This design comes from an exercise in tuning for small area and a short achievable clock period on the open sky130 flow, not from production work. In this exercise RTL edits were held to simulation tests only and were not proved equivalent to the original. Some runs may be left out. An edit can pass the tests and still lose a function that they never use. Power and IR drop assume default switching activity.

$ cat flow/run.sh
#!/bin/bash
# synth_recipe.tcl (not shown) runs the flow's synth.tcl, then flattens the netlist and writes it again
# the make line also repeats each setting of config.mk as NAME=value (left out here)
make -C /OpenROAD-flow-scripts/flow DESIGN_CONFIG=/design/flow/config.mk WORK_HOME=/design/flow/orfs CLKGATE_MAP_FILE= SYNTH_SCRIPT=/design/flow/synth_recipe.tcl finish
$ cat flow/config.mk
export PLATFORM = sky130hd
export DESIGN_NAME = pipelined_mips
export DESIGN_NICKNAME = pipelined_mips
export VERILOG_FILES = /design/flow/design.v
export SDC_FILE = /design/flow/constraint.sdc
export NUM_CORES = 4
export LEC_CHECK = 0
export CAP_MARGIN = 20
export CORE_MARGIN = 2
export CORE_UTILIZATION = 40
export SLEW_MARGIN = 20
$ cat flow/constraint.sdc
create_clock -name core_clock -period 9.0 [get_ports {clk}]
set_input_delay 1.8000 -clock core_clock [delete_from_list [all_inputs] [get_ports {clk}]]
set_output_delay 1.8000 -clock core_clock [all_outputs]
set_load 0.01 [all_outputs]
$ cat flow/design.v
`timescale 1ns/1ps
module alu (
    input [32 - 1:0] opA,
    input [32 - 1:0] opB,
    input [3:0] alusel,
    output alu_zero,
    output reg [32 - 1:0] alu_res
);
    wire sign_opA;
    wire sign_opB;
    wire [32 - 1:0] mag_opA;
    wire [32 - 1:0] mag_opB;
    assign sign_opA = opA[31];
    assign sign_opB = opB[31];
    assign mag_opA = sign_opA ? (~opA + 1) : opA;
    assign mag_opB = sign_opB ? (~opB + 1) : opB;
    always @ (*) begin
        case (alusel)
            4'b0111: alu_res <= opA & opB;
            4'b1111:  alu_res <= opA | opB;
            4'b0001: alu_res <= opA + opB;
            4'b0011: alu_res <= opA - opB;
            4'b1110: begin
                case ({sign_opA, sign_opB})
                    2'b01: alu_res <= 32'd0;
                    2'b10: alu_res <= 32'd1;
                    2'b00: alu_res <= mag_opA < mag_opB ? 32'd1 : 32'd0;
                    2'b11: alu_res <= mag_opA > mag_opB ? 32'd1 : 32'd0;
                endcase
            end
            4'b1100: alu_res <= opB << opA;      
            4'b1000: alu_res <= opB >> opA;      
            default:     alu_res <= 0;
        endcase
    end
    assign alu_zero = alu_res ? 1'b0 : 1'b1;
endmodule
`timescale 1ns/1ps
module rf(
    input clk,
    input nrst,
    input [5 - 1:0] rd_addrA,
    input [5 - 1:0] rd_addrB,
    input [5 - 1:0] wr_addr,
    input wr_en,
    input [32 - 1:0] wr_data,
    output [32 - 1:0] rd_dataA,
    output [32 - 1:0] rd_dataB
);
    reg [32 - 1:0] regf [0:32 - 1];
    wire [32 - 1:0] reg0 ;
    wire [32 - 1:0] reg1 ;
    wire [32 - 1:0] reg2 ;
    wire [32 - 1:0] reg3 ;
    wire [32 - 1:0] reg4 ;
    wire [32 - 1:0] reg5 ;
    wire [32 - 1:0] reg6 ;
    wire [32 - 1:0] reg7 ;
    wire [32 - 1:0] reg8 ;
    wire [32 - 1:0] reg9 ;
    wire [32 - 1:0] reg10 ;
    wire [32 - 1:0] reg11 ;
    wire [32 - 1:0] reg12 ;
    wire [32 - 1:0] reg13 ;
    wire [32 - 1:0] reg14 ;
    wire [32 - 1:0] reg15 ;
    wire [32 - 1:0] reg16 ;
    wire [32 - 1:0] reg17 ;
    wire [32 - 1:0] reg18 ;
    wire [32 - 1:0] reg19 ;
    wire [32 - 1:0] reg20 ;
    wire [32 - 1:0] reg21 ;
    wire [32 - 1:0] reg22 ;
    wire [32 - 1:0] reg23 ;
    wire [32 - 1:0] reg24 ;
    wire [32 - 1:0] reg25 ;
    wire [32 - 1:0] reg26 ;
    wire [32 - 1:0] reg27 ;
    wire [32 - 1:0] reg28 ;
    wire [32 - 1:0] reg29 ;
    wire [32 - 1:0] reg30 ;
    wire [32 - 1:0] reg31 ;
    assign reg0 = regf[0];
    assign reg1 = regf[1];
    assign reg2 = regf[2];
    assign reg3 = regf[3];
    assign reg4 = regf[4];
    assign reg5 = regf[5];
    assign reg6 = regf[6];
    assign reg7 = regf[7];
    assign reg8 = regf[8];
    assign reg9 = regf[9];
    assign reg10 = regf[10];
    assign reg11 = regf[11];
    assign reg12 = regf[12];
    assign reg13 = regf[13];
    assign reg14 = regf[14];
    assign reg15 = regf[15];
    assign reg16 = regf[16];
    assign reg17 = regf[17];
    assign reg18 = regf[18];
    assign reg19 = regf[19];
    assign reg20 = regf[20];
    assign reg21 = regf[21];
    assign reg22 = regf[22];
    assign reg23 = regf[23];
    assign reg24 = regf[24];
    assign reg25 = regf[25];
    assign reg26 = regf[26];
    assign reg27 = regf[27];
    assign reg28 = regf[28];
    assign reg29 = regf[29];
    assign reg30 = regf[30];
    assign reg31 = regf[31];
    always @ (posedge clk or negedge nrst) begin
        if (!nrst) begin
            regf[0] <= 32'd0;
            regf[1] <= 32'd0;
            regf[2] <= 32'd0;
            regf[3] <= 32'd0;
            regf[4] <= 32'd0;
            regf[5] <= 32'd0;
            regf[6] <= 32'd0;
            regf[7] <= 32'd0;
            regf[8] <= 32'd0;
            regf[9] <= 32'd0;
            regf[10] <= 32'd0;
            regf[11] <= 32'd0;
            regf[12] <= 32'd0;
            regf[13] <= 32'd0;
            regf[14] <= 32'd0;
            regf[15] <= 32'd0;
            regf[16] <= 32'd0;
            regf[17] <= 32'd0;
            regf[18] <= 32'd0;
            regf[19] <= 32'd0;
            regf[20] <= 32'd0;
            regf[21] <= 32'd0;
            regf[22] <= 32'd0;
            regf[23] <= 32'd0;
            regf[24] <= 32'd0;
            regf[25] <= 32'd0;
            regf[26] <= 32'd0;
            regf[27] <= 32'd0;
            regf[28] <= 32'd0;
            regf[29] <= 32'd0;
            regf[30] <= 32'd0;
            regf[31] <= 32'd0;
        end
        else begin
            if (wr_en && wr_addr)
               regf[wr_addr] <= wr_data;
        end
    end
    assign rd_dataA = regf[rd_addrA];
    assign rd_dataB = regf[rd_addrB];
endmodule
`timescale 1ns/1ps
module controller (
    input clk,
    input nrst,
    input [32 - 1:0] IF_ID_inst,      
    input alu_zero,                      
    input ID_EXE_control_beq,
    input ID_EXE_control_bne,
    output reg reg_write,
    output reg reg_dst,
    output reg data_wr,
    output reg alu_src,
    output reg mem_to_reg,
    output reg pc_src,
    output reg jump,
    output reg jal,
    output reg jr,
    output reg sll,
    output reg srl,
    output reg bne,
    output reg beq,
    output reg [3:0] alusel
);
    wire [5:0] IF_ID_inst_opcode;
    wire [4:0] IF_ID_inst_rs;
    wire [4:0] IF_ID_inst_rt;
    wire [4:0] IF_ID_inst_rd;
    wire [4:0] IF_ID_inst_shamt;
    wire [5:0] IF_ID_inst_funct;
    wire [15:0] IF_ID_inst_imm;
    assign IF_ID_inst_opcode = IF_ID_inst[31:26];
    assign IF_ID_inst_rs = IF_ID_inst[25:21];
    assign IF_ID_inst_rt = IF_ID_inst[20:16];
    assign IF_ID_inst_rd = IF_ID_inst[15:11];
    assign IF_ID_inst_shamt = IF_ID_inst[10:6];
    assign IF_ID_inst_funct = IF_ID_inst[5:0];
    assign IF_ID_inst_imm = IF_ID_inst[15:0];
    always @ (*) begin
        case (IF_ID_inst_opcode)
            6'h23,
            6'h2B,
            6'h08:
                alusel <= 4'b0001;
            6'h04,
            6'h05:
                alusel <= 4'b0011;  
            6'h00:
                case (IF_ID_inst_funct)
                    6'h20: alusel <= 4'b0001;
                    6'h22: alusel <= 4'b0011;
                    6'h24: alusel <= 4'b0111;
                    6'h25:  alusel <= 4'b1111;
                    6'h2A: alusel <= 4'b1110;
                    6'h00: alusel <= 4'b1100;
                    6'h02: alusel <= 4'b1000;
                    default: alusel <= 4'h0;
                endcase
            6'h0A: alusel <= 4'b1110;
            6'h0C: alusel <= 4'b0111;
            6'h0D:  alusel <= 4'b1111;
            default:           alusel <= 4'h0;
        endcase
    end
    always @ (*) begin
        case (IF_ID_inst_opcode)
            6'h23,
            6'h2B,
            6'h08,
            6'h0C,
            6'h0A,
            6'h0D:
                alu_src <= 1'b1;
            default:
                alu_src <= 1'b0;
        endcase
    end
    always @ (*) begin
        case (IF_ID_inst_opcode)
            6'h00:  reg_dst <= 1'b1;
            default:             reg_dst <= 1'b0;
        endcase
    end
    always @ (*) begin
        case (IF_ID_inst_opcode)
            6'h00,
            6'h08,
            6'h0C,
            6'h0A,
            6'h0D,
            6'h23,
            6'h03:
                reg_write <= 1'b1;
            default:
                reg_write <= 1'b0;
        endcase
    end
    always @ (*) begin
        case (IF_ID_inst_opcode)
            6'h23: {data_wr, mem_to_reg} <= 2'b01;
            6'h2B: {data_wr, mem_to_reg} <= 2'b10;
            default:         {data_wr, mem_to_reg} <= 2'b00;
        endcase
    end
    always @ (*) begin
        case (IF_ID_inst_opcode)
            6'h04: {beq, bne} <= 2'b10;
            6'h05: {beq, bne} <= 2'b01;
            default: {beq, bne} <= 2'b00;
        endcase
    end
    always @ (*) begin
        case ({ID_EXE_control_beq, ID_EXE_control_bne})
            2'b10: pc_src <= alu_zero ? 1'b1 : 1'b0;
            2'b01: pc_src <= !alu_zero ? 1'b1 : 1'b0;
            default: pc_src <= 0;
        endcase
    end
    always @ (*) begin
        case (IF_ID_inst_opcode)
            6'h02,
            6'h03:
                jump <= 1'b1;
            default:
                jump <= 1'b0;
        endcase
    end
    always @ (*) begin
        case (IF_ID_inst_opcode)
            6'h03: 
                {jal, jr} <= 2'b10;
            6'h00:
                case (IF_ID_inst_funct)
                    6'h08:   {jal, jr} <= 2'b01;
                    default:                {jal, jr} <= 2'b00;
                endcase
            default:
                {jal, jr} <= 2'b00;
        endcase
    end
    always @ (*) begin
        case (IF_ID_inst_opcode)
            6'h00:
                case (IF_ID_inst_funct)
                    6'h00: {sll, srl} <= 2'b10;
                    6'h02: {sll, srl} <= 2'b01;
                    default:               {sll, srl} <= 2'b00;
                endcase
            default: {sll, srl} <= 2'b0;
        endcase
    end
endmodule
`timescale 1ns/1ps
module IF_ID_pipeline_reg(
    input clk,
    input nrst,
    input [32 - 1:0] pc_IF,
    input [32 - 1:0] inst_addr_plus_4,
    input [32 - 1:0] inst,
    input pc_src,
    input jump,
    input jal,
    input jr,
    output reg [32 - 1:0] pc_ID,
    output reg [32 - 1:0] IF_ID_inst_addr_plus_4,
    output reg [32 - 1:0] IF_ID_inst,
    output reg IF_ID_control_flush
);
    wire flush;
    assign flush = pc_src || jump || jal || jr;
    always @ (posedge clk, negedge nrst) begin
        if (!nrst) begin
            IF_ID_inst <= 0;
        end
        else begin
            IF_ID_inst <= inst;
        end
    end
    always @ (posedge clk, negedge nrst) begin
        if (!nrst) begin
            pc_ID <= 0;
            IF_ID_inst_addr_plus_4 <= 0;
            IF_ID_control_flush <= 0;
        end
        else begin
            pc_ID <= pc_IF;
            IF_ID_inst_addr_plus_4 <= inst_addr_plus_4;
            IF_ID_control_flush <= flush;
        end
    end
endmodule
`timescale 1ns/1ps
module ID_EXE_pipeline_reg(
    input clk,
    input nrst,
    input [32 - 1:0] pc_ID,
    input [32 - 1:0] rd_dataB,
    input [32 - 1:0] alu_opA,
    input [32 - 1:0] alu_opB,
    input [4:0] wr_addr,
    input [3:0] alusel,
    input mem_to_reg,
    input reg_write,
    input data_wr,
    input [32 - 1:0] IF_ID_inst_addr_plus_4,
    input [32 - 1:0] branch_target_address,
    input flush,
    input beq,
    input bne,
    input jal,
    output reg [32 - 1:0] pc_EXE,
    output reg [32 - 1:0] ID_EXE_data_rd_dataB,
    output reg [32 - 1:0] ID_EXE_data_alu_opA,
    output reg [32 - 1:0] ID_EXE_data_alu_opB,
    output reg [4:0] ID_EXE_data_wr_addr,
    output reg [3:0] ID_EXE_control_alusel, 
    output reg ID_EXE_control_mem_to_reg,
    output reg ID_EXE_control_reg_write,
    output reg ID_EXE_control_data_wr,
    output reg [32 - 1:0] ID_EXE_data_inst_addr_plus_4,
    output reg [32 - 1:0] ID_EXE_data_branch_target_address,
    output reg ID_EXE_control_beq,
    output reg ID_EXE_control_bne,
    output reg ID_EXE_control_jal
);
    always @ (posedge clk, negedge nrst) begin
        if (!nrst) begin
            pc_EXE <= 0;
            ID_EXE_data_rd_dataB <= 0;
            ID_EXE_data_alu_opA <= 0;
            ID_EXE_data_alu_opB <= 0;
            ID_EXE_data_wr_addr <= 0;
            ID_EXE_control_alusel <= 0;
            ID_EXE_control_mem_to_reg <= 0;
            ID_EXE_control_reg_write <= 0;
            ID_EXE_control_data_wr <= 0;
            ID_EXE_data_inst_addr_plus_4 <= 0;
            ID_EXE_data_branch_target_address <= 0;
            ID_EXE_control_beq <= 0;
            ID_EXE_control_bne <= 0;
            ID_EXE_control_jal <= 0;
        end
        else begin
            pc_EXE <= pc_ID;
            ID_EXE_data_rd_dataB <= rd_dataB;
            ID_EXE_data_alu_opA <= alu_opA;
            ID_EXE_data_alu_opB <= alu_opB;
            ID_EXE_data_wr_addr <= wr_addr;
            ID_EXE_data_branch_target_address <= branch_target_address;
            ID_EXE_data_inst_addr_plus_4 <= IF_ID_inst_addr_plus_4;
            ID_EXE_control_beq <= beq;
            ID_EXE_control_bne <= bne;
            ID_EXE_control_jal <= jal;
            if (flush) begin
                ID_EXE_control_alusel <= 0;
                ID_EXE_control_mem_to_reg <= 0;
                ID_EXE_control_reg_write <= 0;
                ID_EXE_control_data_wr <= 0;
            end
            else begin
                ID_EXE_control_alusel <= alusel;
                ID_EXE_control_mem_to_reg <= mem_to_reg;
                ID_EXE_control_reg_write <= reg_write;
                ID_EXE_control_data_wr <= data_wr;
            end
        end
    end
endmodule
`timescale 1ns/1ps
module EXE_MEM_pipeline_reg(
    input clk,
    input nrst,
    input [32 - 1:0] pc_EXE,
    input [32 - 1:0] alu_res,
    input [32 - 1:0] ID_EXE_data_rd_dataB,
    input [4:0] ID_EXE_data_wr_addr,
    input ID_EXE_control_mem_to_reg,
    input ID_EXE_control_reg_write,
    input ID_EXE_control_data_wr,
    input ID_EXE_control_jal,
    input [32 - 1:0] ID_EXE_data_inst_addr_plus_4,
    output reg [32 - 1:0] pc_MEM,
    output reg [32 - 1:0] EXE_MEM_data_alu_res,
    output reg [32 - 1:0] EXE_MEM_data_rd_dataB,
    output reg [4:0] EXE_MEM_data_wr_addr,
    output reg EXE_MEM_control_mem_to_reg,
    output reg EXE_MEM_control_reg_write,
    output reg EXE_MEM_control_data_wr,
    output reg EXE_MEM_control_jal,
    output reg [32 - 1:0] EXE_MEM_data_inst_addr_plus_4
);
    always @ (posedge clk, negedge nrst) begin
        if (!nrst) begin
            pc_MEM <= 0;
            EXE_MEM_data_alu_res <= 0;
            EXE_MEM_data_rd_dataB <= 0;
            EXE_MEM_data_wr_addr <= 0;
            EXE_MEM_control_mem_to_reg <= 0;
            EXE_MEM_control_reg_write <= 0;
            EXE_MEM_control_data_wr <= 0;
            EXE_MEM_control_jal <= 0;
            EXE_MEM_data_inst_addr_plus_4 <= 0;
        end
        else begin
            pc_MEM <= pc_EXE;
            EXE_MEM_data_alu_res <= alu_res;
            EXE_MEM_data_rd_dataB <= ID_EXE_data_rd_dataB;
            EXE_MEM_data_wr_addr <= ID_EXE_data_wr_addr;
            EXE_MEM_control_mem_to_reg <= ID_EXE_control_mem_to_reg;
            EXE_MEM_control_reg_write <= ID_EXE_control_reg_write;
            EXE_MEM_control_data_wr <= ID_EXE_control_data_wr;
            EXE_MEM_control_jal <= ID_EXE_control_jal;
            EXE_MEM_data_inst_addr_plus_4 <= ID_EXE_data_inst_addr_plus_4;
        end
    end
endmodule
`timescale 1ns/1ps
module MEM_WB_pipeline_reg(
    input clk,
    input nrst,
    input [32 - 1:0] pc_MEM,
    input [32 - 1:0] mem_data_in,
    input [32 - 1:0] EXE_MEM_data_alu_res,
    input [4:0] EXE_MEM_data_wr_addr,
    input EXE_MEM_control_mem_to_reg,
    input EXE_MEM_control_reg_write,
    input EXE_MEM_control_jal,
    input [32 - 1:0] EXE_MEM_data_inst_addr_plus_4,
    output reg [32 - 1:0] pc_WB,
    output reg [32 - 1:0] MEM_WB_data_mem_data_in,
    output reg [32 - 1:0] MEM_WB_data_alu_res,
    output reg [4:0] MEM_WB_data_wr_addr,
    output reg MEM_WB_control_mem_to_reg,
    output reg MEM_WB_control_reg_write,
    output reg MEM_WB_control_jal,
    output reg [32 - 1:0] MEM_WB_data_inst_addr_plus_4
);
    always @ (posedge clk, negedge nrst) begin
        if (!nrst) begin
            MEM_WB_data_mem_data_in <= 0;
        end
        else begin
            MEM_WB_data_mem_data_in <= mem_data_in;
        end
    end
    always @ (posedge clk, negedge nrst) begin
        if (!nrst) begin
            pc_WB <= 0;
            MEM_WB_data_alu_res <= 0;
            MEM_WB_data_wr_addr <= 0;
            MEM_WB_control_mem_to_reg <= 0;
            MEM_WB_control_reg_write <= 0;
            MEM_WB_control_jal <= 0;
            MEM_WB_data_inst_addr_plus_4 <= 0;
        end
        else begin
            pc_WB <= pc_MEM;
            MEM_WB_data_alu_res <= EXE_MEM_data_alu_res;
            MEM_WB_data_wr_addr <= EXE_MEM_data_wr_addr;
            MEM_WB_control_mem_to_reg <= EXE_MEM_control_mem_to_reg;
            MEM_WB_control_reg_write <= EXE_MEM_control_reg_write;
            MEM_WB_control_jal <= EXE_MEM_control_jal;
            MEM_WB_data_inst_addr_plus_4 <= EXE_MEM_data_inst_addr_plus_4;
        end
    end
endmodule
`timescale 1ns/1ps
module datapath (
    input clk,
    input nrst,
    input reg_write,
    input reg_dst,
    input data_wr,
    input alu_src,
    input mem_to_reg,
    input pc_src,
    input jump,
    input jal,
    input jr,
    input sll,
    input srl,
    input bne,
    input beq,
    input [3:0] alusel,
    input [32 - 1:0] inst,                  
    input [32 - 1:0] mem_data_in,           
    output alu_zero,                                 
    output reg [32 - 1:0] inst_addr,    
    output [32 - 1:0] data_addr,        
    output [32 - 1:0] mem_data_out,         
    output [32 - 1:0] IF_ID_inst,
    output ID_EXE_control_bne,
    output ID_EXE_control_beq,
    output EXE_MEM_control_data_wr,
    output [32 - 1:0] pc_IF,
    output [32 - 1:0] pc_ID,
    output [32 - 1:0] pc_EXE,
    output [32 - 1:0] pc_MEM,
    output [32 - 1:0] pc_WB
);
    wire [4:0] inst_rs;
    wire [4:0] inst_rt;
    wire [4:0] inst_rd;
    wire [4:0] inst_shamt;
    wire [15:0] inst_imm;
    wire [32 - 1:0] inst_imm_sign_extended;
    wire [15:0] inst_jump_target_addr;
    wire [4:0] rd_addrA;
    wire [4:0] rd_addrB;
    reg [4:0] wr_addr;
    reg [32 - 1:0] wr_data;
    wire [32 - 1:0] rd_dataA;
    wire [32 - 1:0] rd_dataB;
    wire [32 - 1:0] IF_ID_inst_addr_plus_4;
    wire IF_ID_control_flush;
    wire [32 - 1:0] ID_EXE_data_rd_dataB;
    wire [32 - 1:0] ID_EXE_data_alu_opA;
    wire [32 - 1:0] ID_EXE_data_alu_opB;
    wire [4:0] ID_EXE_data_wr_addr;
    wire [3:0] ID_EXE_control_alusel; 
    wire ID_EXE_control_mem_to_reg;
    wire ID_EXE_control_reg_write;
    wire ID_EXE_control_data_wr;
    wire [32 - 1:0] ID_EXE_data_inst_addr_plus_4;
    wire [32 - 1:0] ID_EXE_data_branch_target_address;
    wire ID_EXE_control_jal;
    wire [32 - 1:0] EXE_MEM_data_alu_res;
    wire [32 - 1:0] EXE_MEM_data_rd_dataB;
    wire [4:0] EXE_MEM_data_wr_addr;
    wire EXE_MEM_control_mem_to_reg;
    wire EXE_MEM_control_reg_write;
    wire EXE_MEM_control_jal;
    wire [32 - 1:0] EXE_MEM_data_inst_addr_plus_4;
    wire [32 - 1:0] MEM_WB_data_mem_data_in;
    wire [32 - 1:0] MEM_WB_data_alu_res;
    wire [4:0] MEM_WB_data_wr_addr;
    wire MEM_WB_control_mem_to_reg;
    wire MEM_WB_control_reg_write;
    wire MEM_WB_control_jal;
    wire [32 - 1:0] MEM_WB_data_inst_addr_plus_4;
    reg [32 - 1:0] next_inst_addr;
    wire [32 - 1:0] inst_addr_plus_4;
    always @ (posedge clk or negedge nrst) begin
        if (!nrst) 
            inst_addr <= 0;
        else 
            inst_addr <= next_inst_addr;
    end
    assign pc_IF = inst_addr;
    assign inst_addr_plus_4 = inst_addr + 4;
    always @ (*) begin
        case ({pc_src, jump, jr})
            3'b100: next_inst_addr <= ID_EXE_data_branch_target_address + ID_EXE_data_inst_addr_plus_4;     
            3'b010: next_inst_addr <= {IF_ID_inst_addr_plus_4[31:28], inst_jump_target_addr, 2'b00};
            3'b001: next_inst_addr <= rd_dataA;
            default: next_inst_addr <= inst_addr_plus_4;
        endcase
    end
    IF_ID_pipeline_reg P1 (.clk(clk),
        .nrst(nrst),
        .pc_IF(pc_IF),
        .inst_addr_plus_4(inst_addr_plus_4),
        .inst(inst),
        .pc_src(pc_src),
        .jump(jump),
        .jal(jal),
        .jr(jr),
        .IF_ID_inst_addr_plus_4(IF_ID_inst_addr_plus_4),
        .IF_ID_inst(IF_ID_inst),
        .pc_ID(pc_ID),
        .IF_ID_control_flush(IF_ID_control_flush)
    );
    wire [32 - 1:0] branch_target_address;
    assign inst_rs = IF_ID_inst[25:21];
    assign inst_rt = IF_ID_inst[20:16];
    assign inst_rd = IF_ID_inst[15:11];
    assign inst_shamt = IF_ID_inst[10:6];
    assign inst_imm = IF_ID_inst[15:0];
    assign inst_imm_sign_extended = {{16{IF_ID_inst[15]}}, IF_ID_inst[15:0]};
    assign inst_jump_target_addr = IF_ID_inst[25:0];
    wire [32 - 1:0] opA;
    wire [32 - 1:0] opB;
    wire [32 - 1:0] alu_res;
    assign rd_addrA = inst_rs;
    assign rd_addrB = inst_rt;
    always @ (*) begin
        case (jal)
            1'b1: wr_addr <= 32'd31;                         
            1'b0: wr_addr <= reg_dst ? inst_rd : inst_rt;    
        endcase
    end
    always @ (*) begin
        case (MEM_WB_control_jal)
            1'b1: wr_data <= MEM_WB_data_inst_addr_plus_4;
            1'b0: wr_data <= MEM_WB_control_mem_to_reg ? MEM_WB_data_mem_data_in : MEM_WB_data_alu_res;
        endcase
    end
    rf U1 (.clk(clk),
        .nrst(nrst),
        .rd_addrA(rd_addrA),
        .rd_addrB(rd_addrB),
        .wr_addr(MEM_WB_data_wr_addr),
        .wr_en(MEM_WB_control_reg_write),
        .wr_data(wr_data),
        .rd_dataA(rd_dataA),
        .rd_dataB(rd_dataB)
    );
    assign opA = (sll || srl) ? { {27{1'b0}}, inst_shamt } : rd_dataA;
    assign opB = alu_src ? inst_imm_sign_extended : rd_dataB;
    assign branch_target_address = inst_imm_sign_extended << 2;
    wire flush;
    assign flush = pc_src || IF_ID_control_flush;
    ID_EXE_pipeline_reg P2 (.clk(clk),
        .nrst(nrst),
        .pc_ID(pc_ID),
        .rd_dataB(rd_dataB),
        .alu_opA(opA),
        .alu_opB(opB),
        .wr_addr(wr_addr),
        .alusel(alusel),
        .mem_to_reg(mem_to_reg),
        .reg_write(reg_write),
        .data_wr(data_wr),
        .IF_ID_inst_addr_plus_4(IF_ID_inst_addr_plus_4),
        .branch_target_address(branch_target_address),
        .flush(flush),
        .beq(beq),
        .bne(bne),
        .jal(jal),
        .pc_EXE(pc_EXE),
        .ID_EXE_data_rd_dataB(ID_EXE_data_rd_dataB),
        .ID_EXE_data_alu_opA(ID_EXE_data_alu_opA),
        .ID_EXE_data_alu_opB(ID_EXE_data_alu_opB),
        .ID_EXE_data_wr_addr(ID_EXE_data_wr_addr),
        .ID_EXE_control_alusel(ID_EXE_control_alusel),
        .ID_EXE_control_mem_to_reg(ID_EXE_control_mem_to_reg),
        .ID_EXE_control_reg_write(ID_EXE_control_reg_write),
        .ID_EXE_control_data_wr(ID_EXE_control_data_wr),
        .ID_EXE_data_inst_addr_plus_4(ID_EXE_data_inst_addr_plus_4),
        .ID_EXE_data_branch_target_address(ID_EXE_data_branch_target_address),
        .ID_EXE_control_beq(ID_EXE_control_beq),
        .ID_EXE_control_bne(ID_EXE_control_bne),
        .ID_EXE_control_jal(ID_EXE_control_jal)
    );
    alu U2 (.opA(ID_EXE_data_alu_opA), 
        .opB(ID_EXE_data_alu_opB),
        .alusel(ID_EXE_control_alusel),
        .alu_res(alu_res),
        .alu_zero(alu_zero)
    );
    EXE_MEM_pipeline_reg P3 (.clk(clk),
        .nrst(nrst),
        .pc_EXE(pc_EXE),
        .alu_res(alu_res),
        .ID_EXE_data_rd_dataB(ID_EXE_data_rd_dataB),
        .ID_EXE_data_wr_addr(ID_EXE_data_wr_addr),
        .ID_EXE_control_mem_to_reg(ID_EXE_control_mem_to_reg),
        .ID_EXE_control_reg_write(ID_EXE_control_reg_write),
        .ID_EXE_control_data_wr(ID_EXE_control_data_wr),
        .ID_EXE_control_jal(ID_EXE_control_jal),
        .ID_EXE_data_inst_addr_plus_4(ID_EXE_data_inst_addr_plus_4),
        .pc_MEM(pc_MEM),
        .EXE_MEM_data_alu_res(EXE_MEM_data_alu_res),
        .EXE_MEM_data_rd_dataB(EXE_MEM_data_rd_dataB),
        .EXE_MEM_data_wr_addr(EXE_MEM_data_wr_addr),
        .EXE_MEM_control_mem_to_reg(EXE_MEM_control_mem_to_reg),
        .EXE_MEM_control_reg_write(EXE_MEM_control_reg_write),
        .EXE_MEM_control_data_wr(EXE_MEM_control_data_wr),
        .EXE_MEM_control_jal(EXE_MEM_control_jal),
        .EXE_MEM_data_inst_addr_plus_4(EXE_MEM_data_inst_addr_plus_4)
    );
    assign data_addr = EXE_MEM_data_alu_res;
    assign mem_data_out = EXE_MEM_data_rd_dataB;
    MEM_WB_pipeline_reg P4 (.clk(clk),
        .nrst(nrst),
        .pc_MEM(pc_MEM),
        .mem_data_in(mem_data_in),
        .EXE_MEM_data_alu_res(EXE_MEM_data_alu_res),
        .EXE_MEM_data_wr_addr(EXE_MEM_data_wr_addr),
        .EXE_MEM_control_mem_to_reg(EXE_MEM_control_mem_to_reg),
        .EXE_MEM_control_reg_write(EXE_MEM_control_reg_write),
        .EXE_MEM_control_jal(EXE_MEM_control_jal),
        .EXE_MEM_data_inst_addr_plus_4(EXE_MEM_data_inst_addr_plus_4),
        .pc_WB(pc_WB),
        .MEM_WB_data_mem_data_in(MEM_WB_data_mem_data_in),
        .MEM_WB_data_alu_res(MEM_WB_data_alu_res),
        .MEM_WB_data_wr_addr(MEM_WB_data_wr_addr),
        .MEM_WB_control_mem_to_reg(MEM_WB_control_mem_to_reg),
        .MEM_WB_control_reg_write(MEM_WB_control_reg_write),
        .MEM_WB_control_jal(MEM_WB_control_jal),
        .MEM_WB_data_inst_addr_plus_4(MEM_WB_data_inst_addr_plus_4)
    );
endmodule
`timescale 1ns/1ps
module pipelined_mips(
    input clk,
    input nrst,
    input [32 - 1:0] inst,              
    input [32 - 1:0] data_in,           
    output [32 - 1:0] data_out,         
    output data_wr,                            
    output [32 - 1:0] inst_addr,    
    output [32 - 1:0] data_addr,     
    output [32 - 1:0] pc_IF,
    output [32 - 1:0] pc_ID,
    output [32 - 1:0] pc_EXE,    
    output [32 - 1:0] pc_MEM,
    output [32 - 1:0] pc_WB
);
    wire reg_write;
    wire reg_dst;
    wire alu_src;
    wire mem_to_reg;
    wire pc_src;
    wire jump;
    wire jal;
    wire jr;
    wire sll;
    wire srl;
    wire [3:0] alusel;
    wire alu_zero;
    wire ID_data_wr;
    wire ID_EXE_control_bne;
    wire ID_EXE_control_beq;
    wire bne;
    wire beq;
    wire [32 - 1:0] IF_ID_inst;
    datapath U1 (.clk(clk),
        .nrst(nrst),
        .reg_write(reg_write),
        .reg_dst(reg_dst),
        .data_wr(ID_data_wr),
        .alu_src(alu_src),
        .mem_to_reg(mem_to_reg),
        .pc_src(pc_src),
        .jump(jump),
        .jal(jal),
        .jr(jr),
        .sll(sll),
        .srl(srl),
        .bne(bne),
        .beq(beq),
        .alusel(alusel),
        .inst(inst),
        .mem_data_in(data_in),
        .alu_zero(alu_zero),
        .inst_addr(inst_addr),
        .data_addr(data_addr),
        .mem_data_out(data_out),
        .IF_ID_inst(IF_ID_inst),
        .ID_EXE_control_bne(ID_EXE_control_bne),
        .ID_EXE_control_beq(ID_EXE_control_beq),
        .EXE_MEM_control_data_wr(data_wr),
        .pc_IF(pc_IF),
        .pc_ID(pc_ID),
        .pc_EXE(pc_EXE),
        .pc_MEM(pc_MEM),
        .pc_WB(pc_WB)
    );
    controller U2 (.clk(clk),
        .nrst(nrst),
        .IF_ID_inst(IF_ID_inst),
        .alu_zero(alu_zero),
        .ID_EXE_control_beq(ID_EXE_control_beq),
        .ID_EXE_control_bne(ID_EXE_control_bne),
        .reg_write(reg_write),
        .reg_dst(reg_dst),
        .data_wr(ID_data_wr),
        .alu_src(alu_src),
        .mem_to_reg(mem_to_reg),
        .pc_src(pc_src),
        .jump(jump),
        .jal(jal),
        .jr(jr),
        .sll(sll),
        .srl(srl),
        .bne(bne),
        .beq(beq),
        .alusel(alusel)
    );
endmodule
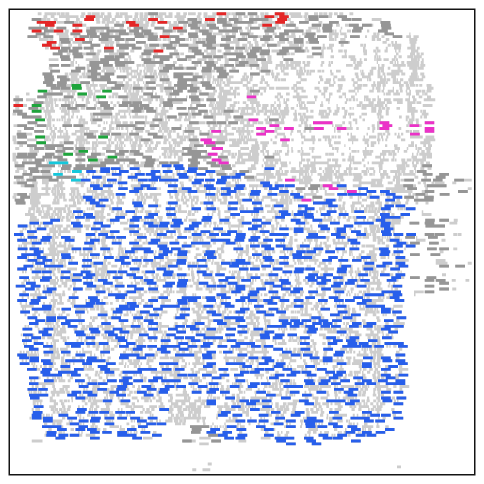
Run 1: sequential cells grouped by signal name
signal	color	sequential cells
`U1.P2.ID_EXE_data_branch_target_address`	green	16
`U1.P4.pc_WB`	red	30
`U1.P4.MEM_WB_data_wr_addr`	cyan	5
`U1.P2.ID_EXE_data_alu_opA`	magenta	32
`U1.U1.regf`	blue	1024

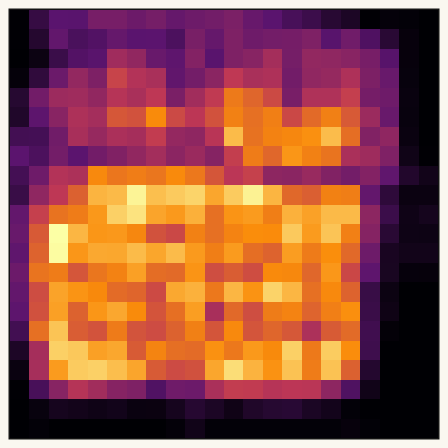
Run 1: wiring heat map
The die is cut into 22 by 22 equal tiles; black is low, pale yellow is high, scaled to the fullest tile. Values are wire area over tile area, all layers added.
nearly empty tiles	13%
mean over tiles	0.35
densest ninth of the die	center
tiles over half the peak	43%
fullest tile	0.82
emptiest ninth of the die	lower right

==> key figures, run 1 <==
Outcome
  – Status: complete, no violations

Synth
  – Post-synth EDFFs: 0
  – Multiplexer area fraction after synthesis: 3.977%
  – Post-synthesis sequential area ratio: 52.93%
  – Yosys warns: 9
  – Synth Area per Inst: 10.04 sq um
  – Adder-Cell Fraction of Synth Area: 2.003%
  – Synth area leaders: dfrtp_1, o21ai_0, nand2_1, a221oi_1, a22o_1
  – Post-synthesis compound-gate area fraction: 23.35%
  – Post-Synth Simple-Gate Area: 11.74%
  – Mapped cell area: 76080 sq um
  – Synth async-reset ratio: 100.0%
  – Top cell type's share of synthesized area: 52.93%
  – #FFs+latches synth: 1609
  – Largest family of logic cells by synthesized area: compound AO/OA/AOI/OAI gates
  – Count leader, synth: dfrtp_1
  – Post-Synth XOR/XNOR Area: 1.819%
  – Syn Inst Count: 7575
  – Top cells by count, synth: dfrtp_1, nand2_1, o21ai_0
  – Net Count, Synth: 7740
  – Synth Flop Type: dfrtp_1
  – Synth area leader: dfrtp_1
  – Synth cell types: 87

Pwr
  – Gate power share: 15.5%
  – Sw Ratio: 28.81%
  – Clk network pwr share: 39.7%
  – Leak: 37.52 nW
  – Pwr per Cell Area: 213.3 nW/um^2
  – Max VDD drop: 0.0001756 V
  – Switching power: 5.432 mW
  – Design Power: 18.85 mW
  – P_int: 13.42 mW
  – Flop pwr share: 44.8%

Timing
  – Min Tclk post-route: 8779 ps
  – Min Hold Slack: 343.0 ps
  – Fin worst setup slack: 221.4 ps
  – RSZ-0062 raised after global routing: false
  – Max-slew headroom: 12.74%
  – Hold Fails Final Rpt: 0
  – Slew @ Worst Pin: 1306 ps
  – Post-route setup TNS: 0 ps
  – Slew Limit Fails: 0
  – Final setup fails: 0
  – Fin crit share: 97.54%
  – Fmax achieved: 113.9 MHz
  – Fin Clk Skew: 47.08 ps

Global routing
  – Met2 Use GR: 52.03%
  – Largest net degree at the start of global routing: 163
  – Total GRT Usage: 37.69%
  – GRT met3 Usage: 13.80%
  – Number of global-route vias before repair: 65940
  – Overflow after GRT: 0
  – Initial antenna violation count: 37
  – Layer with the highest usage: met2
  – Met1 Use GR: 50.11%
  – First-pass GRT wire length: 517000 um

Layout
  – Most common cell after layout, fill and taps aside: dfrtp_1
  – Proportion of layout cells with a drive suffix above 1: 10.41%
  – Final Cell Area: 88390 sq um
  – Area occupied by multi-input gates: 33710 sq um
  – Layout Cells excl Fill: 10230
  – Commonest non-fill, non-tap cells in the layout: dfrtp_1, nand2_1, o21ai_0, a22oi_1, a221oi_1
  – Filler cells: 17490
  – Register area: 40280 sq um
  – Area Overhead vs Synth: 16.19%
  – Final net count: 7722
  – Final core occ: 46.62%
  – Max reg flops: 1024
  – Largest Register: U1.U1.regf

Worst setup path
  – CP max stage cell: or4_1
  – Critical path depth in cells: 26
  – CP Class: flop to flop
  – Worst reg-to-reg setup slack: 220 ps
  – Crit-path leading delay family: simple AND/OR/NAND/NOR gates
  – Arr. time, crit path: 9510 ps
  – R2R cell count: 26
  – Req. time, crit path: 9730 ps
  – Type of origin of the critical path: flop
  – CP peak stage delay: 550 ps
  – Critical path peak fanout: 8
  – Worst R2R Start: U1.P2.ID_EXE_data_alu_opB[1]$_DFF_PN0_
  – Critical path buffer and inverter count: 2
  – CP most frequent cell: or3_1
  – Setup crit start: U1.P2.ID_EXE_data_alu_opB[1]$_DFF_PN0_
  – Worst Setup End Kind: flop
  – Reg2reg end: U1.inst_addr[1]$_DFFE_PN0P_
  – Worst setup path end: U1.inst_addr[1]$_DFFE_PN0P_

Placed design
  – Post-DP HPWL: 217900 um
  – GP Congestion: 1.005
  – Setup WS pre-CTS: 50.18 ps
  – I/O Buffers: 322
  – DP Area: 82230 sq um
  – Placed cells: 9891

Route
  – Vias/cell: 6.825
  – Final wirelength: 372500 um
  – Routed Antenna Nets: 0
  – DR top layer: met5
  – Total length of routed met2 wires: 151400 um
  – Routed met3 length: 53650 um
  – Via count: 69840
  – # DRC: 0
  – DRT Pass-1 Iters: 7
  – Drt initial violations: 11590
  – Wire length per cell: 36.40 um
  – WL met1: 139800 um

Clock tree
  – Clock sinks: 1609
  – Hold Buf Count CTS: 0
  – CTS Buf Count: 172
  – H-tree levels: 4
  – Clk pin slew, worst setup/hold paths: 60 ps
  – CTS tree: done
  – Root Buffer: clkbuf_16
  – Clock Latency Late Sink: 860 ps
  – Bufs on Longest Clock Path: 3

Floorplan
  – Core Region: 189600 sq um
  – Horiz. Die Dim: 440.1 um
  – Die ar.: 193700 sq um
  – Starting Density: 40.13%
  – IO Count: 323
  – Die Span Y: 440.1 um
  – # rows: 160

Worst hold path
  – Worst Hold End: U1.P2.ID_EXE_data_inst_addr_plus_4[2]$_DFF_PN0_
  – Hold path depth: 0
  – Hold path start: U1.P1.IF_ID_inst_addr_plus_4[2]$_DFF_PN0_
  – Hold Path Class: flop to flop

Run
  – Maxcap violations: 0
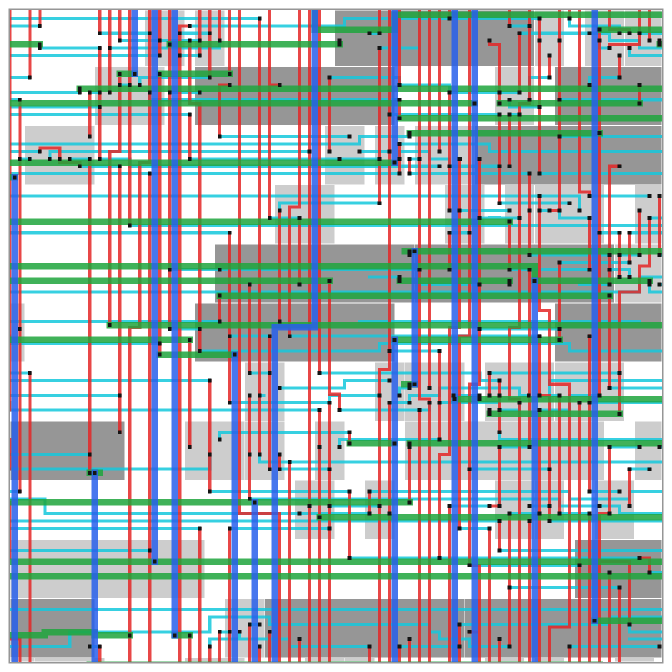
Run 1: layout detail
Window x 95 to 125, y 95 to 125 um. Cells in gray, sequential cells in the stronger gray; small squares are vias.
layer	color
met3	green
met4	blue
met2	red
met1	cyan
sequential cells in the window	11
netlist names of flops here include	`U1.U1.regf` (11)
most frequent	dfrtp_1 (11), o21ai_0 (11), nand2_1 (9)
cells with their middle in the window	45

run 1: cell families after synthesis:
| group | after synthesis |
|---|---|
| AO/OA/AOI/OAI | 2642 |
| AND/OR/NAND/NOR | 2031 |
| flip-flops | 1609 |
| buffers and inverters | 786 |
| multiplexers | 223 |
| XOR/XNOR | 158 |
| adder cells (fa/ha/maj) | 126 |
run 1: power by group through the flow:
stage	clock [mW]	combinational, mW	sequential (mW)
2_1_floorplan	0	1.26	8.42
3_3_place_gp	0	2.81	8.56
3_5_place_dp	0	2.82	8.57
4_1_cts	7.50	2.83	8.45
5_1_grt	7.82	3.08	8.52
6_report	7.49	2.91	8.45
run 1: repair_timing:
| item | 4_1_cts | 5_1_grt |
|---|---|---|
| setup endpoints to repair | 0 | 39 |
| buffers inserted | 0 | 1 |
| gates resized for setup | 0 | 24 |
| endpoints found under the hold margin | 0 | 0 |
run 1: cell type report:
type / count / area share (%)
Sequential cell: 1609 / 45.57
Multi-Input combinational cell: 5181 / 38.14
Timing Repair Buffer: 548 / 5.787
Clock buffer: 244 / 5.573
Tap cell: 2511 / 3.554
Clock inverter: 70 / 1.114
Inverter: 45 / 0.1911
Antenna cell: 25 / 0.07078
Run 1, metal 1:
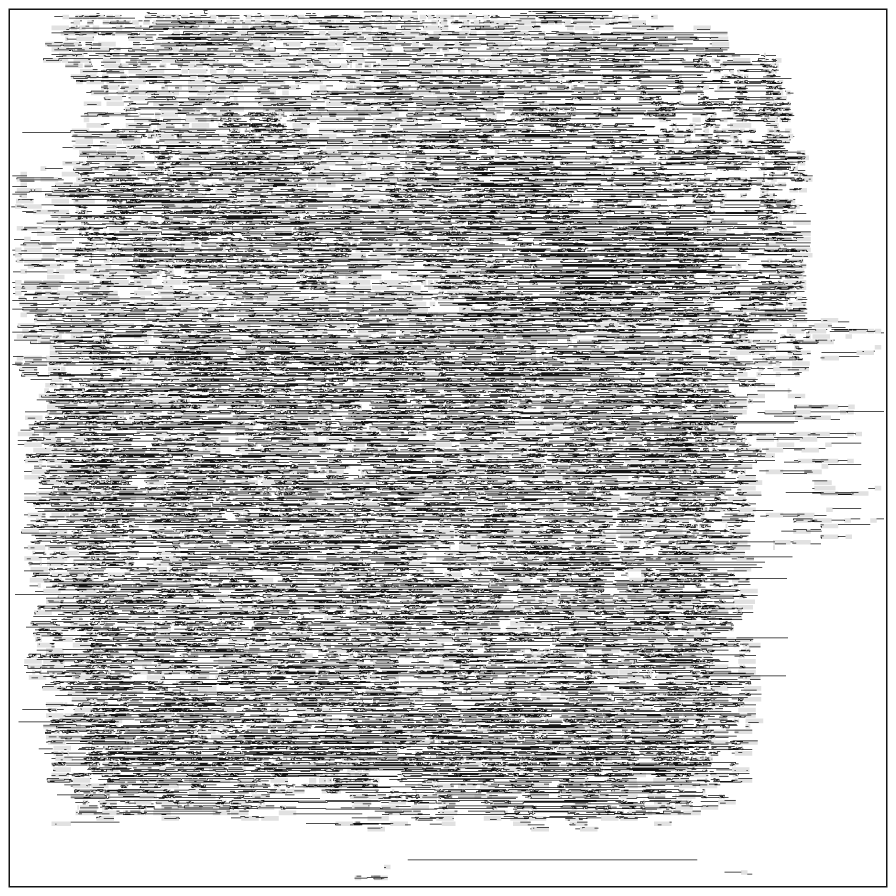

## Run 2: files that changed since run 1, shown whole
==> flow/design.v <==
`timescale 1ns/1ps
module pipelined_mips(
    input clk,
    input nrst,
    input [31:0] inst,
    input [31:0] data_in,
    output [31:0] data_out,
    output data_wr,
    output [31:0] inst_addr,
    output [31:0] data_addr,
    output [31:0] pc_IF,
    output [31:0] pc_ID,
    output [31:0] pc_EXE,
    output [31:0] pc_MEM,
    output [31:0] pc_WB
);
    integer i;
    reg [31:0] pc_f;
    reg [31:0] ir_d, pc_d;
    reg        sq_d;             
    reg [31:0] pc_e, b_e;
    reg [31:0] a_e;              
    reg [15:0] imm_e;            
    reg [4:0]  wa_e;             
    reg        srcimm_e;
    reg        ar_e, m_e, and_e, or_e, slt_e, sll_e, srl_e;
    reg        lw_e, sw_e, rw_e, jal_e;
    reg        tka_e, tkeq_e, tkne_e;
    reg [31:0] pc_m, alu_m, b_m;
    reg [4:0]  wa_m;             
    reg        sw_m, rw_m, lw_m, jal_m;
    reg [31:0] pc_w;
    reg [31:0] wd_w;             
    reg [4:0]  wa_w;             
    reg        we_w;
    reg [31:0] rf [1:31];
    reg [31:1] vld;
    always @(posedge clk) begin
        for (i = 1; i < 32; i = i + 1)
            if (we_w && wa_w == i)
                rf[i] <= wd_w;
    end
    always @(posedge clk or negedge nrst) begin
        if (!nrst)
            vld <= 31'd0;
        else
            for (i = 1; i < 32; i = i + 1)
                if (we_w && wa_w == i)
                    vld[i] <= 1'b1;
    end
    wire [4:0] rs = ir_d[25:21];
    wire [4:0] rt = ir_d[20:16];
    wire [4:0] rd = ir_d[15:11];
    reg [31:0] rdA, rdB;
    always @(*) begin
        rdA = 32'd0;
        rdB = 32'd0;
        for (i = 1; i < 32; i = i + 1) begin
            rdA = rdA | ({32{vld[i] && rs == i}} & rf[i]);
            rdB = rdB | ({32{vld[i] && rt == i}} & rf[i]);
        end
    end
    wire [5:0] opc = ir_d[31:26];
    wire [5:0] fn  = ir_d[5:0];
    wire rtype  = opc == 6'h00;
    wire f_add  = rtype && fn == 6'h20;
    wire f_sub  = rtype && fn == 6'h22;
    wire f_and  = rtype && fn == 6'h24;
    wire f_or   = rtype && fn == 6'h25;
    wire f_slt  = rtype && fn == 6'h2A;
    wire f_sll  = rtype && fn == 6'h00;
    wire f_srl  = rtype && fn == 6'h02;
    wire f_jr   = rtype && fn == 6'h08;
    wire o_lw   = opc == 6'h23;
    wire o_sw   = opc == 6'h2B;
    wire o_addi = opc == 6'h08;
    wire o_andi = opc == 6'h0C;
    wire o_ori  = opc == 6'h0D;
    wire o_slti = opc == 6'h0A;
    wire o_beq  = opc == 6'h04;
    wire o_bne  = opc == 6'h05;
    wire o_j    = opc == 6'h02;
    wire o_jal  = opc == 6'h03;
    wire d_add  = o_lw | o_sw | o_addi | f_add;
    wire d_sub  = o_beq | o_bne | f_sub;
    wire d_and  = o_andi | f_and;
    wire d_or   = o_ori | f_or;
    wire d_slt  = o_slti | f_slt;
    wire d_src  = o_lw | o_sw | o_addi | o_andi | o_ori | o_slti;
    wire d_rw   = rtype | o_addi | o_andi | o_slti | o_ori | o_lw | o_jal;
    wire jump   = o_j | o_jal;
    wire [4:0] wa_d = o_jal ? 5'd31 : (rtype ? rd : rt);
    wire [31:0] opB = srcimm_e ? {{16{imm_e[15]}}, imm_e} : b_e;
    wire [31:0] sum = a_e + (opB ^ {32{m_e}}) + {31'd0, m_e};
    wire lt = (a_e[31] ^ opB[31]) ? a_e[31] : sum[31];
    wire [4:0] sh = imm_e[10:6];
    reg  [31:0] shin;
    always @(*)
        for (i = 0; i < 32; i = i + 1)
            shin[i] = sll_e ? opB[31 - i] : opB[i];
    wire [31:0] shr = shin >> sh;
    reg  [31:0] shl;
    always @(*)
        for (i = 0; i < 32; i = i + 1)
            shl[i] = shr[31 - i];
    wire [31:0] alu_res = ({32{ar_e}}  & sum)
                        | ({32{and_e}} & (a_e & opB))
                        | ({32{or_e}}  & (a_e | opB))
                        | {31'd0, slt_e & lt}
                        | ({32{sll_e}} & shl)
                        | ({32{srl_e}} & shr);
    wire eq = a_e == b_e;
    wire pc_src = tka_e | (tkeq_e & eq) | (tkne_e & ~eq);
    wire [31:0] btarget = {pc_e[31:2] + {{14{imm_e[15]}}, imm_e} + 30'd1, pc_e[1:0]};
    wire [31:0] pc4_f = {pc_f[31:2] + 30'd1, pc_f[1:0]};
    wire [3:0]  pc4_d_hi = pc_d[31:28] + {3'd0, &pc_d[27:2]};
    wire [31:0] jtarget = {10'd0, pc4_d_hi, ir_d[15:0], 2'b00};
    reg [31:0] npc;
    always @(*) begin
        case ({pc_src, jump, f_jr})
            3'b100:  npc = btarget;
            3'b010:  npc = jtarget;
            3'b001:  npc = rdA;
            default: npc = pc4_f;
        endcase
    end
    wire flush = pc_src | sq_d;
    wire [31:0] pc4_m = {pc_m[31:2] + 30'd1, pc_m[1:0]};
    wire [31:0] wd_m = jal_m ? pc4_m : (lw_m ? data_in : alu_m);
    always @(posedge clk or negedge nrst) begin
        if (!nrst) begin
            pc_f <= 32'd0;
            ir_d <= 32'd0; pc_d <= 32'd0; sq_d <= 1'b0;
            pc_e <= 32'd0; b_e <= 32'd0; srcimm_e <= 1'b0;
            ar_e <= 1'b0; m_e <= 1'b0; and_e <= 1'b0; or_e <= 1'b0;
            slt_e <= 1'b0; sll_e <= 1'b0; srl_e <= 1'b0;
            lw_e <= 1'b0; sw_e <= 1'b0; rw_e <= 1'b0; jal_e <= 1'b0;
            tka_e <= 1'b0; tkeq_e <= 1'b0; tkne_e <= 1'b0;
            pc_m <= 32'd0; alu_m <= 32'd0; b_m <= 32'd0;
            sw_m <= 1'b0; rw_m <= 1'b0; lw_m <= 1'b0; jal_m <= 1'b0;
            pc_w <= 32'd0; we_w <= 1'b0;
        end else begin
            pc_f <= npc;
            ir_d <= inst;
            pc_d <= pc_f;
            sq_d <= pc_src | jump | f_jr;
            pc_e <= pc_d;
            b_e <= rdB;
            srcimm_e <= d_src;
            ar_e  <= ~flush & (d_add | d_sub);
            m_e   <= ~flush & (d_sub | d_slt);
            and_e <= ~flush & d_and;
            or_e  <= ~flush & d_or;
            slt_e <= ~flush & d_slt;
            sll_e <= ~flush & f_sll;
            srl_e <= ~flush & f_srl;
            lw_e  <= ~flush & o_lw;
            sw_e  <= ~flush & o_sw;
            rw_e  <= ~flush & d_rw & (wa_d != 5'd0);
            jal_e <= o_jal;
            tka_e  <= o_beq & flush;
            tkeq_e <= o_beq & ~flush;
            tkne_e <= o_bne & ~flush;
            pc_m <= pc_e;
            alu_m <= alu_res;
            b_m <= b_e;
            sw_m <= sw_e; rw_m <= rw_e; lw_m <= lw_e; jal_m <= jal_e;
            pc_w <= pc_m;
            we_w <= rw_m;
        end
    end
    always @(posedge clk) begin
        a_e <= rdA;
        imm_e <= ir_d[15:0];
        wa_e <= wa_d;
        wa_m <= wa_e;
        wa_w <= wa_m;
        wd_w <= wd_m;
    end
    assign inst_addr = pc_f;
    assign pc_IF = pc_f;
    assign pc_ID = pc_d;
    assign pc_EXE = pc_e;
    assign pc_MEM = pc_m;
    assign pc_WB = pc_w;
    assign data_addr = alu_m;
    assign data_out = b_m;
    assign data_wr = sw_m;
endmodule
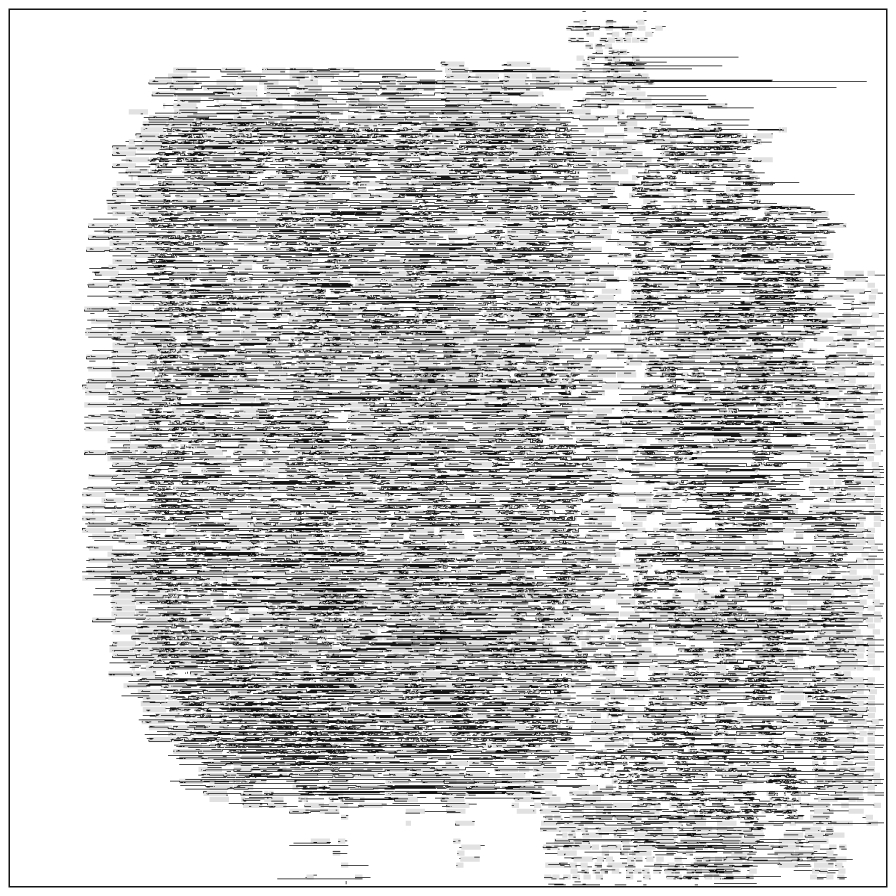
Run 2: metal 1
longest straight run	102 um
nets with wire on the layer	4643
main direction	horizontal
share of all routed wire	33%

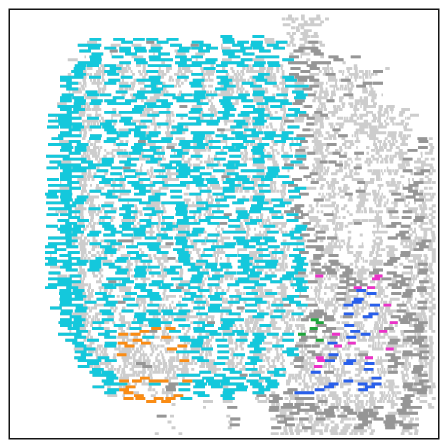
Run 2: sequential cells grouped by signal name
signal	color	sequential cells
`vld`	orange	31
`pc_f`	blue	32
`imm_e`	magenta	16
`wa_w`	green	5
`rf`	cyan	992
not colored	351
Flop+latch power: 8.05 mW
register area: 40210 sq um
final core occ: 47.30%

==> key figures, run 2 <==
Outcome
  – Status: complete, no violations

Route
  – Vias/cell: 7.296
  – Final wirelength: 297200 um
  – Drt initial violations: 11280
  – Routed Antenna Nets: 0
  – # DRC: 0

Global routing
  – Overflow after GRT: 0
  – Total GRT Usage: 36.32%
  – Number of global-route vias before repair: 47900
  – First-pass GRT wire length: 396900 um
  – Largest net degree at the start of global routing: 115
  – Initial antenna violation count: 20

Floorplan
  – Die ar.: 158900 sq um
  – Starting Density: 40.34%
  – # rows: 144
  – Core Region: 154400 sq um
  – IO Count: 323
  – Die Span Y: 398.6 um

Layout
  – Final net count: 4940
  – Commonest non-fill, non-tap cells in the layout: edfxtp_1, a22oi_1, dfrtp_1, clkdlybuf4s50_1, nand3_1
  – Largest Register: rf
  – Max reg flops: 992
  – Final Cell Area: 73030 sq um
  – Layout Cells excl Fill: 7007
  – Area Overhead vs Synth: 17.23%
  – Most common cell after layout, fill and taps aside: edfxtp_1
  – Proportion of layout cells with a drive suffix above 1: 11.63%

Run
  – Maxcap violations: 0

Clock tree
  – Clk pin slew, worst setup/hold paths: 70 ps
  – Bufs on Longest Clock Path: 3
  – Clock sinks: 1427
  – H-tree levels: 4
  – Hold Buf Count CTS: 0
  – PostCTS Resize Cnt: 0
  – CTS Buf Count: 150
  – Clock Latency Late Sink: 830 ps
  – CTS tree: done
  – Root Buffer: clkbuf_16

Worst setup path
  – Worst Setup End Kind: flop
  – Reg2reg end: alu_m[24]$_DFF_PN0_
  – R2R cell count: 14
  – CP Class: flop to flop
  – CP peak stage delay: 640 ps
  – CP most frequent cell: o31a_1
  – Setup crit start: srcimm_e$_DFF_PN0_
  – Worst reg-to-reg setup slack: 4400 ps
  – Type of origin of the critical path: flop
  – Critical path peak fanout: 56
  – Worst setup path end: alu_m[24]$_DFF_PN0_
  – Req. time, crit path: 9740 ps
  – Worst R2R Start: srcimm_e$_DFF_PN0_
  – Critical path depth in cells: 14

Worst hold path
  – Worst Hold End: wa_w[4]$_DFF_P_
  – Hold Path Class: flop to flop
  – Hold path start: wa_m[4]$_DFF_P_
  – Hold path depth: 0

Synth
  – Yosys warns: 2
  – Synth area leader: edfxtp_1
  – Synth Flop Type: edfxtp_1
  – Synth Area per Inst: 13.57 sq um
  – Top cell type's share of synthesized area: 47.82%
  – #FFs+latches synth: 1427
  – Synth async-reset ratio: 23.83%
  – Synth area leaders: edfxtp_1, dfrtp_1, a22oi_1, dfxtp_1, a221oi_1
  – Post-synth EDFFs: 992
  – Mapped cell area: 62290 sq um

Placed design
  – Setup WS pre-CTS: 4500 ps
  – DP Area: 67740 sq um
  – I/O Buffers: 322
  – Post-DP HPWL: 173100 um
  – GP Congestion: 0.9682

Timing
  – Fin worst setup slack: 4398 ps
  – Slew Limit Fails: 0
  – Post-route setup TNS: 0 ps
  – RSZ-0062 raised after global routing: false
  – Fin crit share: 51.14%
  – Slew @ Worst Pin: 1370 ps
  – Min Hold Slack: 328.1 ps
  – Fmax achieved: 217.3 MHz
  – Max-slew headroom: 8.029%

Pwr
  – Leak: 26.66 nW
  – Design Power: 17.23 mW
  – Pwr per Cell Area: 236.0 nW/um^2
  – Max VDD drop: 0.0001633 V
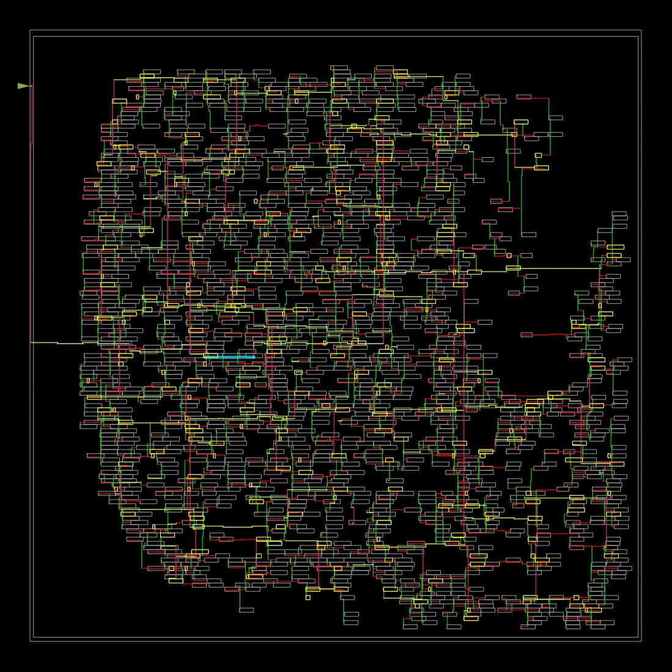
Run 2: clock routing
count of clock buffers in the final design: 184
Fin Clk Skew: 30.38 ps

## run 2: cell types whose count changed in the layout (fill, tap and decap cells not counted), sizes merged, moves of 171 or more
cell,previous run,this run
nand2,1229,163
a22o,327,156
o21ai,1077,109
edfxtp,0,992
dfrtp,1609,340
a22oi,362,594
## run 2: cell families (layout without fill, tap and decap cells)
logic type      Yosys count  in the layout  share of synthesized area [%]
simple gates            970            970                          8.281
xor+xnor                169            169                          2.376
compound gates         1373           1373                          16.89
other cells               0             26                              0
buf+inv                 399            744                          2.716
fa+ha+maj                67             67                          1.370
mux                     187            187                          3.838
flops                  1427           1427                          64.53
## run 2: final cells by class
type                    count  area (sq um)
fillers                 13490         81380
multi-input cells        2766         20840
well taps                2044          2557
clock buffers             184          4098
diodes                     26         65.06
clock inverters            98          1130
repair buffers            420          3976
flip-flops and latches   1427         40210
inverters                  42         157.7
## run 2: layer usage
metal	global-route usage, %	vias up	wire (um)
li1	-	19070	-
met3	14.60	1491	45890
met2	53.26	5515	125700
met1	43.33	25040	99310
met4	25.98	10	26100
met5	0	-	158
## run 2: power breakdown
part,internal (mW),switching (mW)
Clock,3.80,2.83
Combinational,1.22,1.33
Sequential,7.42,0.633
Run 2, layout detail:
Window x 85 to 115, y 85 to 115 um. Cells in gray, sequential cells in the stronger gray; small squares are vias.
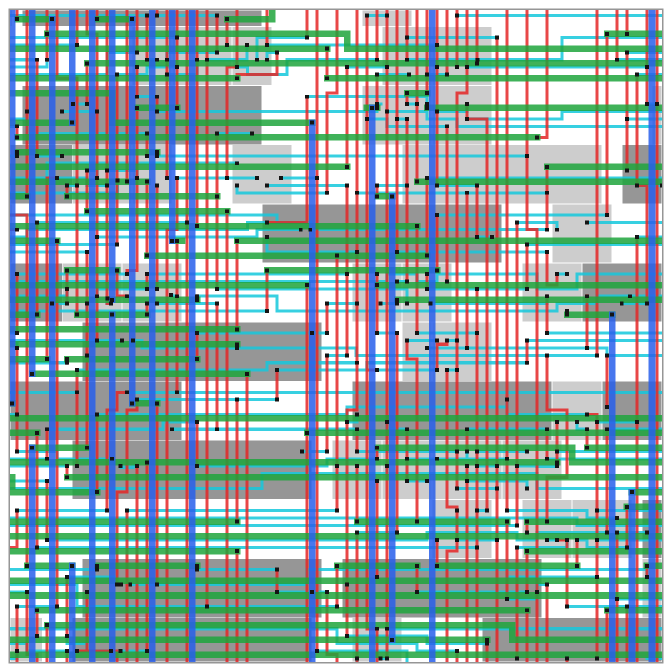

==> run 3, diff against run 2 <==
--- a/flow/design.v
+++ b/flow/design.v
@@ -93,3 +93,23 @@
     wire [31:0] opB = srcimm_e ? {{16{imm_e[15]}}, imm_e} : b_e;
-    wire [31:0] sum = a_e + (opB ^ {32{m_e}}) + {31'd0, m_e};
+    wire [31:0] bx = opB ^ {32{m_e}};
+    reg  [31:0] pg [0:5];
+    reg  [31:0] pp [0:5];
+    reg  [31:0] sum;
+    integer l, j;
+    always @(*) begin
+        pg[0] = a_e & bx;
+        pp[0] = a_e ^ bx;
+        pg[0][0] = pg[0][0] | (pp[0][0] & m_e);
+        for (l = 0; l < 5; l = l + 1) begin
+            pg[l+1] = pg[l];
+            pp[l+1] = pp[l];
+            for (i = 0; i < 32; i = i + 1)
+                if ((i >> l) & 1) begin
+                    j = ((i >> (l + 1)) << (l + 1)) + (1 << l) - 1;
+                    pg[l+1][i] = pg[l][i] | (pp[l][i] & pg[l][j]);
+                    pp[l+1][i] = pp[l][i] & pp[l][j];
+                end
+        end
+        sum = pp[0] ^ {pg[5][30:0], m_e};
+    end
     wire lt = (a_e[31] ^ opB[31]) ? a_e[31] : sum[31];
--- a/flow/config.mk
+++ b/flow/config.mk
@@ -10,2 +10,3 @@
 export CORE_UTILIZATION = 40
+export SETUP_SLACK_MARGIN = 5
 export SLEW_MARGIN = 20
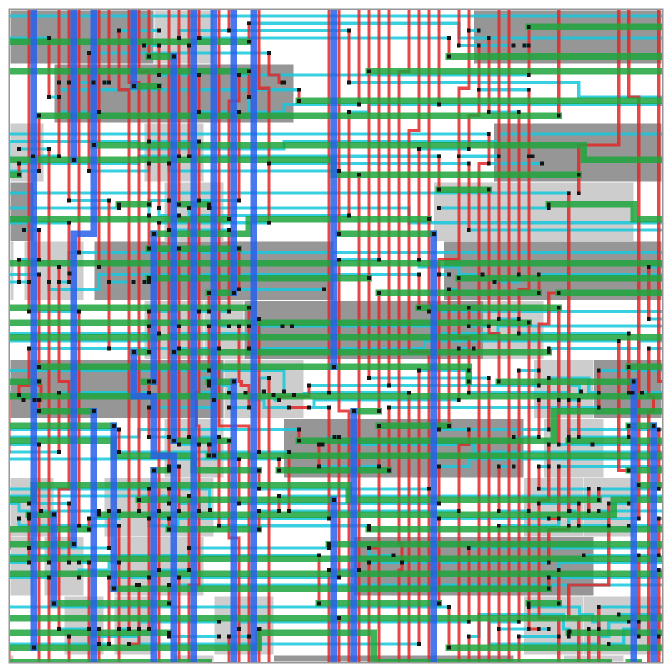
Run 3: layout detail
Window x 84 to 114, y 84 to 114 um. Cells in gray, sequential cells in the stronger gray; small squares are vias.
layer	color
met1	cyan
met2	red
met4	blue
met3	green
sequential cells in the window	10
netlist names of flops here include	`rf` (10)
cells with their middle in the window	35
most frequent	a22oi_1 (12), edfxtp_1 (10), nand3_1 (5)

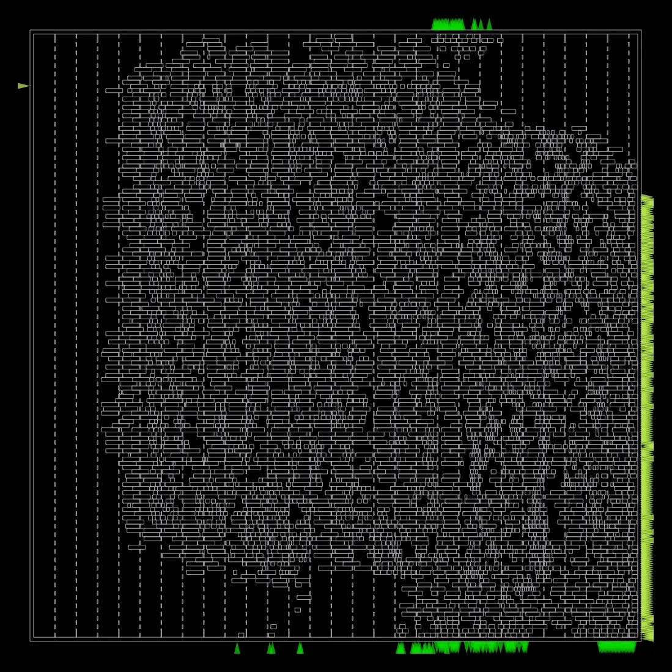
Run 3: cell placement
Core Region: 153700 sq um
Layout Cells excl Fill: 6939
Seq cells: 1427

==> key figures, run 3 <==
Route
  – Routed met3 length: 46450 um
  – Routed Antenna Nets: 0
  – Wire length per cell: 41.96 um
  – # DRC: 0
  – DR top layer: met5
  – WL met1: 94510 um
  – DRT Pass-1 Iters: 13
  – Total length of routed met2 wires: 125700 um
  – Drt initial violations: 11820
  – Vias/cell: 7.206

Floorplan
  – Horiz. Die Dim: 397.1 um
  – Die Span Y: 397.1 um
  – # rows: 144
  – IO Count: 323
  – Starting Density: 40.22%
  – Die ar.: 157700 sq um
  – TAP cells: 2044

Global routing
  – Total GRT Usage: 35.83%
  – Number of global-route vias before repair: 46780
  – Overflow after GRT: 0
  – Initial antenna violation count: 34
  – First-pass GRT wire length: 389200 um
  – Largest net degree at the start of global routing: 122

Timing
  – Fin crit share: 45.82%
  – Fin worst setup slack: 4876 ps
  – Min Hold Slack: 323.3 ps
  – Fmax achieved: 242.5 MHz
  – Slew @ Worst Pin: 1226 ps
  – Final setup fails: 0
  – Slew Limit Fails: 0
  – RSZ-0062 raised after global routing: false
  – Post-route setup TNS: 0 ps
  – Min Tclk post-route: 4124 ps
  – Fin Clk Skew: 29.04 ps
  – Max-slew headroom: 18.25%
  – Hold Fails Final Rpt: 0

Synth
  – Yosys warns: 4
  – Top cell type's share of synthesized area: 48.20%
  – Post-synth EDFFs: 992
  – Synth Flop Type: edfxtp_1
  – Synth async-reset ratio: 23.83%
  – Synth area leader: edfxtp_1
  – Net Count, Synth: 4662
  – Top cells by count, synth: edfxtp_1, a22oi_1, dfrtp_1
  – Syn Inst Count: 4526
  – Synth Area per Inst: 13.66 sq um
  – Synth cell types: 83
  – Mapped cell area: 61810 sq um
  – #FFs+latches synth: 1427
  – Count leader, synth: edfxtp_1
  – Post-synthesis sequential area ratio: 65.04%
  – Synth area leaders: edfxtp_1, dfrtp_1, a22oi_1, dfxtp_1, a22o_1

Clock tree
  – CTS tree: done
  – Clock Latency Late Sink: 800 ps
  – Clock sinks: 1427
  – Hold Buf Count CTS: 0
  – Clk pin slew, worst setup/hold paths: 60 ps
  – CTS Buf Count: 145
  – Root Buffer: clkbuf_16
  – H-tree levels: 4
  – Bufs on Longest Clock Path: 3

Layout
  – Inverter count: 45
  – Max reg flops: 992
  – Sequential share of cell area: 55.36%
  – Clk tree area frac: 7.181%
  – ANT cells: 34
  – Largest Register: rf
  – Area Overhead vs Synth: 17.53%
  – Multi-input combinational area share: 27.91%
  – Proportion of layout cells with a drive suffix above 1: 12.34%
  – Multi-input gates: 2687
  – Final Cell Area: 72640 sq um
  – Count of clock buffers in the final design: 201
  – Non-CTS buffers: 434
  – Register area: 40210 sq um
  – Area occupied by multi-input gates: 20270 sq um
  – Commonest non-fill, non-tap cells in the layout: edfxtp_1, a22oi_1, dfrtp_1, clkdlybuf4s50_1, nand3_1
  – Most common cell after layout, fill and taps aside: edfxtp_1
  – Filler cells: 13280
  – Data buffer area share: 5.686%
  – Final net count: 4876
  – Final core occ: 47.27%
  – Max-area cell class: sequential cells

Worst setup path
  – Type of origin of the critical path: flop
  – Crit-path leading delay family: simple AND/OR/NAND/NOR gates
  – Reg2reg end: pc_f[20]$_DFF_PN0_
  – CP Class: flop to flop
  – CP most frequent cell: buf_4
  – Critical path depth in cells: 11
  – Worst reg-to-reg setup slack: 4880 ps
  – Critical path buffer and inverter count: 2
  – R2R cell count: 11
  – Worst Setup End Kind: flop
  – Req. time, crit path: 9700 ps
  – Worst R2R Start: ir_d[24]$_DFF_PN0_
  – Worst setup path end: pc_f[20]$_DFF_PN0_
  – Critical-path cell list: nor3b_1 -> and3_2 -> buf_4 -> buf_4 -> a22o_1 -> a221oi_1 -> nand3_1 -> or4_1 -> a22oi_1 -> mux2_2 -> a32oi_1
  – CP max stage cell: dfrtp_1
  – Setup crit start: ir_d[24]$_DFF_PN0_
  – Critical path peak fanout: 17
  – CP peak stage delay: 620 ps
  – Arr. time, crit path: 4830 ps

Worst hold path
  – Hold path depth: 0
  – Worst Hold End: wa_m[4]$_DFF_P_
  – Hold path start: wa_e[4]$_DFF_P_
  – Hold Path Class: flop to flop

Placed design
  – DP Area: 67190 sq um
  – Setup WS pre-CTS: 3826 ps
  – Placed cells: 6632
  – I/O Buffers: 322
  – GP Congestion: 0.9998
  – Post-DP HPWL: 163500 um

Pwr
  – Sw Ratio: 27.24%
  – Clock network power: 6.62 mW
  – Leak: 26.36 nW
  – P_comb: 2.49 mW
  – Gate power share: 14.5%
  – P_int: 12.53 mW
  – Flop pwr share: 47.1%
  – Design Power: 17.23 mW
  – Flop+latch power: 8.11 mW
  – Max VDD drop: 0.0001566 V
  – Switching power: 4.692 mW
  – Max power group: registers
  – Pwr per Cell Area: 237.1 nW/um^2
  – Clk network pwr share: 38.4%

Run
  – Maxcap violations: 0

Outcome
  – Status: complete, no violations
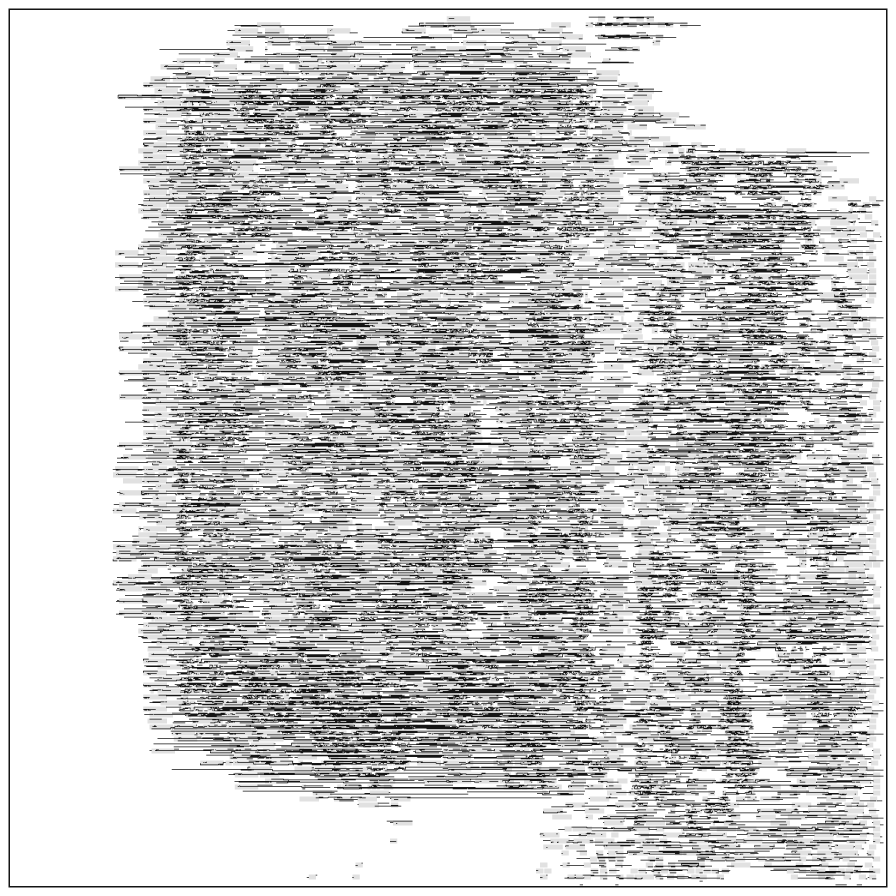
Run 3: metal 1
final wirelength: 291200 um
via count: 50000

==> run 3: cell count changes in the layout (fill, tap and decap cells not counted), moves of 10 or more <==
cell and delta:
a21o_1 -15, clkinv_1 -19, and3_1 -34, and4_1 -10, a22oi_1 +30, a221oi_1 -13, nand4_1 +11, clkbuf_1 +11
a2111oi_0 -12, a21oi_1 -26
==> run 3: routing by layer <==
metal	up-vias	global-route usage (%)
met5	-	1.695
met1	24410	42.01
met2	5412	53.73
li1	18730	-
met3	1430	14.47
met4	22	24.38
==> run 3: logic make-up (layout without fill, tap and decap cells) <==
logic type / count (synthesis) / after routing / share of synthesized area (%)
other: 0 / 34 / 0
multiplexers: 173 / 173 / 3.472
buffers and inverters: 412 / 747 / 2.925
AND/OR/NAND/NOR: 923 / 923 / 7.899
XOR/XNOR: 168 / 168 / 2.381
flip-flops: 1427 / 1427 / 65.04
AO/OA/AOI/OAI: 1353 / 1353 / 16.79
adder cells (fa/ha/maj): 70 / 70 / 1.490
==> run 3: timing repair <==
action,CTS,global route
endpoints found under the setup margin,30,18
buffers inserted,3,1
gates resized for setup,8,15
gates cloned,1,0
pin swaps,2,1
Run 3, clock routing:
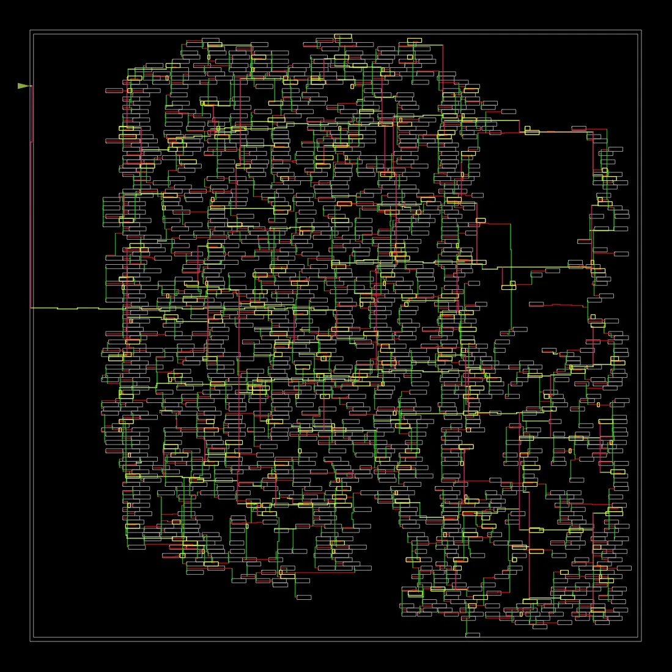

==> run 4, diff against run 3 <==
--- a/flow/design.v
+++ b/flow/design.v
@@ -22,5 +22,5 @@
     reg [31:0] a_e;              
+    reg [31:0] bx_e;             
     reg [15:0] imm_e;            
     reg [4:0]  wa_e;             
-    reg        srcimm_e;
     reg        ar_e, m_e, and_e, or_e, slt_e, sll_e, srl_e;
@@ -92,4 +92,8 @@
     wire [4:0] wa_d = o_jal ? 5'd31 : (rtype ? rd : rt);
-    wire [31:0] opB = srcimm_e ? {{16{imm_e[15]}}, imm_e} : b_e;
-    wire [31:0] bx = opB ^ {32{m_e}};
+    wire [31:0] opB_d = d_src ? {{16{ir_d[15]}}, ir_d[15:0]} : rdB;
+    reg  [31:0] bx_d;
+    always @(*)
+        for (i = 0; i < 32; i = i + 1)
+            bx_d[i] = f_sll ? rdB[31 - i] : (opB_d[i] ^ (d_sub | d_slt));
+    wire [31:0] bx = bx_e;
     reg  [31:0] pg [0:5];
@@ -114,9 +118,5 @@
     end
-    wire lt = (a_e[31] ^ opB[31]) ? a_e[31] : sum[31];
+    wire lt = (a_e[31] ~^ bx[31]) ? a_e[31] : sum[31];
     wire [4:0] sh = imm_e[10:6];
-    reg  [31:0] shin;
-    always @(*)
-        for (i = 0; i < 32; i = i + 1)
-            shin[i] = sll_e ? opB[31 - i] : opB[i];
-    wire [31:0] shr = shin >> sh;
+    wire [31:0] shr = bx >> sh;
     reg  [31:0] shl;
@@ -126,4 +126,4 @@
     wire [31:0] alu_res = ({32{ar_e}}  & sum)
-                        | ({32{and_e}} & (a_e & opB))
-                        | ({32{or_e}}  & (a_e | opB))
+                        | ({32{and_e}} & (a_e & bx))
+                        | ({32{or_e}}  & (a_e | bx))
                         | {31'd0, slt_e & lt}
@@ -153,3 +153,3 @@
             ir_d <= 32'd0; pc_d <= 32'd0; sq_d <= 1'b0;
-            pc_e <= 32'd0; b_e <= 32'd0; srcimm_e <= 1'b0;
+            pc_e <= 32'd0; b_e <= 32'd0;
             ar_e <= 1'b0; m_e <= 1'b0; and_e <= 1'b0; or_e <= 1'b0;
@@ -168,3 +168,2 @@
             b_e <= rdB;
-            srcimm_e <= d_src;
             ar_e  <= ~flush & (d_add | d_sub);
@@ -193,2 +192,3 @@
         a_e <= rdA;
+        bx_e <= bx_d;
         imm_e <= ir_d[15:0];
==> flow/flow/run.sh (new file) <==
#!/bin/bash
# Layout with the standard flow (standard.sh), changing only how it optimises:
#  - no full/half-adder cell extraction in synthesis (ADDER_MAP_FILE empty), so the
#    parallel-prefix adder in the RTL is mapped by ABC as plain gates;
#  - port buffers are buf_4 instead of the default delay-buffer pick.
# The clock period, SDC and everything else are the standard flow's. Make's output goes to
# flow_standard.log here; each ORFS step logs under orfs/logs/.
set -euo pipefail
bash standard.sh ADDER_MAP_FILE= SETUP_SLACK_MARGIN=5.8 \
    "BUFFER_PORTS_ARGS=-buffer_cell sky130_fd_sc_hd__buf_4" finish > flow_standard.log 2>&1
==> flow/standard.sh (new file) <==
#!/bin/bash
# synth_recipe.tcl (not shown) runs the flow's synth.tcl, then flattens the netlist and writes it again
# the make line also repeats each setting of config.mk as NAME=value (left out here)
make -C /OpenROAD-flow-scripts/flow DESIGN_CONFIG=/design/flow/config.mk WORK_HOME=/design/flow/orfs CLKGATE_MAP_FILE= SYNTH_SCRIPT=/design/flow/synth_recipe.tcl "${@:-finish}"
--- a/flow/config.mk
+++ b/flow/config.mk
@@ -10,3 +10,4 @@
 export CORE_UTILIZATION = 40
-export SETUP_SLACK_MARGIN = 5
+export CTS_CLUSTER_DIAMETER = 70
+export CTS_CLUSTER_SIZE = 30
 export SLEW_MARGIN = 20
removed: flow/run.sh
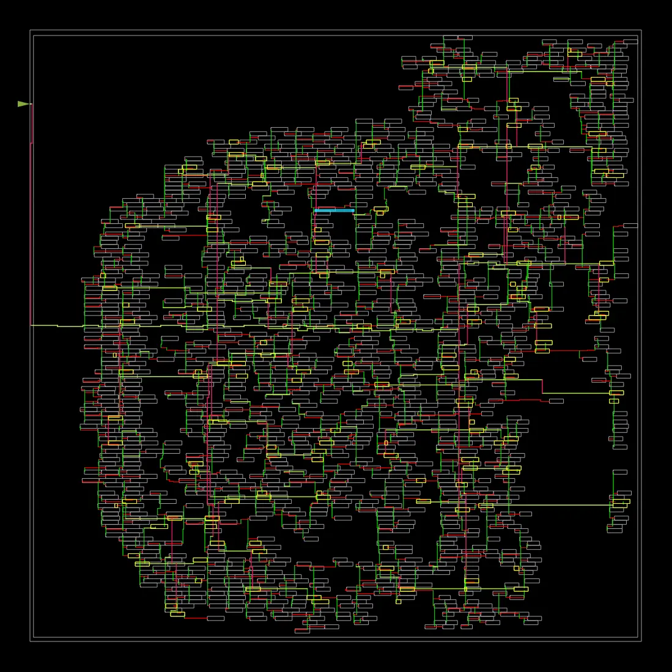
Run 4: clock routing
Seq cells: 1458
Fin Clk Skew: 57.56 ps
count of clock buffers in the final design: 91
clock network power: 4.92 mW

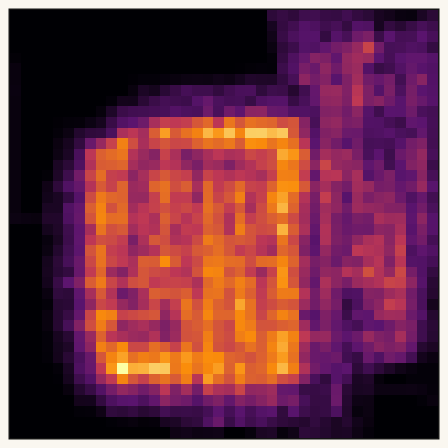
Run 4: wiring heat map
The die is cut into 40 by 40 equal tiles; black is low, pale yellow is high, scaled to the fullest tile. Values are wire area over tile area, all layers added.
fullest tile	1.2
emptiest ninth of the die	upper left
densest ninth of the die	center

==> key figures, run 4 <==
Floorplan
  – Die ar.: 158400 sq um
  – Die Span Y: 398.0 um
  – # rows: 144
  – IO Count: 323
  – Starting Density: 40.31%
  – Horiz. Die Dim: 398.0 um
  – Core Region: 154000 sq um

Worst hold path
  – Hold Path Class: flop to flop
  – Hold path depth: 0
  – Worst Hold End: wa_w[0]$_DFF_P_
  – Hold path start: wa_m[0]$_DFF_P_

Synth
  – Syn Inst Count: 4618
  – Post-synth EDFFs: 992
  – Synth area leaders: edfxtp_1, dfrtp_1, a22oi_1, dfxtp_1, a221oi_1
  – Synth Flop Type: edfxtp_1
  – #FFs+latches synth: 1458
  – Yosys warns: 4
  – Count leader, synth: edfxtp_1
  – Net Count, Synth: 4684
  – Synth async-reset ratio: 23.25%
  – Synth area leader: edfxtp_1
  – Top cells by count, synth: edfxtp_1, a22oi_1, dfrtp_1
  – Synth cell types: 95
  – Top cell type's share of synthesized area: 47.97%

Layout
  – Commonest non-fill, non-tap cells in the layout: edfxtp_1, a22oi_1, buf_4, nand3_1, dfrtp_1
  – Final core occ: 47.80%
  – Proportion of layout cells with a drive suffix above 1: 26.41%
  – Final Cell Area: 73640 sq um
  – Most common cell after layout, fill and taps aside: edfxtp_1
  – Area Overhead vs Synth: 18.58%
  – Largest Register: rf
  – Layout Cells excl Fill: 7089

Route
  – DRT Pass-1 Iters: 14
  – DR top layer: met5
  – Vias/cell: 7.323
  – Routed Antenna Nets: 0
  – Wire length per cell: 42.67 um
  – Routed met3 length: 49780 um
  – Total length of routed met2 wires: 123300 um
  – Via count: 51910
  – Final wirelength: 302500 um
  – WL met1: 96790 um
  – # DRC: 0
  – Drt initial violations: 12310

Worst setup path
  – Critical path depth in cells: 11
  – Critical path peak fanout: 16
  – Arr. time, crit path: 4250 ps
  – Req. time, crit path: 9660 ps
  – CP max stage cell: nor3_2
  – CP peak stage delay: 870 ps
  – Reg2reg end: pc_f[17]$_DFF_PN0_
  – R2R cell count: 11
  – Worst Setup End Kind: flop
  – Type of origin of the critical path: flop
  – Critical-path cell list: buf_4 -> nor3_2 -> and3_4 -> a22o_1 -> a221oi_1 -> nand3_1 -> or4_4 -> a22oi_2 -> o21ai_0 -> nor2_1 -> a21oi_1
  – Worst reg-to-reg setup slack: 5410 ps
  – Worst R2R Start: ir_d[25]$_DFF_PN0_
  – Critical path buffer and inverter count: 1
  – CP Class: flop to flop
  – Setup crit start: ir_d[25]$_DFF_PN0_
  – Crit-path leading delay family: simple AND/OR/NAND/NOR gates

Pwr
  – Clk network pwr share: 31.1%
  – Design Power: 15.79 mW
  – Leak: 26.64 nW
  – P_comb: 2.71 mW
  – Max power group: registers
  – Sw Ratio: 30.65%
  – Pwr per Cell Area: 214.4 nW/um^2
  – P_int: 10.95 mW
  – Switching power: 4.838 mW
  – Gate power share: 17.2%
  – Max VDD drop: 0.0001758 V
  – Flop pwr share: 51.7%
  – Flop+latch power: 8.16 mW

Global routing
  – Layer with the highest usage: met2
  – First-pass GRT wire length: 391600 um
  – Met1 Use GR: 42.31%
  – Met2 Use GR: 52.01%
  – Initial antenna violation count: 18
  – Largest net degree at the start of global routing: 190
  – Number of global-route vias before repair: 47140
  – GRT met3 Usage: 15.94%
  – Total GRT Usage: 35.82%

Timing
  – Slew @ Worst Pin: 1444 ps
  – Post-route setup TNS: 0 ps
  – Final setup fails: 0
  – Fmax achieved: 278.7 MHz
  – Hold Fails Final Rpt: 0
  – Fin crit share: 39.87%
  – RSZ-0062 raised after global routing: true
  – Fin worst setup slack: 5412 ps
  – Max-slew headroom: 3.708%
  – Min Hold Slack: 336.3 ps
  – Slew Limit Fails: 0

Placed design
  – Post-DP HPWL: 169300 um
  – Placed cells: 6688
  – Setup WS pre-CTS: 4714 ps
  – DP Area: 66590 sq um
  – I/O Buffers: 322

Clock tree
  – Root Buffer: clkbuf_16
  – Hold Buf Count CTS: 0
  – CTS Buf Count: 87
  – Clock sinks: 1458
  – CTS tree: done
  – H-tree levels: 3
  – Clock Latency Late Sink: 790 ps

Outcome
  – Status: complete, no violations

Run
  – Maxcap violations: 0
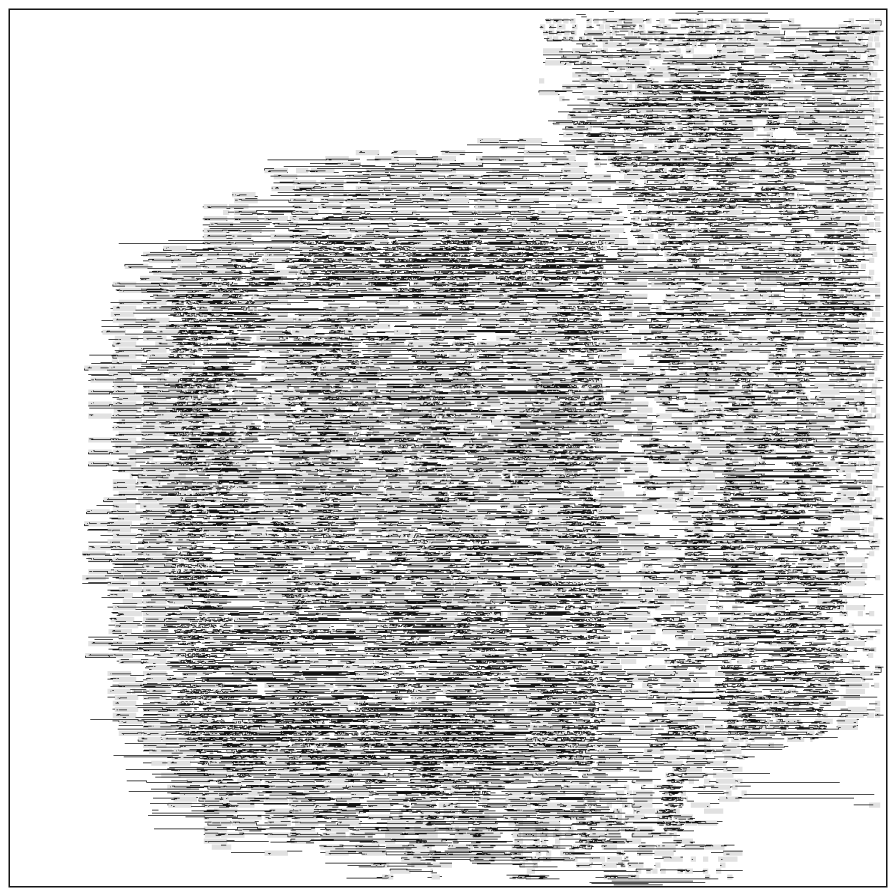
Run 4: metal 1
longest straight run	92.0 um
wire length on this layer	96.8 mm
main direction	horizontal
nets with wire on the layer	4678

## run 4: cell count changes in the layout (fill, tap and decap cells not counted), moves of 26 or more
cell / delta
mux2_2: -33
clkbuf_1: -26
or4_1: -55
clkbuf_16: -65
dfrtp_1: -101
a21oi_1: +28
ha_1: -64
or4_4: +52
buf_6: +63
clkdlybuf4s50_1: -321
dfrtp_2: +101
buf_4: +412
## run 4: logic make-up after synthesis
| group | synth area share (%) |
|---|---|
| adders and majority gates | 0.3727 |
| DFF | 65.73 |
| xor gates and xnor gates | 3.155 |
| muxes | 2.414 |
| buffers and inverters | 3.077 |
| AOI/OAI and AO/OA | 17.33 |
| and+or+nand+nor | 7.924 |
## run 4: layout make-up
type	instances	area (sq um)	area share, %
diodes	28	70.07	0.09515
clock buffers	91	2213	3.006
clock inverters	71	1204	1.635
inverters	28	105.1	0.1427
multi-input cells	2733	20950	28.45
flip-flops and latches	1458	41010	55.70
well taps	2044	2557	3.473
repair buffers	636	5525	7.503
## run 4: timing repair
action | CTS | global route
resized for setup | 341 | 230
pin swaps | 24 | 92
hold endpoints to repair | 0 | 0
setup buffers | 94 | 101
cloned | 2 | 13
setup endpoints to repair | 232 | 116
Run 4, layout detail:
Window x 85 to 115, y 85 to 115 um. Cells in gray, sequential cells in the stronger gray; small squares are vias.
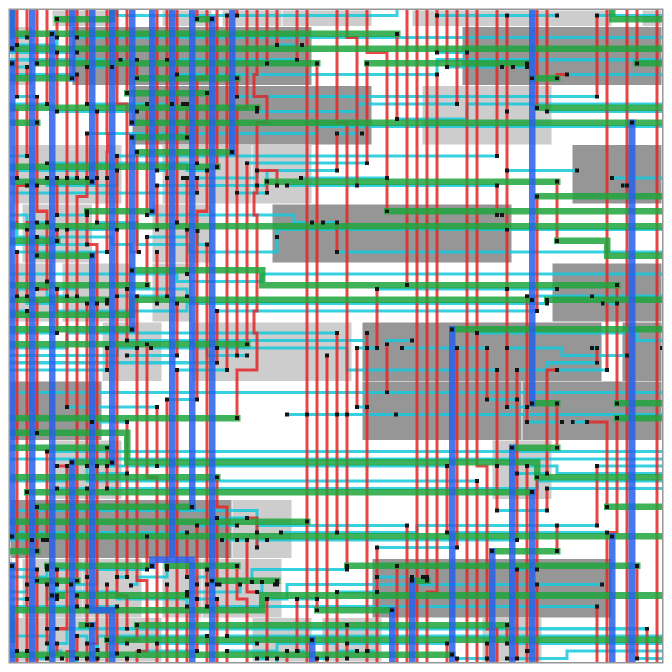

==> run 5, diff against run 4 <==
--- a/flow/flow/run.sh
+++ b/flow/flow/run.sh
@@ -4,3 +4,3 @@
 #    parallel-prefix adder in the RTL is mapped by ABC as plain gates;
-#  - port buffers are buf_4 instead of the default delay-buffer pick.
+#  - port buffers are buf_2 instead of the default delay-buffer pick.
 # The clock period, SDC and everything else are the standard flow's. Make's output goes to
@@ -9,2 +9,2 @@
 bash standard.sh ADDER_MAP_FILE= SETUP_SLACK_MARGIN=5.8 \
-    "BUFFER_PORTS_ARGS=-buffer_cell sky130_fd_sc_hd__buf_4" finish > flow_standard.log 2>&1
+    "BUFFER_PORTS_ARGS=-buffer_cell sky130_fd_sc_hd__buf_2" finish > flow_standard.log 2>&1
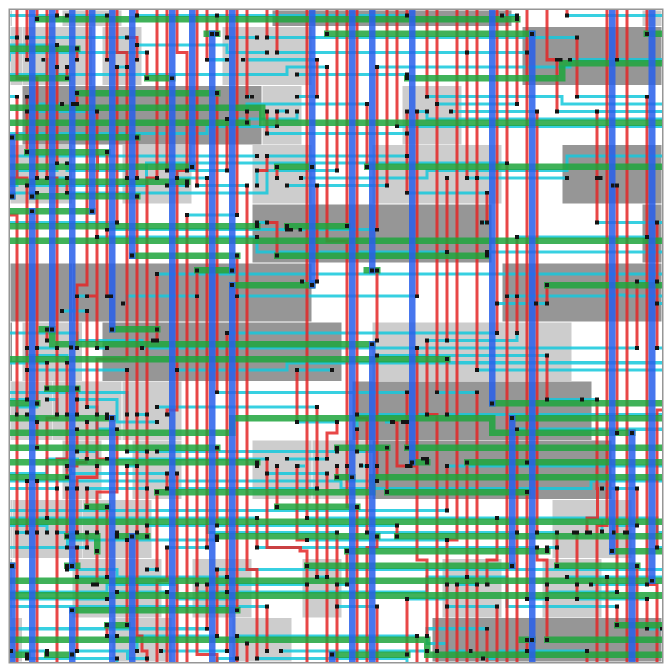
Run 5: layout detail
Window x 85 to 115, y 85 to 115 um. Cells in gray, sequential cells in the stronger gray; small squares are vias.
layer	color
met4	blue
met3	green
met2	red
met1	cyan
sequential cells in the window	9
most frequent	a22oi_1 (10), edfxtp_1 (8)
cells with their middle in the window	37
netlist names of flops here include	`rf` (8), `wd_w` (1)

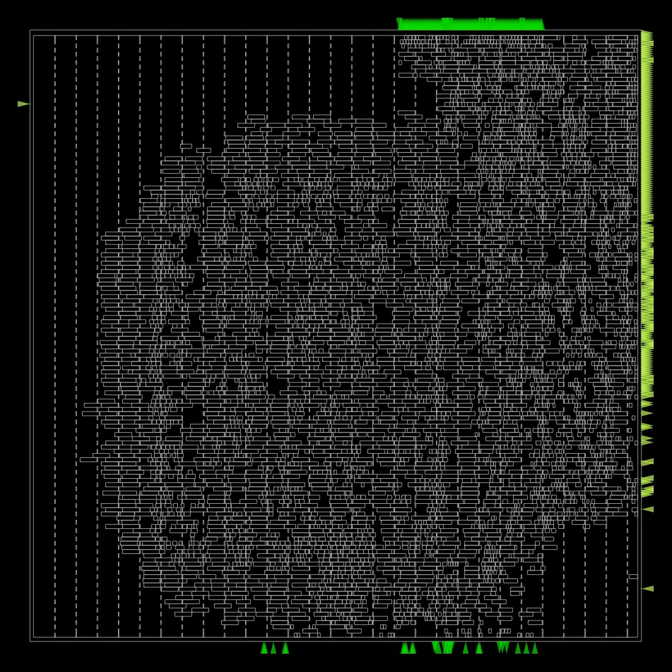
Run 5: cell placement
Core Region: 154000 sq um
TAP cells: 2044
Layout Cells excl Fill: 7058
final core occ: 47.00%

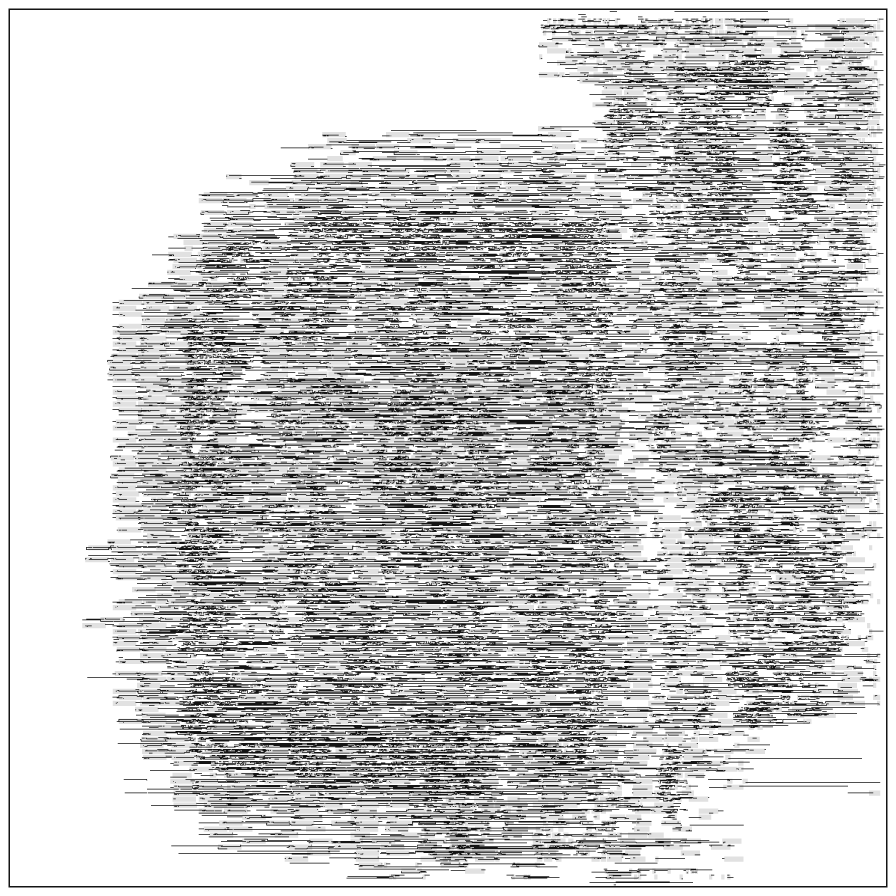
Run 5: metal 1
longest straight run	133 um
main direction	horizontal

==> key figures, run 5 <==
Placed design
  – GP Congestion: 0.9528
  – Placed cells: 6677
  – DP Area: 65730 sq um
  – Post-DP HPWL: 166700 um
  – I/O Buffers: 322
  – Setup WS pre-CTS: 4688 ps

Worst setup path
  – Worst R2R Start: ir_d[17]$_DFF_PN0_
  – CP peak stage delay: 620 ps
  – Arr. time, crit path: 4030 ps
  – Type of origin of the critical path: flop
  – CP max stage cell: buf_4
  – CP Class: flop to flop
  – Reg2reg end: bx_e[30]$_DFF_P_
  – Setup crit start: ir_d[17]$_DFF_PN0_
  – Critical path peak fanout: 24
  – R2R cell count: 9
  – Req. time, crit path: 9670 ps
  – Worst Setup End Kind: flop
  – Critical path buffer and inverter count: 1
  – Crit-path leading delay family: simple AND/OR/NAND/NOR gates
  – Worst setup path end: bx_e[30]$_DFF_P_
  – Worst reg-to-reg setup slack: 5640 ps
  – Critical path depth in cells: 9
  – Critical-path cell list: nor2_2 -> and3_4 -> buf_4 -> a22oi_1 -> nand3_1 -> or4_4 -> o21ai_1 -> xor2_1 -> o21ai_0

Floorplan
  – IO Count: 323
  – # rows: 144
  – Die ar.: 158400 sq um
  – Horiz. Die Dim: 398.0 um
  – Starting Density: 40.31%
  – Die Span Y: 398.0 um

Clock tree
  – Bufs on Longest Clock Path: 3
  – Clock sinks: 1458
  – CTS Buf Count: 87
  – Root Buffer: clkbuf_16
  – H-tree levels: 3
  – Hold Buf Count CTS: 0
  – Clk pin slew, worst setup/hold paths: 110 ps
  – Clock Latency Late Sink: 770 ps
  – CTS tree: done
  – PostCTS Resize Cnt: 316
  – Post-CTS Setup Bufs: 87

Timing
  – Final setup fails: 0
  – Fmax achieved: 297.6 MHz
  – Hold Fails Final Rpt: 0
  – Fin Clk Skew: 64.49 ps
  – Post-route setup TNS: 0 ps
  – Fin crit share: 37.33%
  – Fin worst setup slack: 5640 ps
  – Max-slew headroom: 15.47%
  – Min Hold Slack: 334.2 ps
  – Slew @ Worst Pin: 1255 ps
  – Min Tclk post-route: 3360 ps
  – RSZ-0062 raised after global routing: true
  – Slew Limit Fails: 0

Synth
  – Adder-Cell Fraction of Synth Area: 0.3728%
  – Count leader, synth: edfxtp_1
  – Synth area leader: edfxtp_1
  – Post-synth EDFFs: 992
  – Top cell type's share of synthesized area: 47.97%
  – Synth area leaders: edfxtp_1, dfrtp_1, a22oi_1, dfxtp_1, a221oi_1
  – #FFs+latches synth: 1458
  – Mapped cell area: 62100 sq um
  – Synth cell types: 95
  – Net Count, Synth: 4684
  – Post-synthesis compound-gate area fraction: 17.33%
  – Post-Synth Simple-Gate Area: 7.924%
  – Synth Flop Type: edfxtp_1
  – Post-Synth XOR/XNOR Area: 3.155%
  – Post-synthesis sequential area ratio: 65.73%
  – Multiplexer area fraction after synthesis: 2.414%
  – Yosys warns: 4
  – Synth Area per Inst: 13.45 sq um
  – Synth async-reset ratio: 23.25%
  – Largest family of logic cells by synthesized area: compound AO/OA/AOI/OAI gates
  – Syn Inst Count: 4618
  – Top cells by count, synth: edfxtp_1, a22oi_1, dfrtp_1

Layout
  – Filler cells: 13300
  – Most common cell after layout, fill and taps aside: edfxtp_1
  – Final Cell Area: 72400 sq um
  – Proportion of layout cells with a drive suffix above 1: 25.54%
  – Area Overhead vs Synth: 16.58%
  – Final net count: 4966
  – Largest Register: rf
  – Commonest non-fill, non-tap cells in the layout: edfxtp_1, a22oi_1, buf_2, nand3_1, dfrtp_1
  – Max reg flops: 992

Route
  – Vias/cell: 7.430
  – # DRC: 0
  – Final wirelength: 309600 um
  – Routed Antenna Nets: 0
  – Drt initial violations: 12970
  – Wire length per cell: 43.86 um
  – Via count: 52440
  – DRT Pass-1 Iters: 15

Pwr
  – Max VDD drop: 0.0001574 V
  – Leak: 26.21 nW
  – Design Power: 15.59 mW
  – Pwr per Cell Area: 215.3 nW/um^2

Worst hold path
  – Hold path start: wa_e[0]$_DFF_P_
  – Hold Path Class: flop to flop

Global routing
  – Overflow after GRT: 0
  – Number of global-route vias before repair: 47620
  – Initial antenna violation count: 42
  – Total GRT Usage: 37.21%
  – First-pass GRT wire length: 403700 um
  – Largest net degree at the start of global routing: 79

Outcome
  – Status: complete, no violations

Run
  – Maxcap violations: 0
[run 5: metal layers]
layer	vias to the layer above	global-route usage, %	wire, um
met5	-	0.7567	675
met4	32	27.83	33060
met3	2102	18.93	52830
met2	6027	53.25	126000
met1	25180	42.31	97040
li1	19100	-	-
[run 5: final cells by class]
type                    instances  area [sq um]  share of cell area, %
repair buffers                584          4219                  5.828
inverters                      28         105.1                 0.1452
clock inverters                68          1069                  1.476
diodes                         41         102.6                 0.1417
multi-input cells            2741         21050                  29.08
well taps                    2044          2557                  3.533
flip-flops and latches       1458         41000                  56.64
clock buffers                  94          2288                  3.161
[run 5: where the power goes]
part	total [mW]	internal [mW]	switching (mW)	leakage, nW
registers	8.20	7.57	0.627	14.5
clock network	4.90	2.16	2.74	1.59
logic	2.49	1.05	1.45	10.1
total	15.6	10.8	4.81	26.2
[run 5: worst min-delay path by stage]
stage	to	slack (ps)	depth (start not counted)
floorplan	wa_m[0]$_DFF_P_	310	0
global placement	wa_m[3]$_DFF_P_	310	0
detailed placement	wa_m[0]$_DFF_P_	310	0
CTS	wa_m[0]$_DFF_P_	330	0
global route	wa_m[0]$_DFF_P_	340	0
finish	wa_m[0]$_DFF_P_	330	0
Run 5, wiring heat map:
The die is cut into 40 by 40 equal tiles; black is low, pale yellow is high, scaled to the fullest tile. Values are wire area over tile area, all layers added.
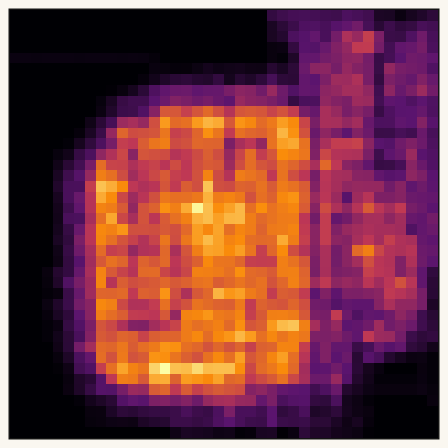

==> run 6, diff against run 5 <==
--- a/flow/design.v
+++ b/flow/design.v
@@ -20,2 +20,3 @@
     reg        sq_d;             
+    reg [31:1] selA_d, selB_d;   
     reg [31:0] pc_e, b_e;
@@ -50,5 +51,11 @@
     end
-    wire [4:0] rs = ir_d[25:21];
     wire [4:0] rt = ir_d[20:16];
     wire [4:0] rd = ir_d[15:11];
+    reg [31:1] vld_next, selA_f, selB_f;
+    always @(*)
+        for (i = 1; i < 32; i = i + 1) begin
+            vld_next[i] = vld[i] | (we_w && wa_w == i);
+            selA_f[i] = vld_next[i] && inst[25:21] == i;
+            selB_f[i] = vld_next[i] && inst[20:16] == i;
+        end
     reg [31:0] rdA, rdB;
@@ -58,4 +65,4 @@
         for (i = 1; i < 32; i = i + 1) begin
-            rdA = rdA | ({32{vld[i] && rs == i}} & rf[i]);
-            rdB = rdB | ({32{vld[i] && rt == i}} & rf[i]);
+            rdA = rdA | ({32{selA_d[i]}} & rf[i]);
+            rdB = rdB | ({32{selB_d[i]}} & rf[i]);
         end
@@ -153,2 +160,3 @@
             ir_d <= 32'd0; pc_d <= 32'd0; sq_d <= 1'b0;
+            selA_d <= 31'd0; selB_d <= 31'd0;
             pc_e <= 32'd0; b_e <= 32'd0;
@@ -164,2 +172,4 @@
             ir_d <= inst;
+            selA_d <= selA_f;
+            selB_d <= selB_f;
             pc_d <= pc_f;
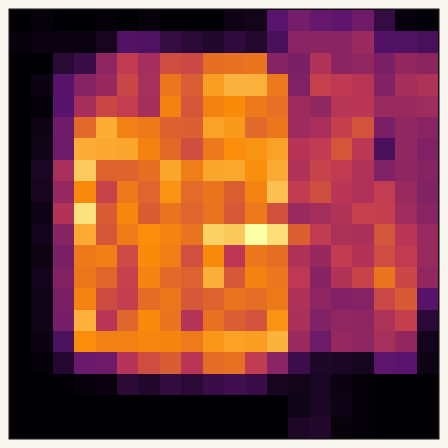
Run 6: wiring heat map
The die is cut into 20 by 20 equal tiles; black is low, pale yellow is high, scaled to the fullest tile. Values are wire area over tile area, all layers added.
fullest tile	0.91
mean over tiles	0.35
tiles over half the peak	40%
emptiest ninth of the die	lower right
nearly empty tiles	19%
densest ninth of the die	center

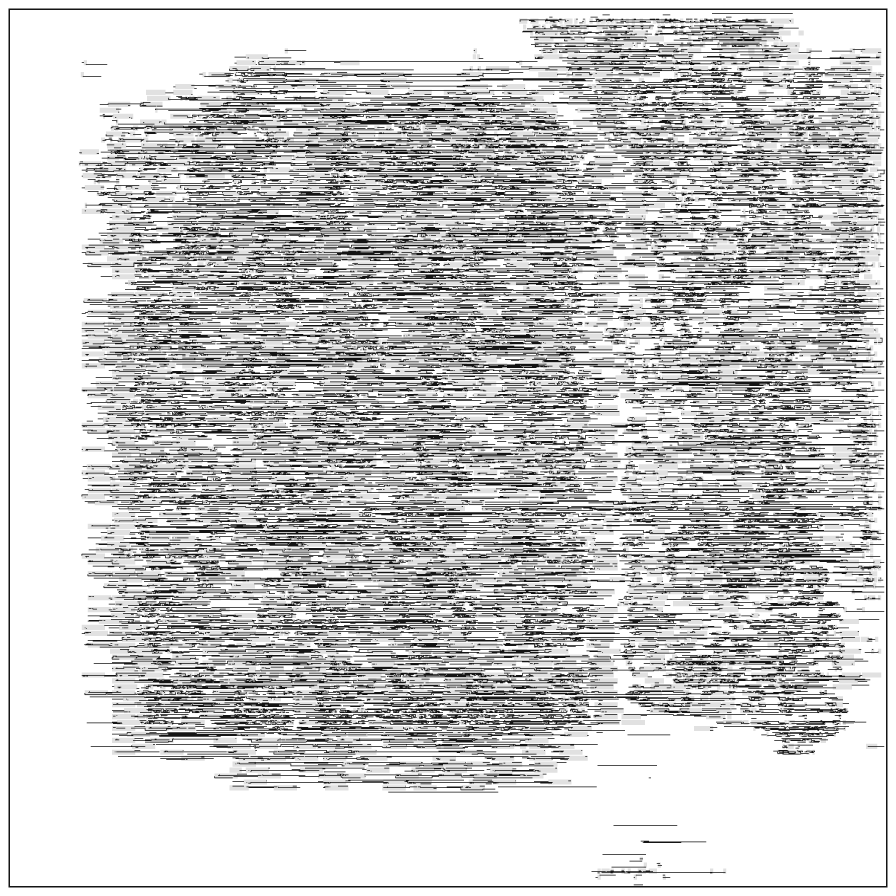
Run 6: metal 1
longest straight run	117 um
share of all routed wire	33%
wire length on this layer	99.6 mm
main direction	horizontal
nets with wire on the layer	4760

==> key figures, run 6 <==
Outcome
  – Status: complete, no violations

Route
  – # DRC: 0
  – Wire length per cell: 41.90 um
  – Drt initial violations: 11370
  – WL met1: 99580 um
  – DRT Pass-1 Iters: 10
  – Final wirelength: 301500 um
  – Routed Antenna Nets: 0
  – Total length of routed met2 wires: 126600 um
  – Via count: 51490
  – Vias/cell: 7.156

Placed design
  – Setup WS pre-CTS: 4303 ps
  – I/O Buffers: 322
  – Placed cells: 6832
  – GP Congestion: 0.9935
  – Post-DP HPWL: 172300 um
  – DP Area: 67030 sq um

Timing
  – Fin crit share: 37.63%
  – Fmax achieved: 295.3 MHz
  – Max-slew headroom: 19.14%
  – Slew @ Worst Pin: 1213 ps
  – Post-route setup TNS: 0 ps
  – Fin worst setup slack: 5613 ps
  – Min Hold Slack: 333.6 ps
  – Final setup fails: 0
  – Fin Clk Skew: 49.49 ps
  – Min Tclk post-route: 3387 ps

Pwr
  – Clk network pwr share: 31.2%
  – Design Power: 15.97 mW
  – Sw Ratio: 30.73%
  – Leak: 26.47 nW
  – Switching power: 4.907 mW
  – P_int: 11.06 mW
  – Flop pwr share: 52.3%
  – Gate power share: 16.5%

Layout
  – Most common cell after layout, fill and taps aside: edfxtp_1
  – Proportion of layout cells with a drive suffix above 1: 22.11%
  – Inverter count: 64
  – Non-CTS buffers: 593
  – Max reg flops: 992
  – Final Cell Area: 72670 sq um
  – Area occupied by multi-input gates: 19800 sq um
  – Layout Cells excl Fill: 7195
  – Filler cells: 13750
  – Clk tree area frac: 4.658%
  – Multi-input combinational area share: 27.25%
  – ANT cells: 40
  – Multi-input gates: 2755
  – Final core occ: 46.47%
  – Sequential share of cell area: 58.53%
  – Final net count: 5085
  – Max-area cell class: sequential cells
  – Largest Register: rf
  – Area Overhead vs Synth: 15.36%
  – Commonest non-fill, non-tap cells in the layout: edfxtp_1, a22oi_1, buf_2, buf_4, nand2_1
  – Count of clock buffers in the final design: 96

Global routing
  – Layer with the highest usage: met2
  – Initial antenna violation count: 27
  – First-pass GRT wire length: 401400 um
  – Total GRT Usage: 36.07%

Synth
  – Synth async-reset ratio: 26.14%
  – Top cell type's share of synthesized area: 47.29%
  – Post-Synth XOR/XNOR Area: 3.071%
  – Mapped cell area: 62990 sq um
  – Syn Inst Count: 4685
  – Post-synth EDFFs: 992
  – Post-Synth Simple-Gate Area: 7.877%
  – Synth area leader: edfxtp_1
  – Synth cell types: 84
  – Multiplexer area fraction after synthesis: 1.917%
  – Net Count, Synth: 4751
  – Synth area leaders: edfxtp_1, dfrtp_1, a22oi_1, dfxtp_1, a221oi_1
  – #FFs+latches synth: 1515
  – Adder-Cell Fraction of Synth Area: 0.4072%

Clock tree
  – Post-CTS Setup Bufs: 116
  – H-tree levels: 3
  – CTS tree: done
  – Hold Buf Count CTS: 0
  – Clock sinks: 1515
  – Clk pin slew, worst setup/hold paths: 110 ps

Worst setup path
  – Req. time, crit path: 9620 ps
  – CP Class: flop to flop
  – CP peak stage delay: 970 ps
  – Worst Setup End Kind: flop
  – Type of origin of the critical path: flop
  – Crit-path leading delay family: simple AND/OR/NAND/NOR gates
  – Critical-path cell list: buf_4 -> a22o_1 -> a221oi_1 -> nand3_1 -> or4_1 -> a22oi_1 -> o21ai_0

Floorplan
  – Die Span Y: 400.8 um
  – Horiz. Die Dim: 400.8 um
  – # rows: 145
  – Die ar.: 160700 sq um

Worst hold path
  – Hold Path Class: flop to flop

Run
  – Maxcap violations: 0
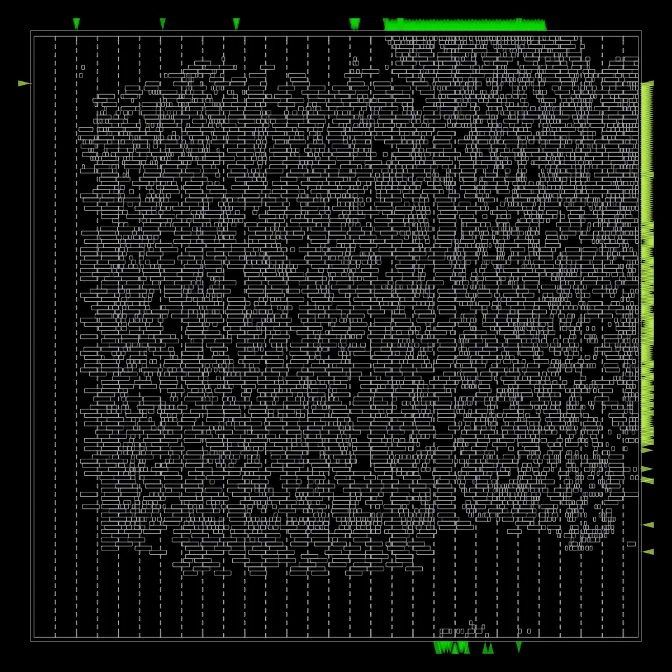
Run 6: cell placement
Seq cells: 1515
Core Region: 156400 sq um

-- run 6: power by group through the flow --
| stage | Clock [mW] | Sequential [mW] | Combinational [mW] |
|---|---|---|---|
| 2_1_floorplan | 0 | 8.43 | 0.971 |
| 3_3_place_gp | 0 | 8.64 | 1.84 |
| 3_5_place_dp | 0 | 8.64 | 1.82 |
| 4_1_cts | 4.95 | 8.35 | 2.43 |
| 5_1_grt | 5.20 | 8.39 | 2.74 |
| 6_report | 4.98 | 8.36 | 2.63 |
-- run 6: worst paths after layout --
check / from / to / slack (ps) / depth (start not counted)
worst max-delay path: selA_d[19]$_DFF_PN0_ / pc_f[26]$_DFF_PN0_ / 5610 / 7
worst min-delay path: wa_m[0]$_DFF_P_ / wa_w[0]$_DFF_P_ / 330 / 0
worst max register to register: selA_d[19]$_DFF_PN0_ / pc_f[26]$_DFF_PN0_ / 5610 / 7
worst min register to register: wa_m[0]$_DFF_P_ / wa_w[0]$_DFF_P_ / 330 / 0
max in group asynchronous: nrst / selA_d[11]$_DFF_PN0_ / 6500 / 2
min in group asynchronous: nrst / alu_m[1]$_DFF_PN0_ / 1090 / 1
Run 6, layout detail:
Window x 85 to 115, y 85 to 115 um. Cells in gray, sequential cells in the stronger gray; small squares are vias.
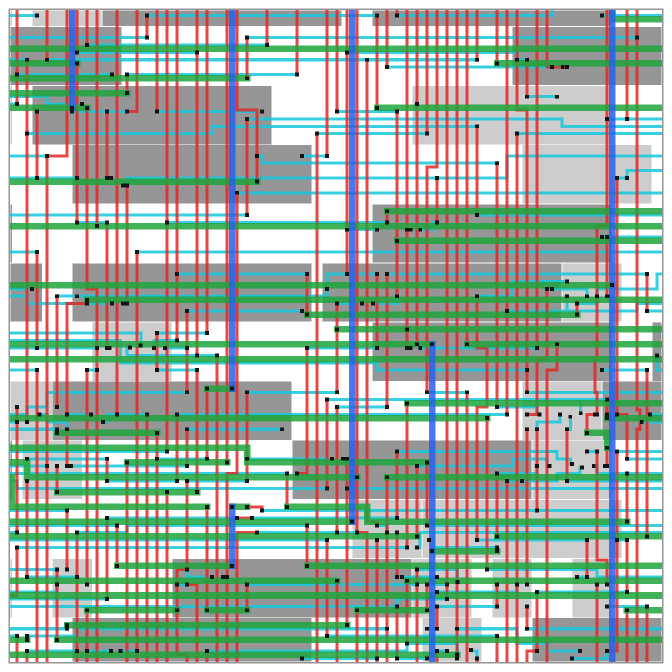

==> run 7, diff against run 6 <==
--- a/flow/config.mk
+++ b/flow/config.mk
@@ -9,5 +9,5 @@
 export CORE_MARGIN = 2
-export CORE_UTILIZATION = 40
-export CTS_CLUSTER_DIAMETER = 70
-export CTS_CLUSTER_SIZE = 30
+export CORE_UTILIZATION = 50
+export CTS_CLUSTER_DIAMETER = 60
+export CTS_CLUSTER_SIZE = 25
 export SLEW_MARGIN = 20
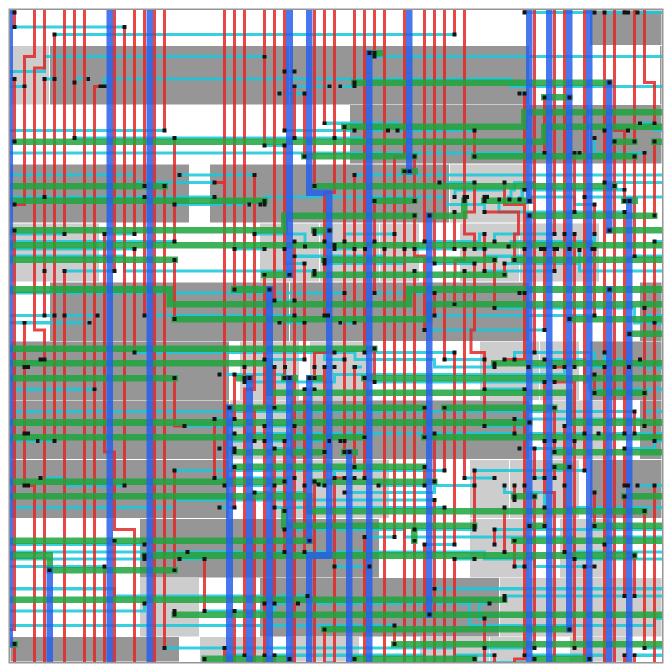
Run 7: layout detail
Window x 75 to 105, y 75 to 105 um. Cells in gray, sequential cells in the stronger gray; small squares are vias.
layer	color
met2	red
met1	cyan
met3	green
met4	blue
netlist names of flops here include	`rf` (13)
cells with their middle in the window	34
most frequent	edfxtp_1 (13), a22oi_1 (9)
sequential cells in the window	13

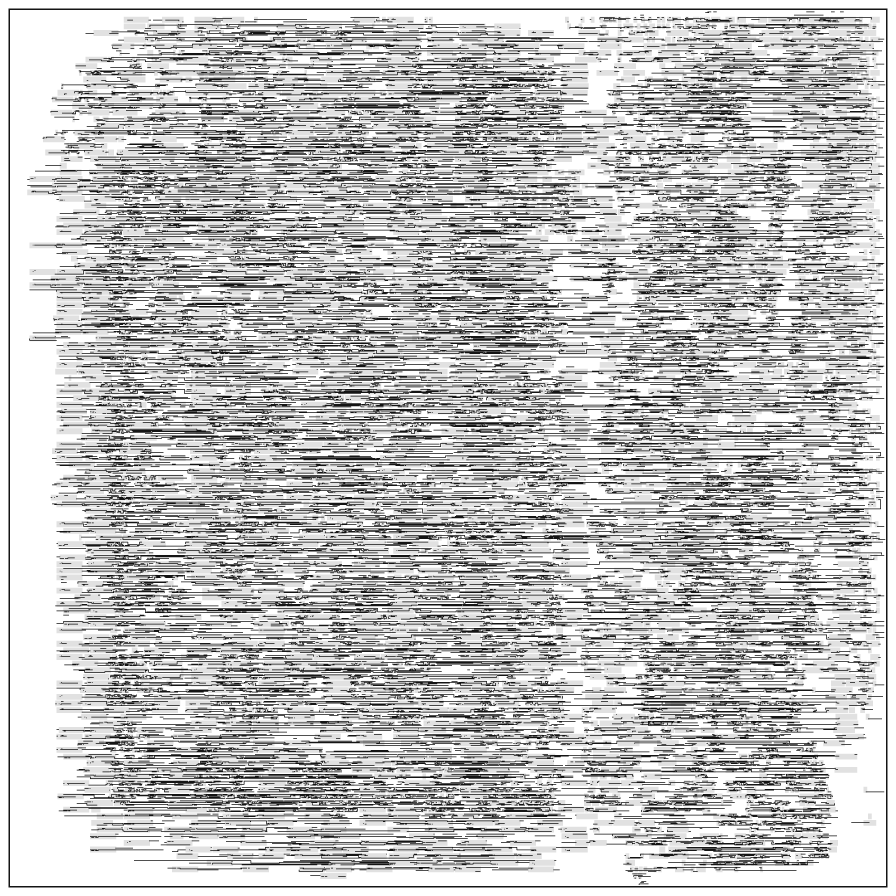
Run 7: metal 1
main direction	horizontal
longest straight run	91.5 um
nets with wire on the layer	4775
final wirelength: 299200 um
via count: 51720

==> key figures, run 7 <==
Floorplan
  – Starting Density: 50.30%
  – Horiz. Die Dim: 358.9 um
  – Die Span Y: 358.9 um

Synth
  – Post-synthesis sequential area ratio: 67.06%
  – Synth cell types: 84
  – Count leader, synth: edfxtp_1
  – Post-synth EDFFs: 992
  – Net Count, Synth: 4751
  – Synth Area per Inst: 13.45 sq um
  – Synth area leader: edfxtp_1
  – Synth async-reset ratio: 26.14%
  – Synth area leaders: edfxtp_1, dfrtp_1, a22oi_1, dfxtp_1, a221oi_1

Worst hold path
  – Hold Path Class: flop to flop
  – Hold path depth: 0

Placed design
  – DP Area: 66570 sq um
  – GP Congestion: 0.9776

Worst setup path
  – Critical path peak fanout: 28
  – CP max stage cell: or4_1
  – Critical path depth in cells: 7
  – Type of origin of the critical path: flop
  – Critical-path cell list: buf_4 -> a22o_1 -> a221oi_1 -> nand3_1 -> or4_1 -> a221oi_1 -> o21ai_0
  – CP peak stage delay: 770 ps
  – Req. time, crit path: 9620 ps

Layout
  – Layout Cells excl Fill: 6814
  – Final Cell Area: 72670 sq um
  – Multi-input combinational area share: 27.11%
  – Non-CTS buffers: 595
  – Proportion of layout cells with a drive suffix above 1: 22.54%
  – Area occupied by multi-input gates: 19700 sq um
  – Data buffer area share: 5.578%
  – Most common cell after layout, fill and taps aside: edfxtp_1
  – Commonest non-fill, non-tap cells in the layout: edfxtp_1, a22oi_1, buf_2, buf_4
  – Clk tree area frac: 5.542%

Clock tree
  – Clock sinks: 1515
  – Root Buffer: clkbuf_16
  – Clock Latency Late Sink: 790 ps
  – Bufs on Longest Clock Path: 3
  – H-tree levels: 3
  – Clk pin slew, worst setup/hold paths: 90 ps

Timing
  – Slew Limit Fails: 0
  – Hold Fails Final Rpt: 0
  – Fin Clk Skew: 59.61 ps
  – RSZ-0062 raised after global routing: true
  – Fin crit share: 37.09%
  – Final setup fails: 0
  – Min Hold Slack: 336.0 ps
  – Slew @ Worst Pin: 1329 ps

Pwr
  – Max power group: registers
  – P_int: 11.53 mW
  – Sw Ratio: 30.17%
  – Flop pwr share: 50.4%
  – Switching power: 4.981 mW
  – P_comb: 2.66 mW
  – Flop+latch power: 8.32 mW

Route
  – DR top layer: met5
  – Wire length per cell: 43.91 um
  – DRT Pass-1 Iters: 11
  – Vias/cell: 7.590
  – Routed met3 length: 47810 um
  – Drt initial violations: 11530
  – # DRC: 0

Outcome
  – Status: complete, no violations

Global routing
  – Initial antenna violation count: 23
  – First-pass GRT wire length: 399900 um
  – Largest net degree at the start of global routing: 150
  – GRT met3 Usage: 17.73%
  – Number of global-route vias before repair: 48120
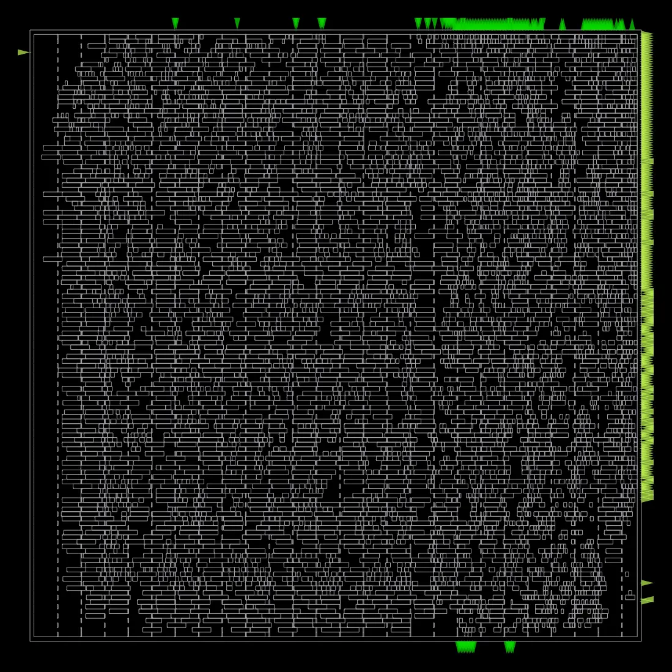
Run 7: cell placement
Core Region: 125200 sq um
TAP cells: 1650
sequential share of cell area: 58.52%
Filler cells: 9956
final core occ: 58.02%

run 7: cell counts after synthesis:
No cell type changed its count.
run 7: cells by family after synthesis:
| logic type | Yosys count | synth area share [%] |
|---|---|---|
| flip-flops | 1515 | 67.06 |
| AO/OA/AOI/OAI | 1425 | 16.98 |
| AND/OR/NAND/NOR | 978 | 7.878 |
| buffers and inverters | 416 | 2.691 |
| XOR/XNOR | 220 | 3.071 |
| multiplexers | 106 | 1.917 |
| adder cells (fa/ha/maj) | 25 | 0.4072 |
run 7: final timing paths:
path	from	slack, ps	end
worst min-delay path	wa_e[0]$_DFF_P_	340	wa_m[0]$_DFF_P_
worst min register to register	wa_e[0]$_DFF_P_	340	wa_m[0]$_DFF_P_
min in group asynchronous	nrst	960	alu_m[26]$_DFF_PN0_
worst max register to register	selA_d[28]$_DFF_PN0_	5660	pc_f[16]$_DFF_PN0_
worst max-delay path	selA_d[28]$_DFF_PN0_	5660	pc_f[16]$_DFF_PN0_
max in group asynchronous	nrst	6620	pc_f[27]$_DFF_PN0_
run 7: timing repair:
item	4_1_cts	5_1_grt
cloned	1	1
pin swaps	20	34
setup buffers	127	18
hold endpoints to repair	0	0
setup endpoints to repair	210	111
gates resized for setup	208	83
hold buffers	0	0
Run 7, sequential cells grouped by signal name:
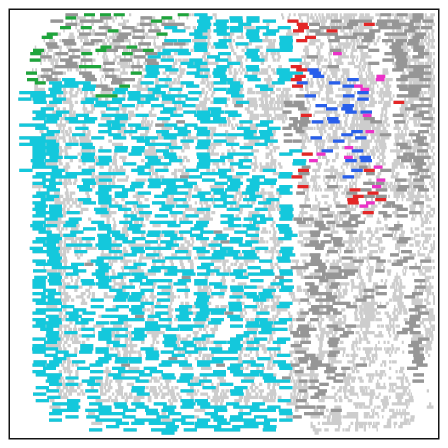

==> run 8, diff against run 7 <==
--- a/flow/flow/run.sh
+++ b/flow/flow/run.sh
@@ -8,3 +8,3 @@
 set -euo pipefail
-bash standard.sh ADDER_MAP_FILE= SETUP_SLACK_MARGIN=5.8 \
+bash standard.sh ADDER_MAP_FILE= SETUP_SLACK_MARGIN=6.0 \
     "BUFFER_PORTS_ARGS=-buffer_cell sky130_fd_sc_hd__buf_2" finish > flow_standard.log 2>&1
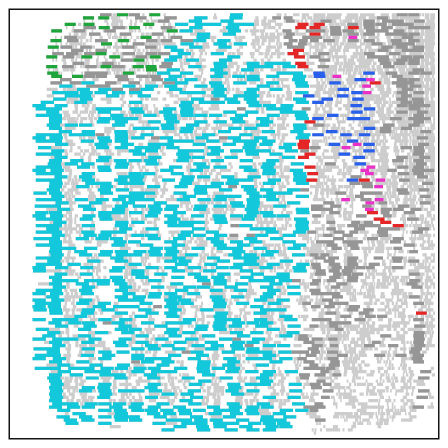
Run 8: sequential cells grouped by signal name
final core occ: 59.78%
sequential share of cell area: 56.85%
Flop+latch power: 8.37 mW
register area: 42570 sq um

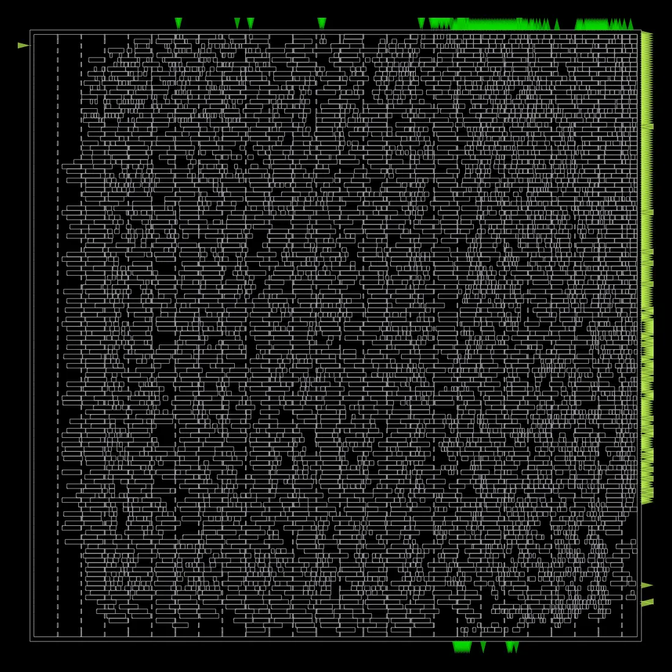
Run 8: cell placement
Layout Cells excl Fill: 6927
Filler cells: 9709
# rows: 130

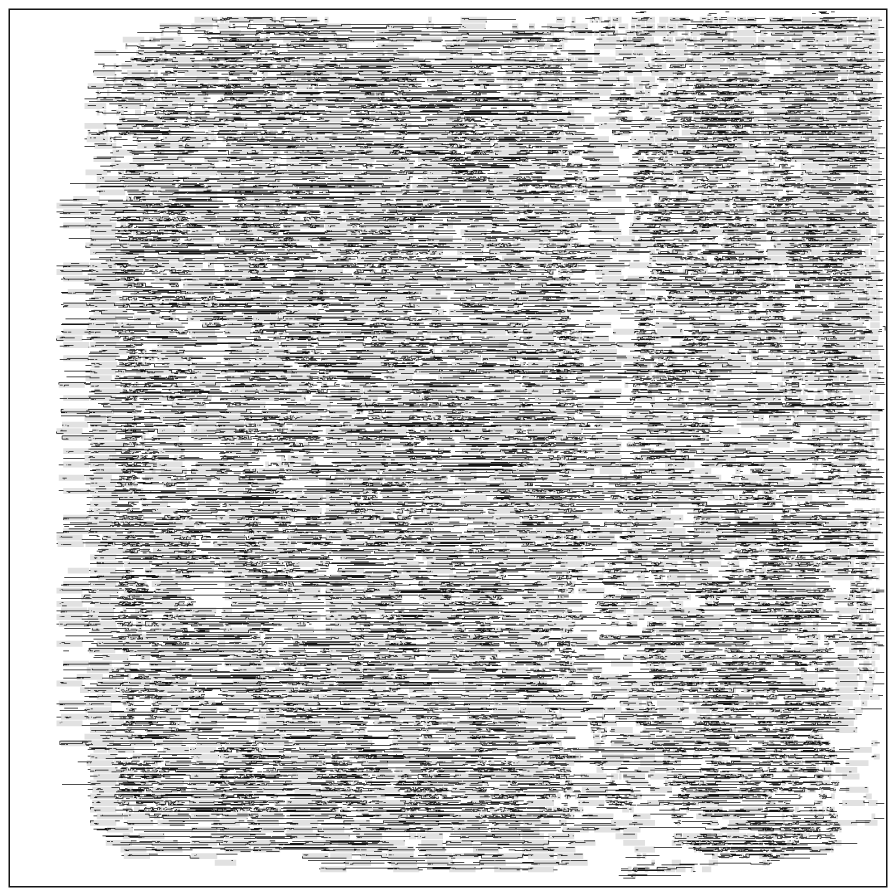
Run 8: metal 1
main direction	horizontal
nets with wire on the layer	4906
longest straight run	101 um
share of all routed wire	32%
met1 Use GR: 53.57%
via count: 52340
final wirelength: 300500 um

==> key figures, run 8 <==
Outcome
  – Status: complete, no violations

Synth
  – Yosys warns: 4
  – Top cell type's share of synthesized area: 47.29%
  – Net Count, Synth: 4751
  – Synth area leaders: edfxtp_1, dfrtp_1, a22oi_1, dfxtp_1, a221oi_1
  – Post-Synth Simple-Gate Area: 7.877%
  – Synth area leader: edfxtp_1
  – Synth Flop Type: edfxtp_1
  – Largest family of logic cells by synthesized area: compound AO/OA/AOI/OAI gates
  – Post-synth EDFFs: 992
  – Post-synthesis sequential area ratio: 67.06%
  – Post-synthesis compound-gate area fraction: 16.98%
  – Synth cell types: 84
  – Synth Area per Inst: 13.45 sq um
  – Adder-Cell Fraction of Synth Area: 0.4072%
  – #FFs+latches synth: 1515
  – Mapped cell area: 62990 sq um
  – Count leader, synth: edfxtp_1
  – Post-Synth XOR/XNOR Area: 3.071%
  – Synth async-reset ratio: 26.14%
  – Syn Inst Count: 4685

Worst setup path
  – Worst reg-to-reg setup slack: 5880 ps
  – CP max stage cell: dfrtp_2
  – Critical path peak fanout: 6
  – Setup crit start: pc_f[2]$_DFF_PN0_
  – Reg2reg end: pc_f[4]$_DFF_PN0_
  – Critical path buffer and inverter count: 1
  – Type of origin of the critical path: flop
  – Req. time, crit path: 7200 ps
  – Crit-path leading delay family: flip-flops
  – Worst setup path end: inst_addr[2]
  – Critical path depth in cells: 1
  – R2R cell count: 7

Timing
  – RSZ-0062 raised after global routing: true
  – Min Tclk post-route: 3254 ps
  – Fin crit share: 36.16%
  – Min Hold Slack: 336.3 ps
  – Max-slew headroom: 15.07%
  – Final setup fails: 0
  – Post-route setup TNS: 0 ps
  – Fin Clk Skew: 44.88 ps
  – Slew @ Worst Pin: 1265 ps
  – Hold Fails Final Rpt: 0
  – Fin worst setup slack: 5746 ps
  – Fmax achieved: 307.3 MHz

Clock tree
  – Clk pin slew, worst setup/hold paths: 90 ps
  – Clock sinks: 1515
  – H-tree levels: 3
  – CTS Buf Count: 110
  – Clock Latency Late Sink: 800 ps
  – CTS tree: done
  – Post-CTS Setup Bufs: 195
  – PostCTS Resize Cnt: 401
  – Root Buffer: clkbuf_16

Worst hold path
  – Hold path start: wa_e[4]$_DFF_P_
  – Worst Hold End: wa_m[4]$_DFF_P_
  – Hold Path Class: flop to flop
  – Hold path depth: 0

Pwr
  – Pwr per Cell Area: 228.0 nW/um^2
  – Max VDD drop: 0.0001613 V
  – Design Power: 17.07 mW
  – Leak: 27.64 nW

Placed design
  – Placed cells: 6426
  – GP Congestion: 1.000
  – DP Area: 66520 sq um
  – Setup WS pre-CTS: 4580 ps
  – Post-DP HPWL: 164900 um

Global routing
  – Overflow after GRT: 0
  – Number of global-route vias before repair: 48820
  – Largest net degree at the start of global routing: 137
  – First-pass GRT wire length: 400400 um
  – Total GRT Usage: 45.08%
  – Layer with the highest usage: met2
  – GRT met3 Usage: 18.15%
  – Met2 Use GR: 65.96%

Route
  – Routed Antenna Nets: 0
  – Vias/cell: 7.556
  – DRT Pass-1 Iters: 12
  – # DRC: 0

Floorplan
  – Die ar.: 128800 sq um
  – IO Count: 323
  – Die Span Y: 358.9 um
  – Starting Density: 50.30%

Run
  – Maxcap violations: 0

Layout
  – Area Overhead vs Synth: 18.86%
  – Largest Register: rf
  – Proportion of layout cells with a drive suffix above 1: 25.58%
  – Final net count: 5223
  – Commonest non-fill, non-tap cells in the layout: edfxtp_1, a22oi_1, buf_4, nand2_1, nand3_1
## run 8: changes by cell type in the layout (fill, tap and decap cells not counted), moves of 9 or more
cell | previous run | this run
o21ai_0 | 155 | 142
inv_12 | 5 | 14
buf_4 | 255 | 350
o21ai_1 | 10 | 19
buf_2 | 279 | 161
dfxtp_1 | 104 | 92
buf_6 | 54 | 185
or4_1 | 40 | 26
dfxtp_4 | 2 | 11
or4_4 | 26 | 40
## run 8: routing by layer
metal | wire length (um) | up-vias
met5 | 158 | -
met2 | 126600 | 5670
met1 | 95600 | 25410
li1 | - | 19660
met4 | 28630 | 11
met3 | 49580 | 1587
## run 8: area by class of cell
class                   count  area, sq um  area share [%]
flip-flops and latches   1515        42570           56.85
multi-input cells        2757        20080           26.82
repair inverters            2        10.01         0.01337
inverters                  62        240.2          0.3209
well taps                1650         2064           2.757
repair buffers            709         5756           7.687
diodes                     23        57.56         0.07687
clock buffers             117         2843           3.797
clock inverters            92         1256           1.678
## run 8: power breakdown
part | internal (mW) | switching, mW
logic | 1.43 | 1.68
registers | 7.83 | 0.543
clock network | 2.59 | 3.00
total | 11.8 | 5.23

-- separate check: timing with driven ports --
The flow's constraints put no driver on any port. The routed layouts listed below were extracted and timed again, unchanged, in two steps. Step 1 sets driving cells, clkbuf_16 on the clock port and buf_2 on the other inputs (assumed; they add their load-dependent delay and slew). Step 2 moves the port delays by t, midway between the first and last clock arrival at a register: inputs arrive t later, outputs are due t later. That takes back most of the time a late clock gives input paths. Three values: ideal ports, drivers, drivers and shift; two values: the first two.
run	t, ns	setup WS [ns]	worst slew at a driven data input, ns
run 1	0.932	0.221 / 0.221 / 0.221	0.09
run 2	0.897	4.398 / 4.398 / 4.398	0.13
run 3	0.867	4.876 / 4.876 / 4.876	0.12
run 4	0.839	5.412 / 5.412 / 5.412	0.09
run 5	0.819	5.640 / 5.628 / 5.640	0.07
run 6	0.824	5.613 / 5.613 / 5.613	0.24
run 7	0.849	5.662 / 5.622 / 5.614	0.15
run 8	0.861	5.746 / 5.661 / 5.553	0.11
After both steps setup and hold are still met in every run listed. The setup slack of run 8, which loses most, moves by -0.085 ns with the drivers and by -0.193 ns with both steps. The worst setup slack also covers recovery checks on asynchronous resets.
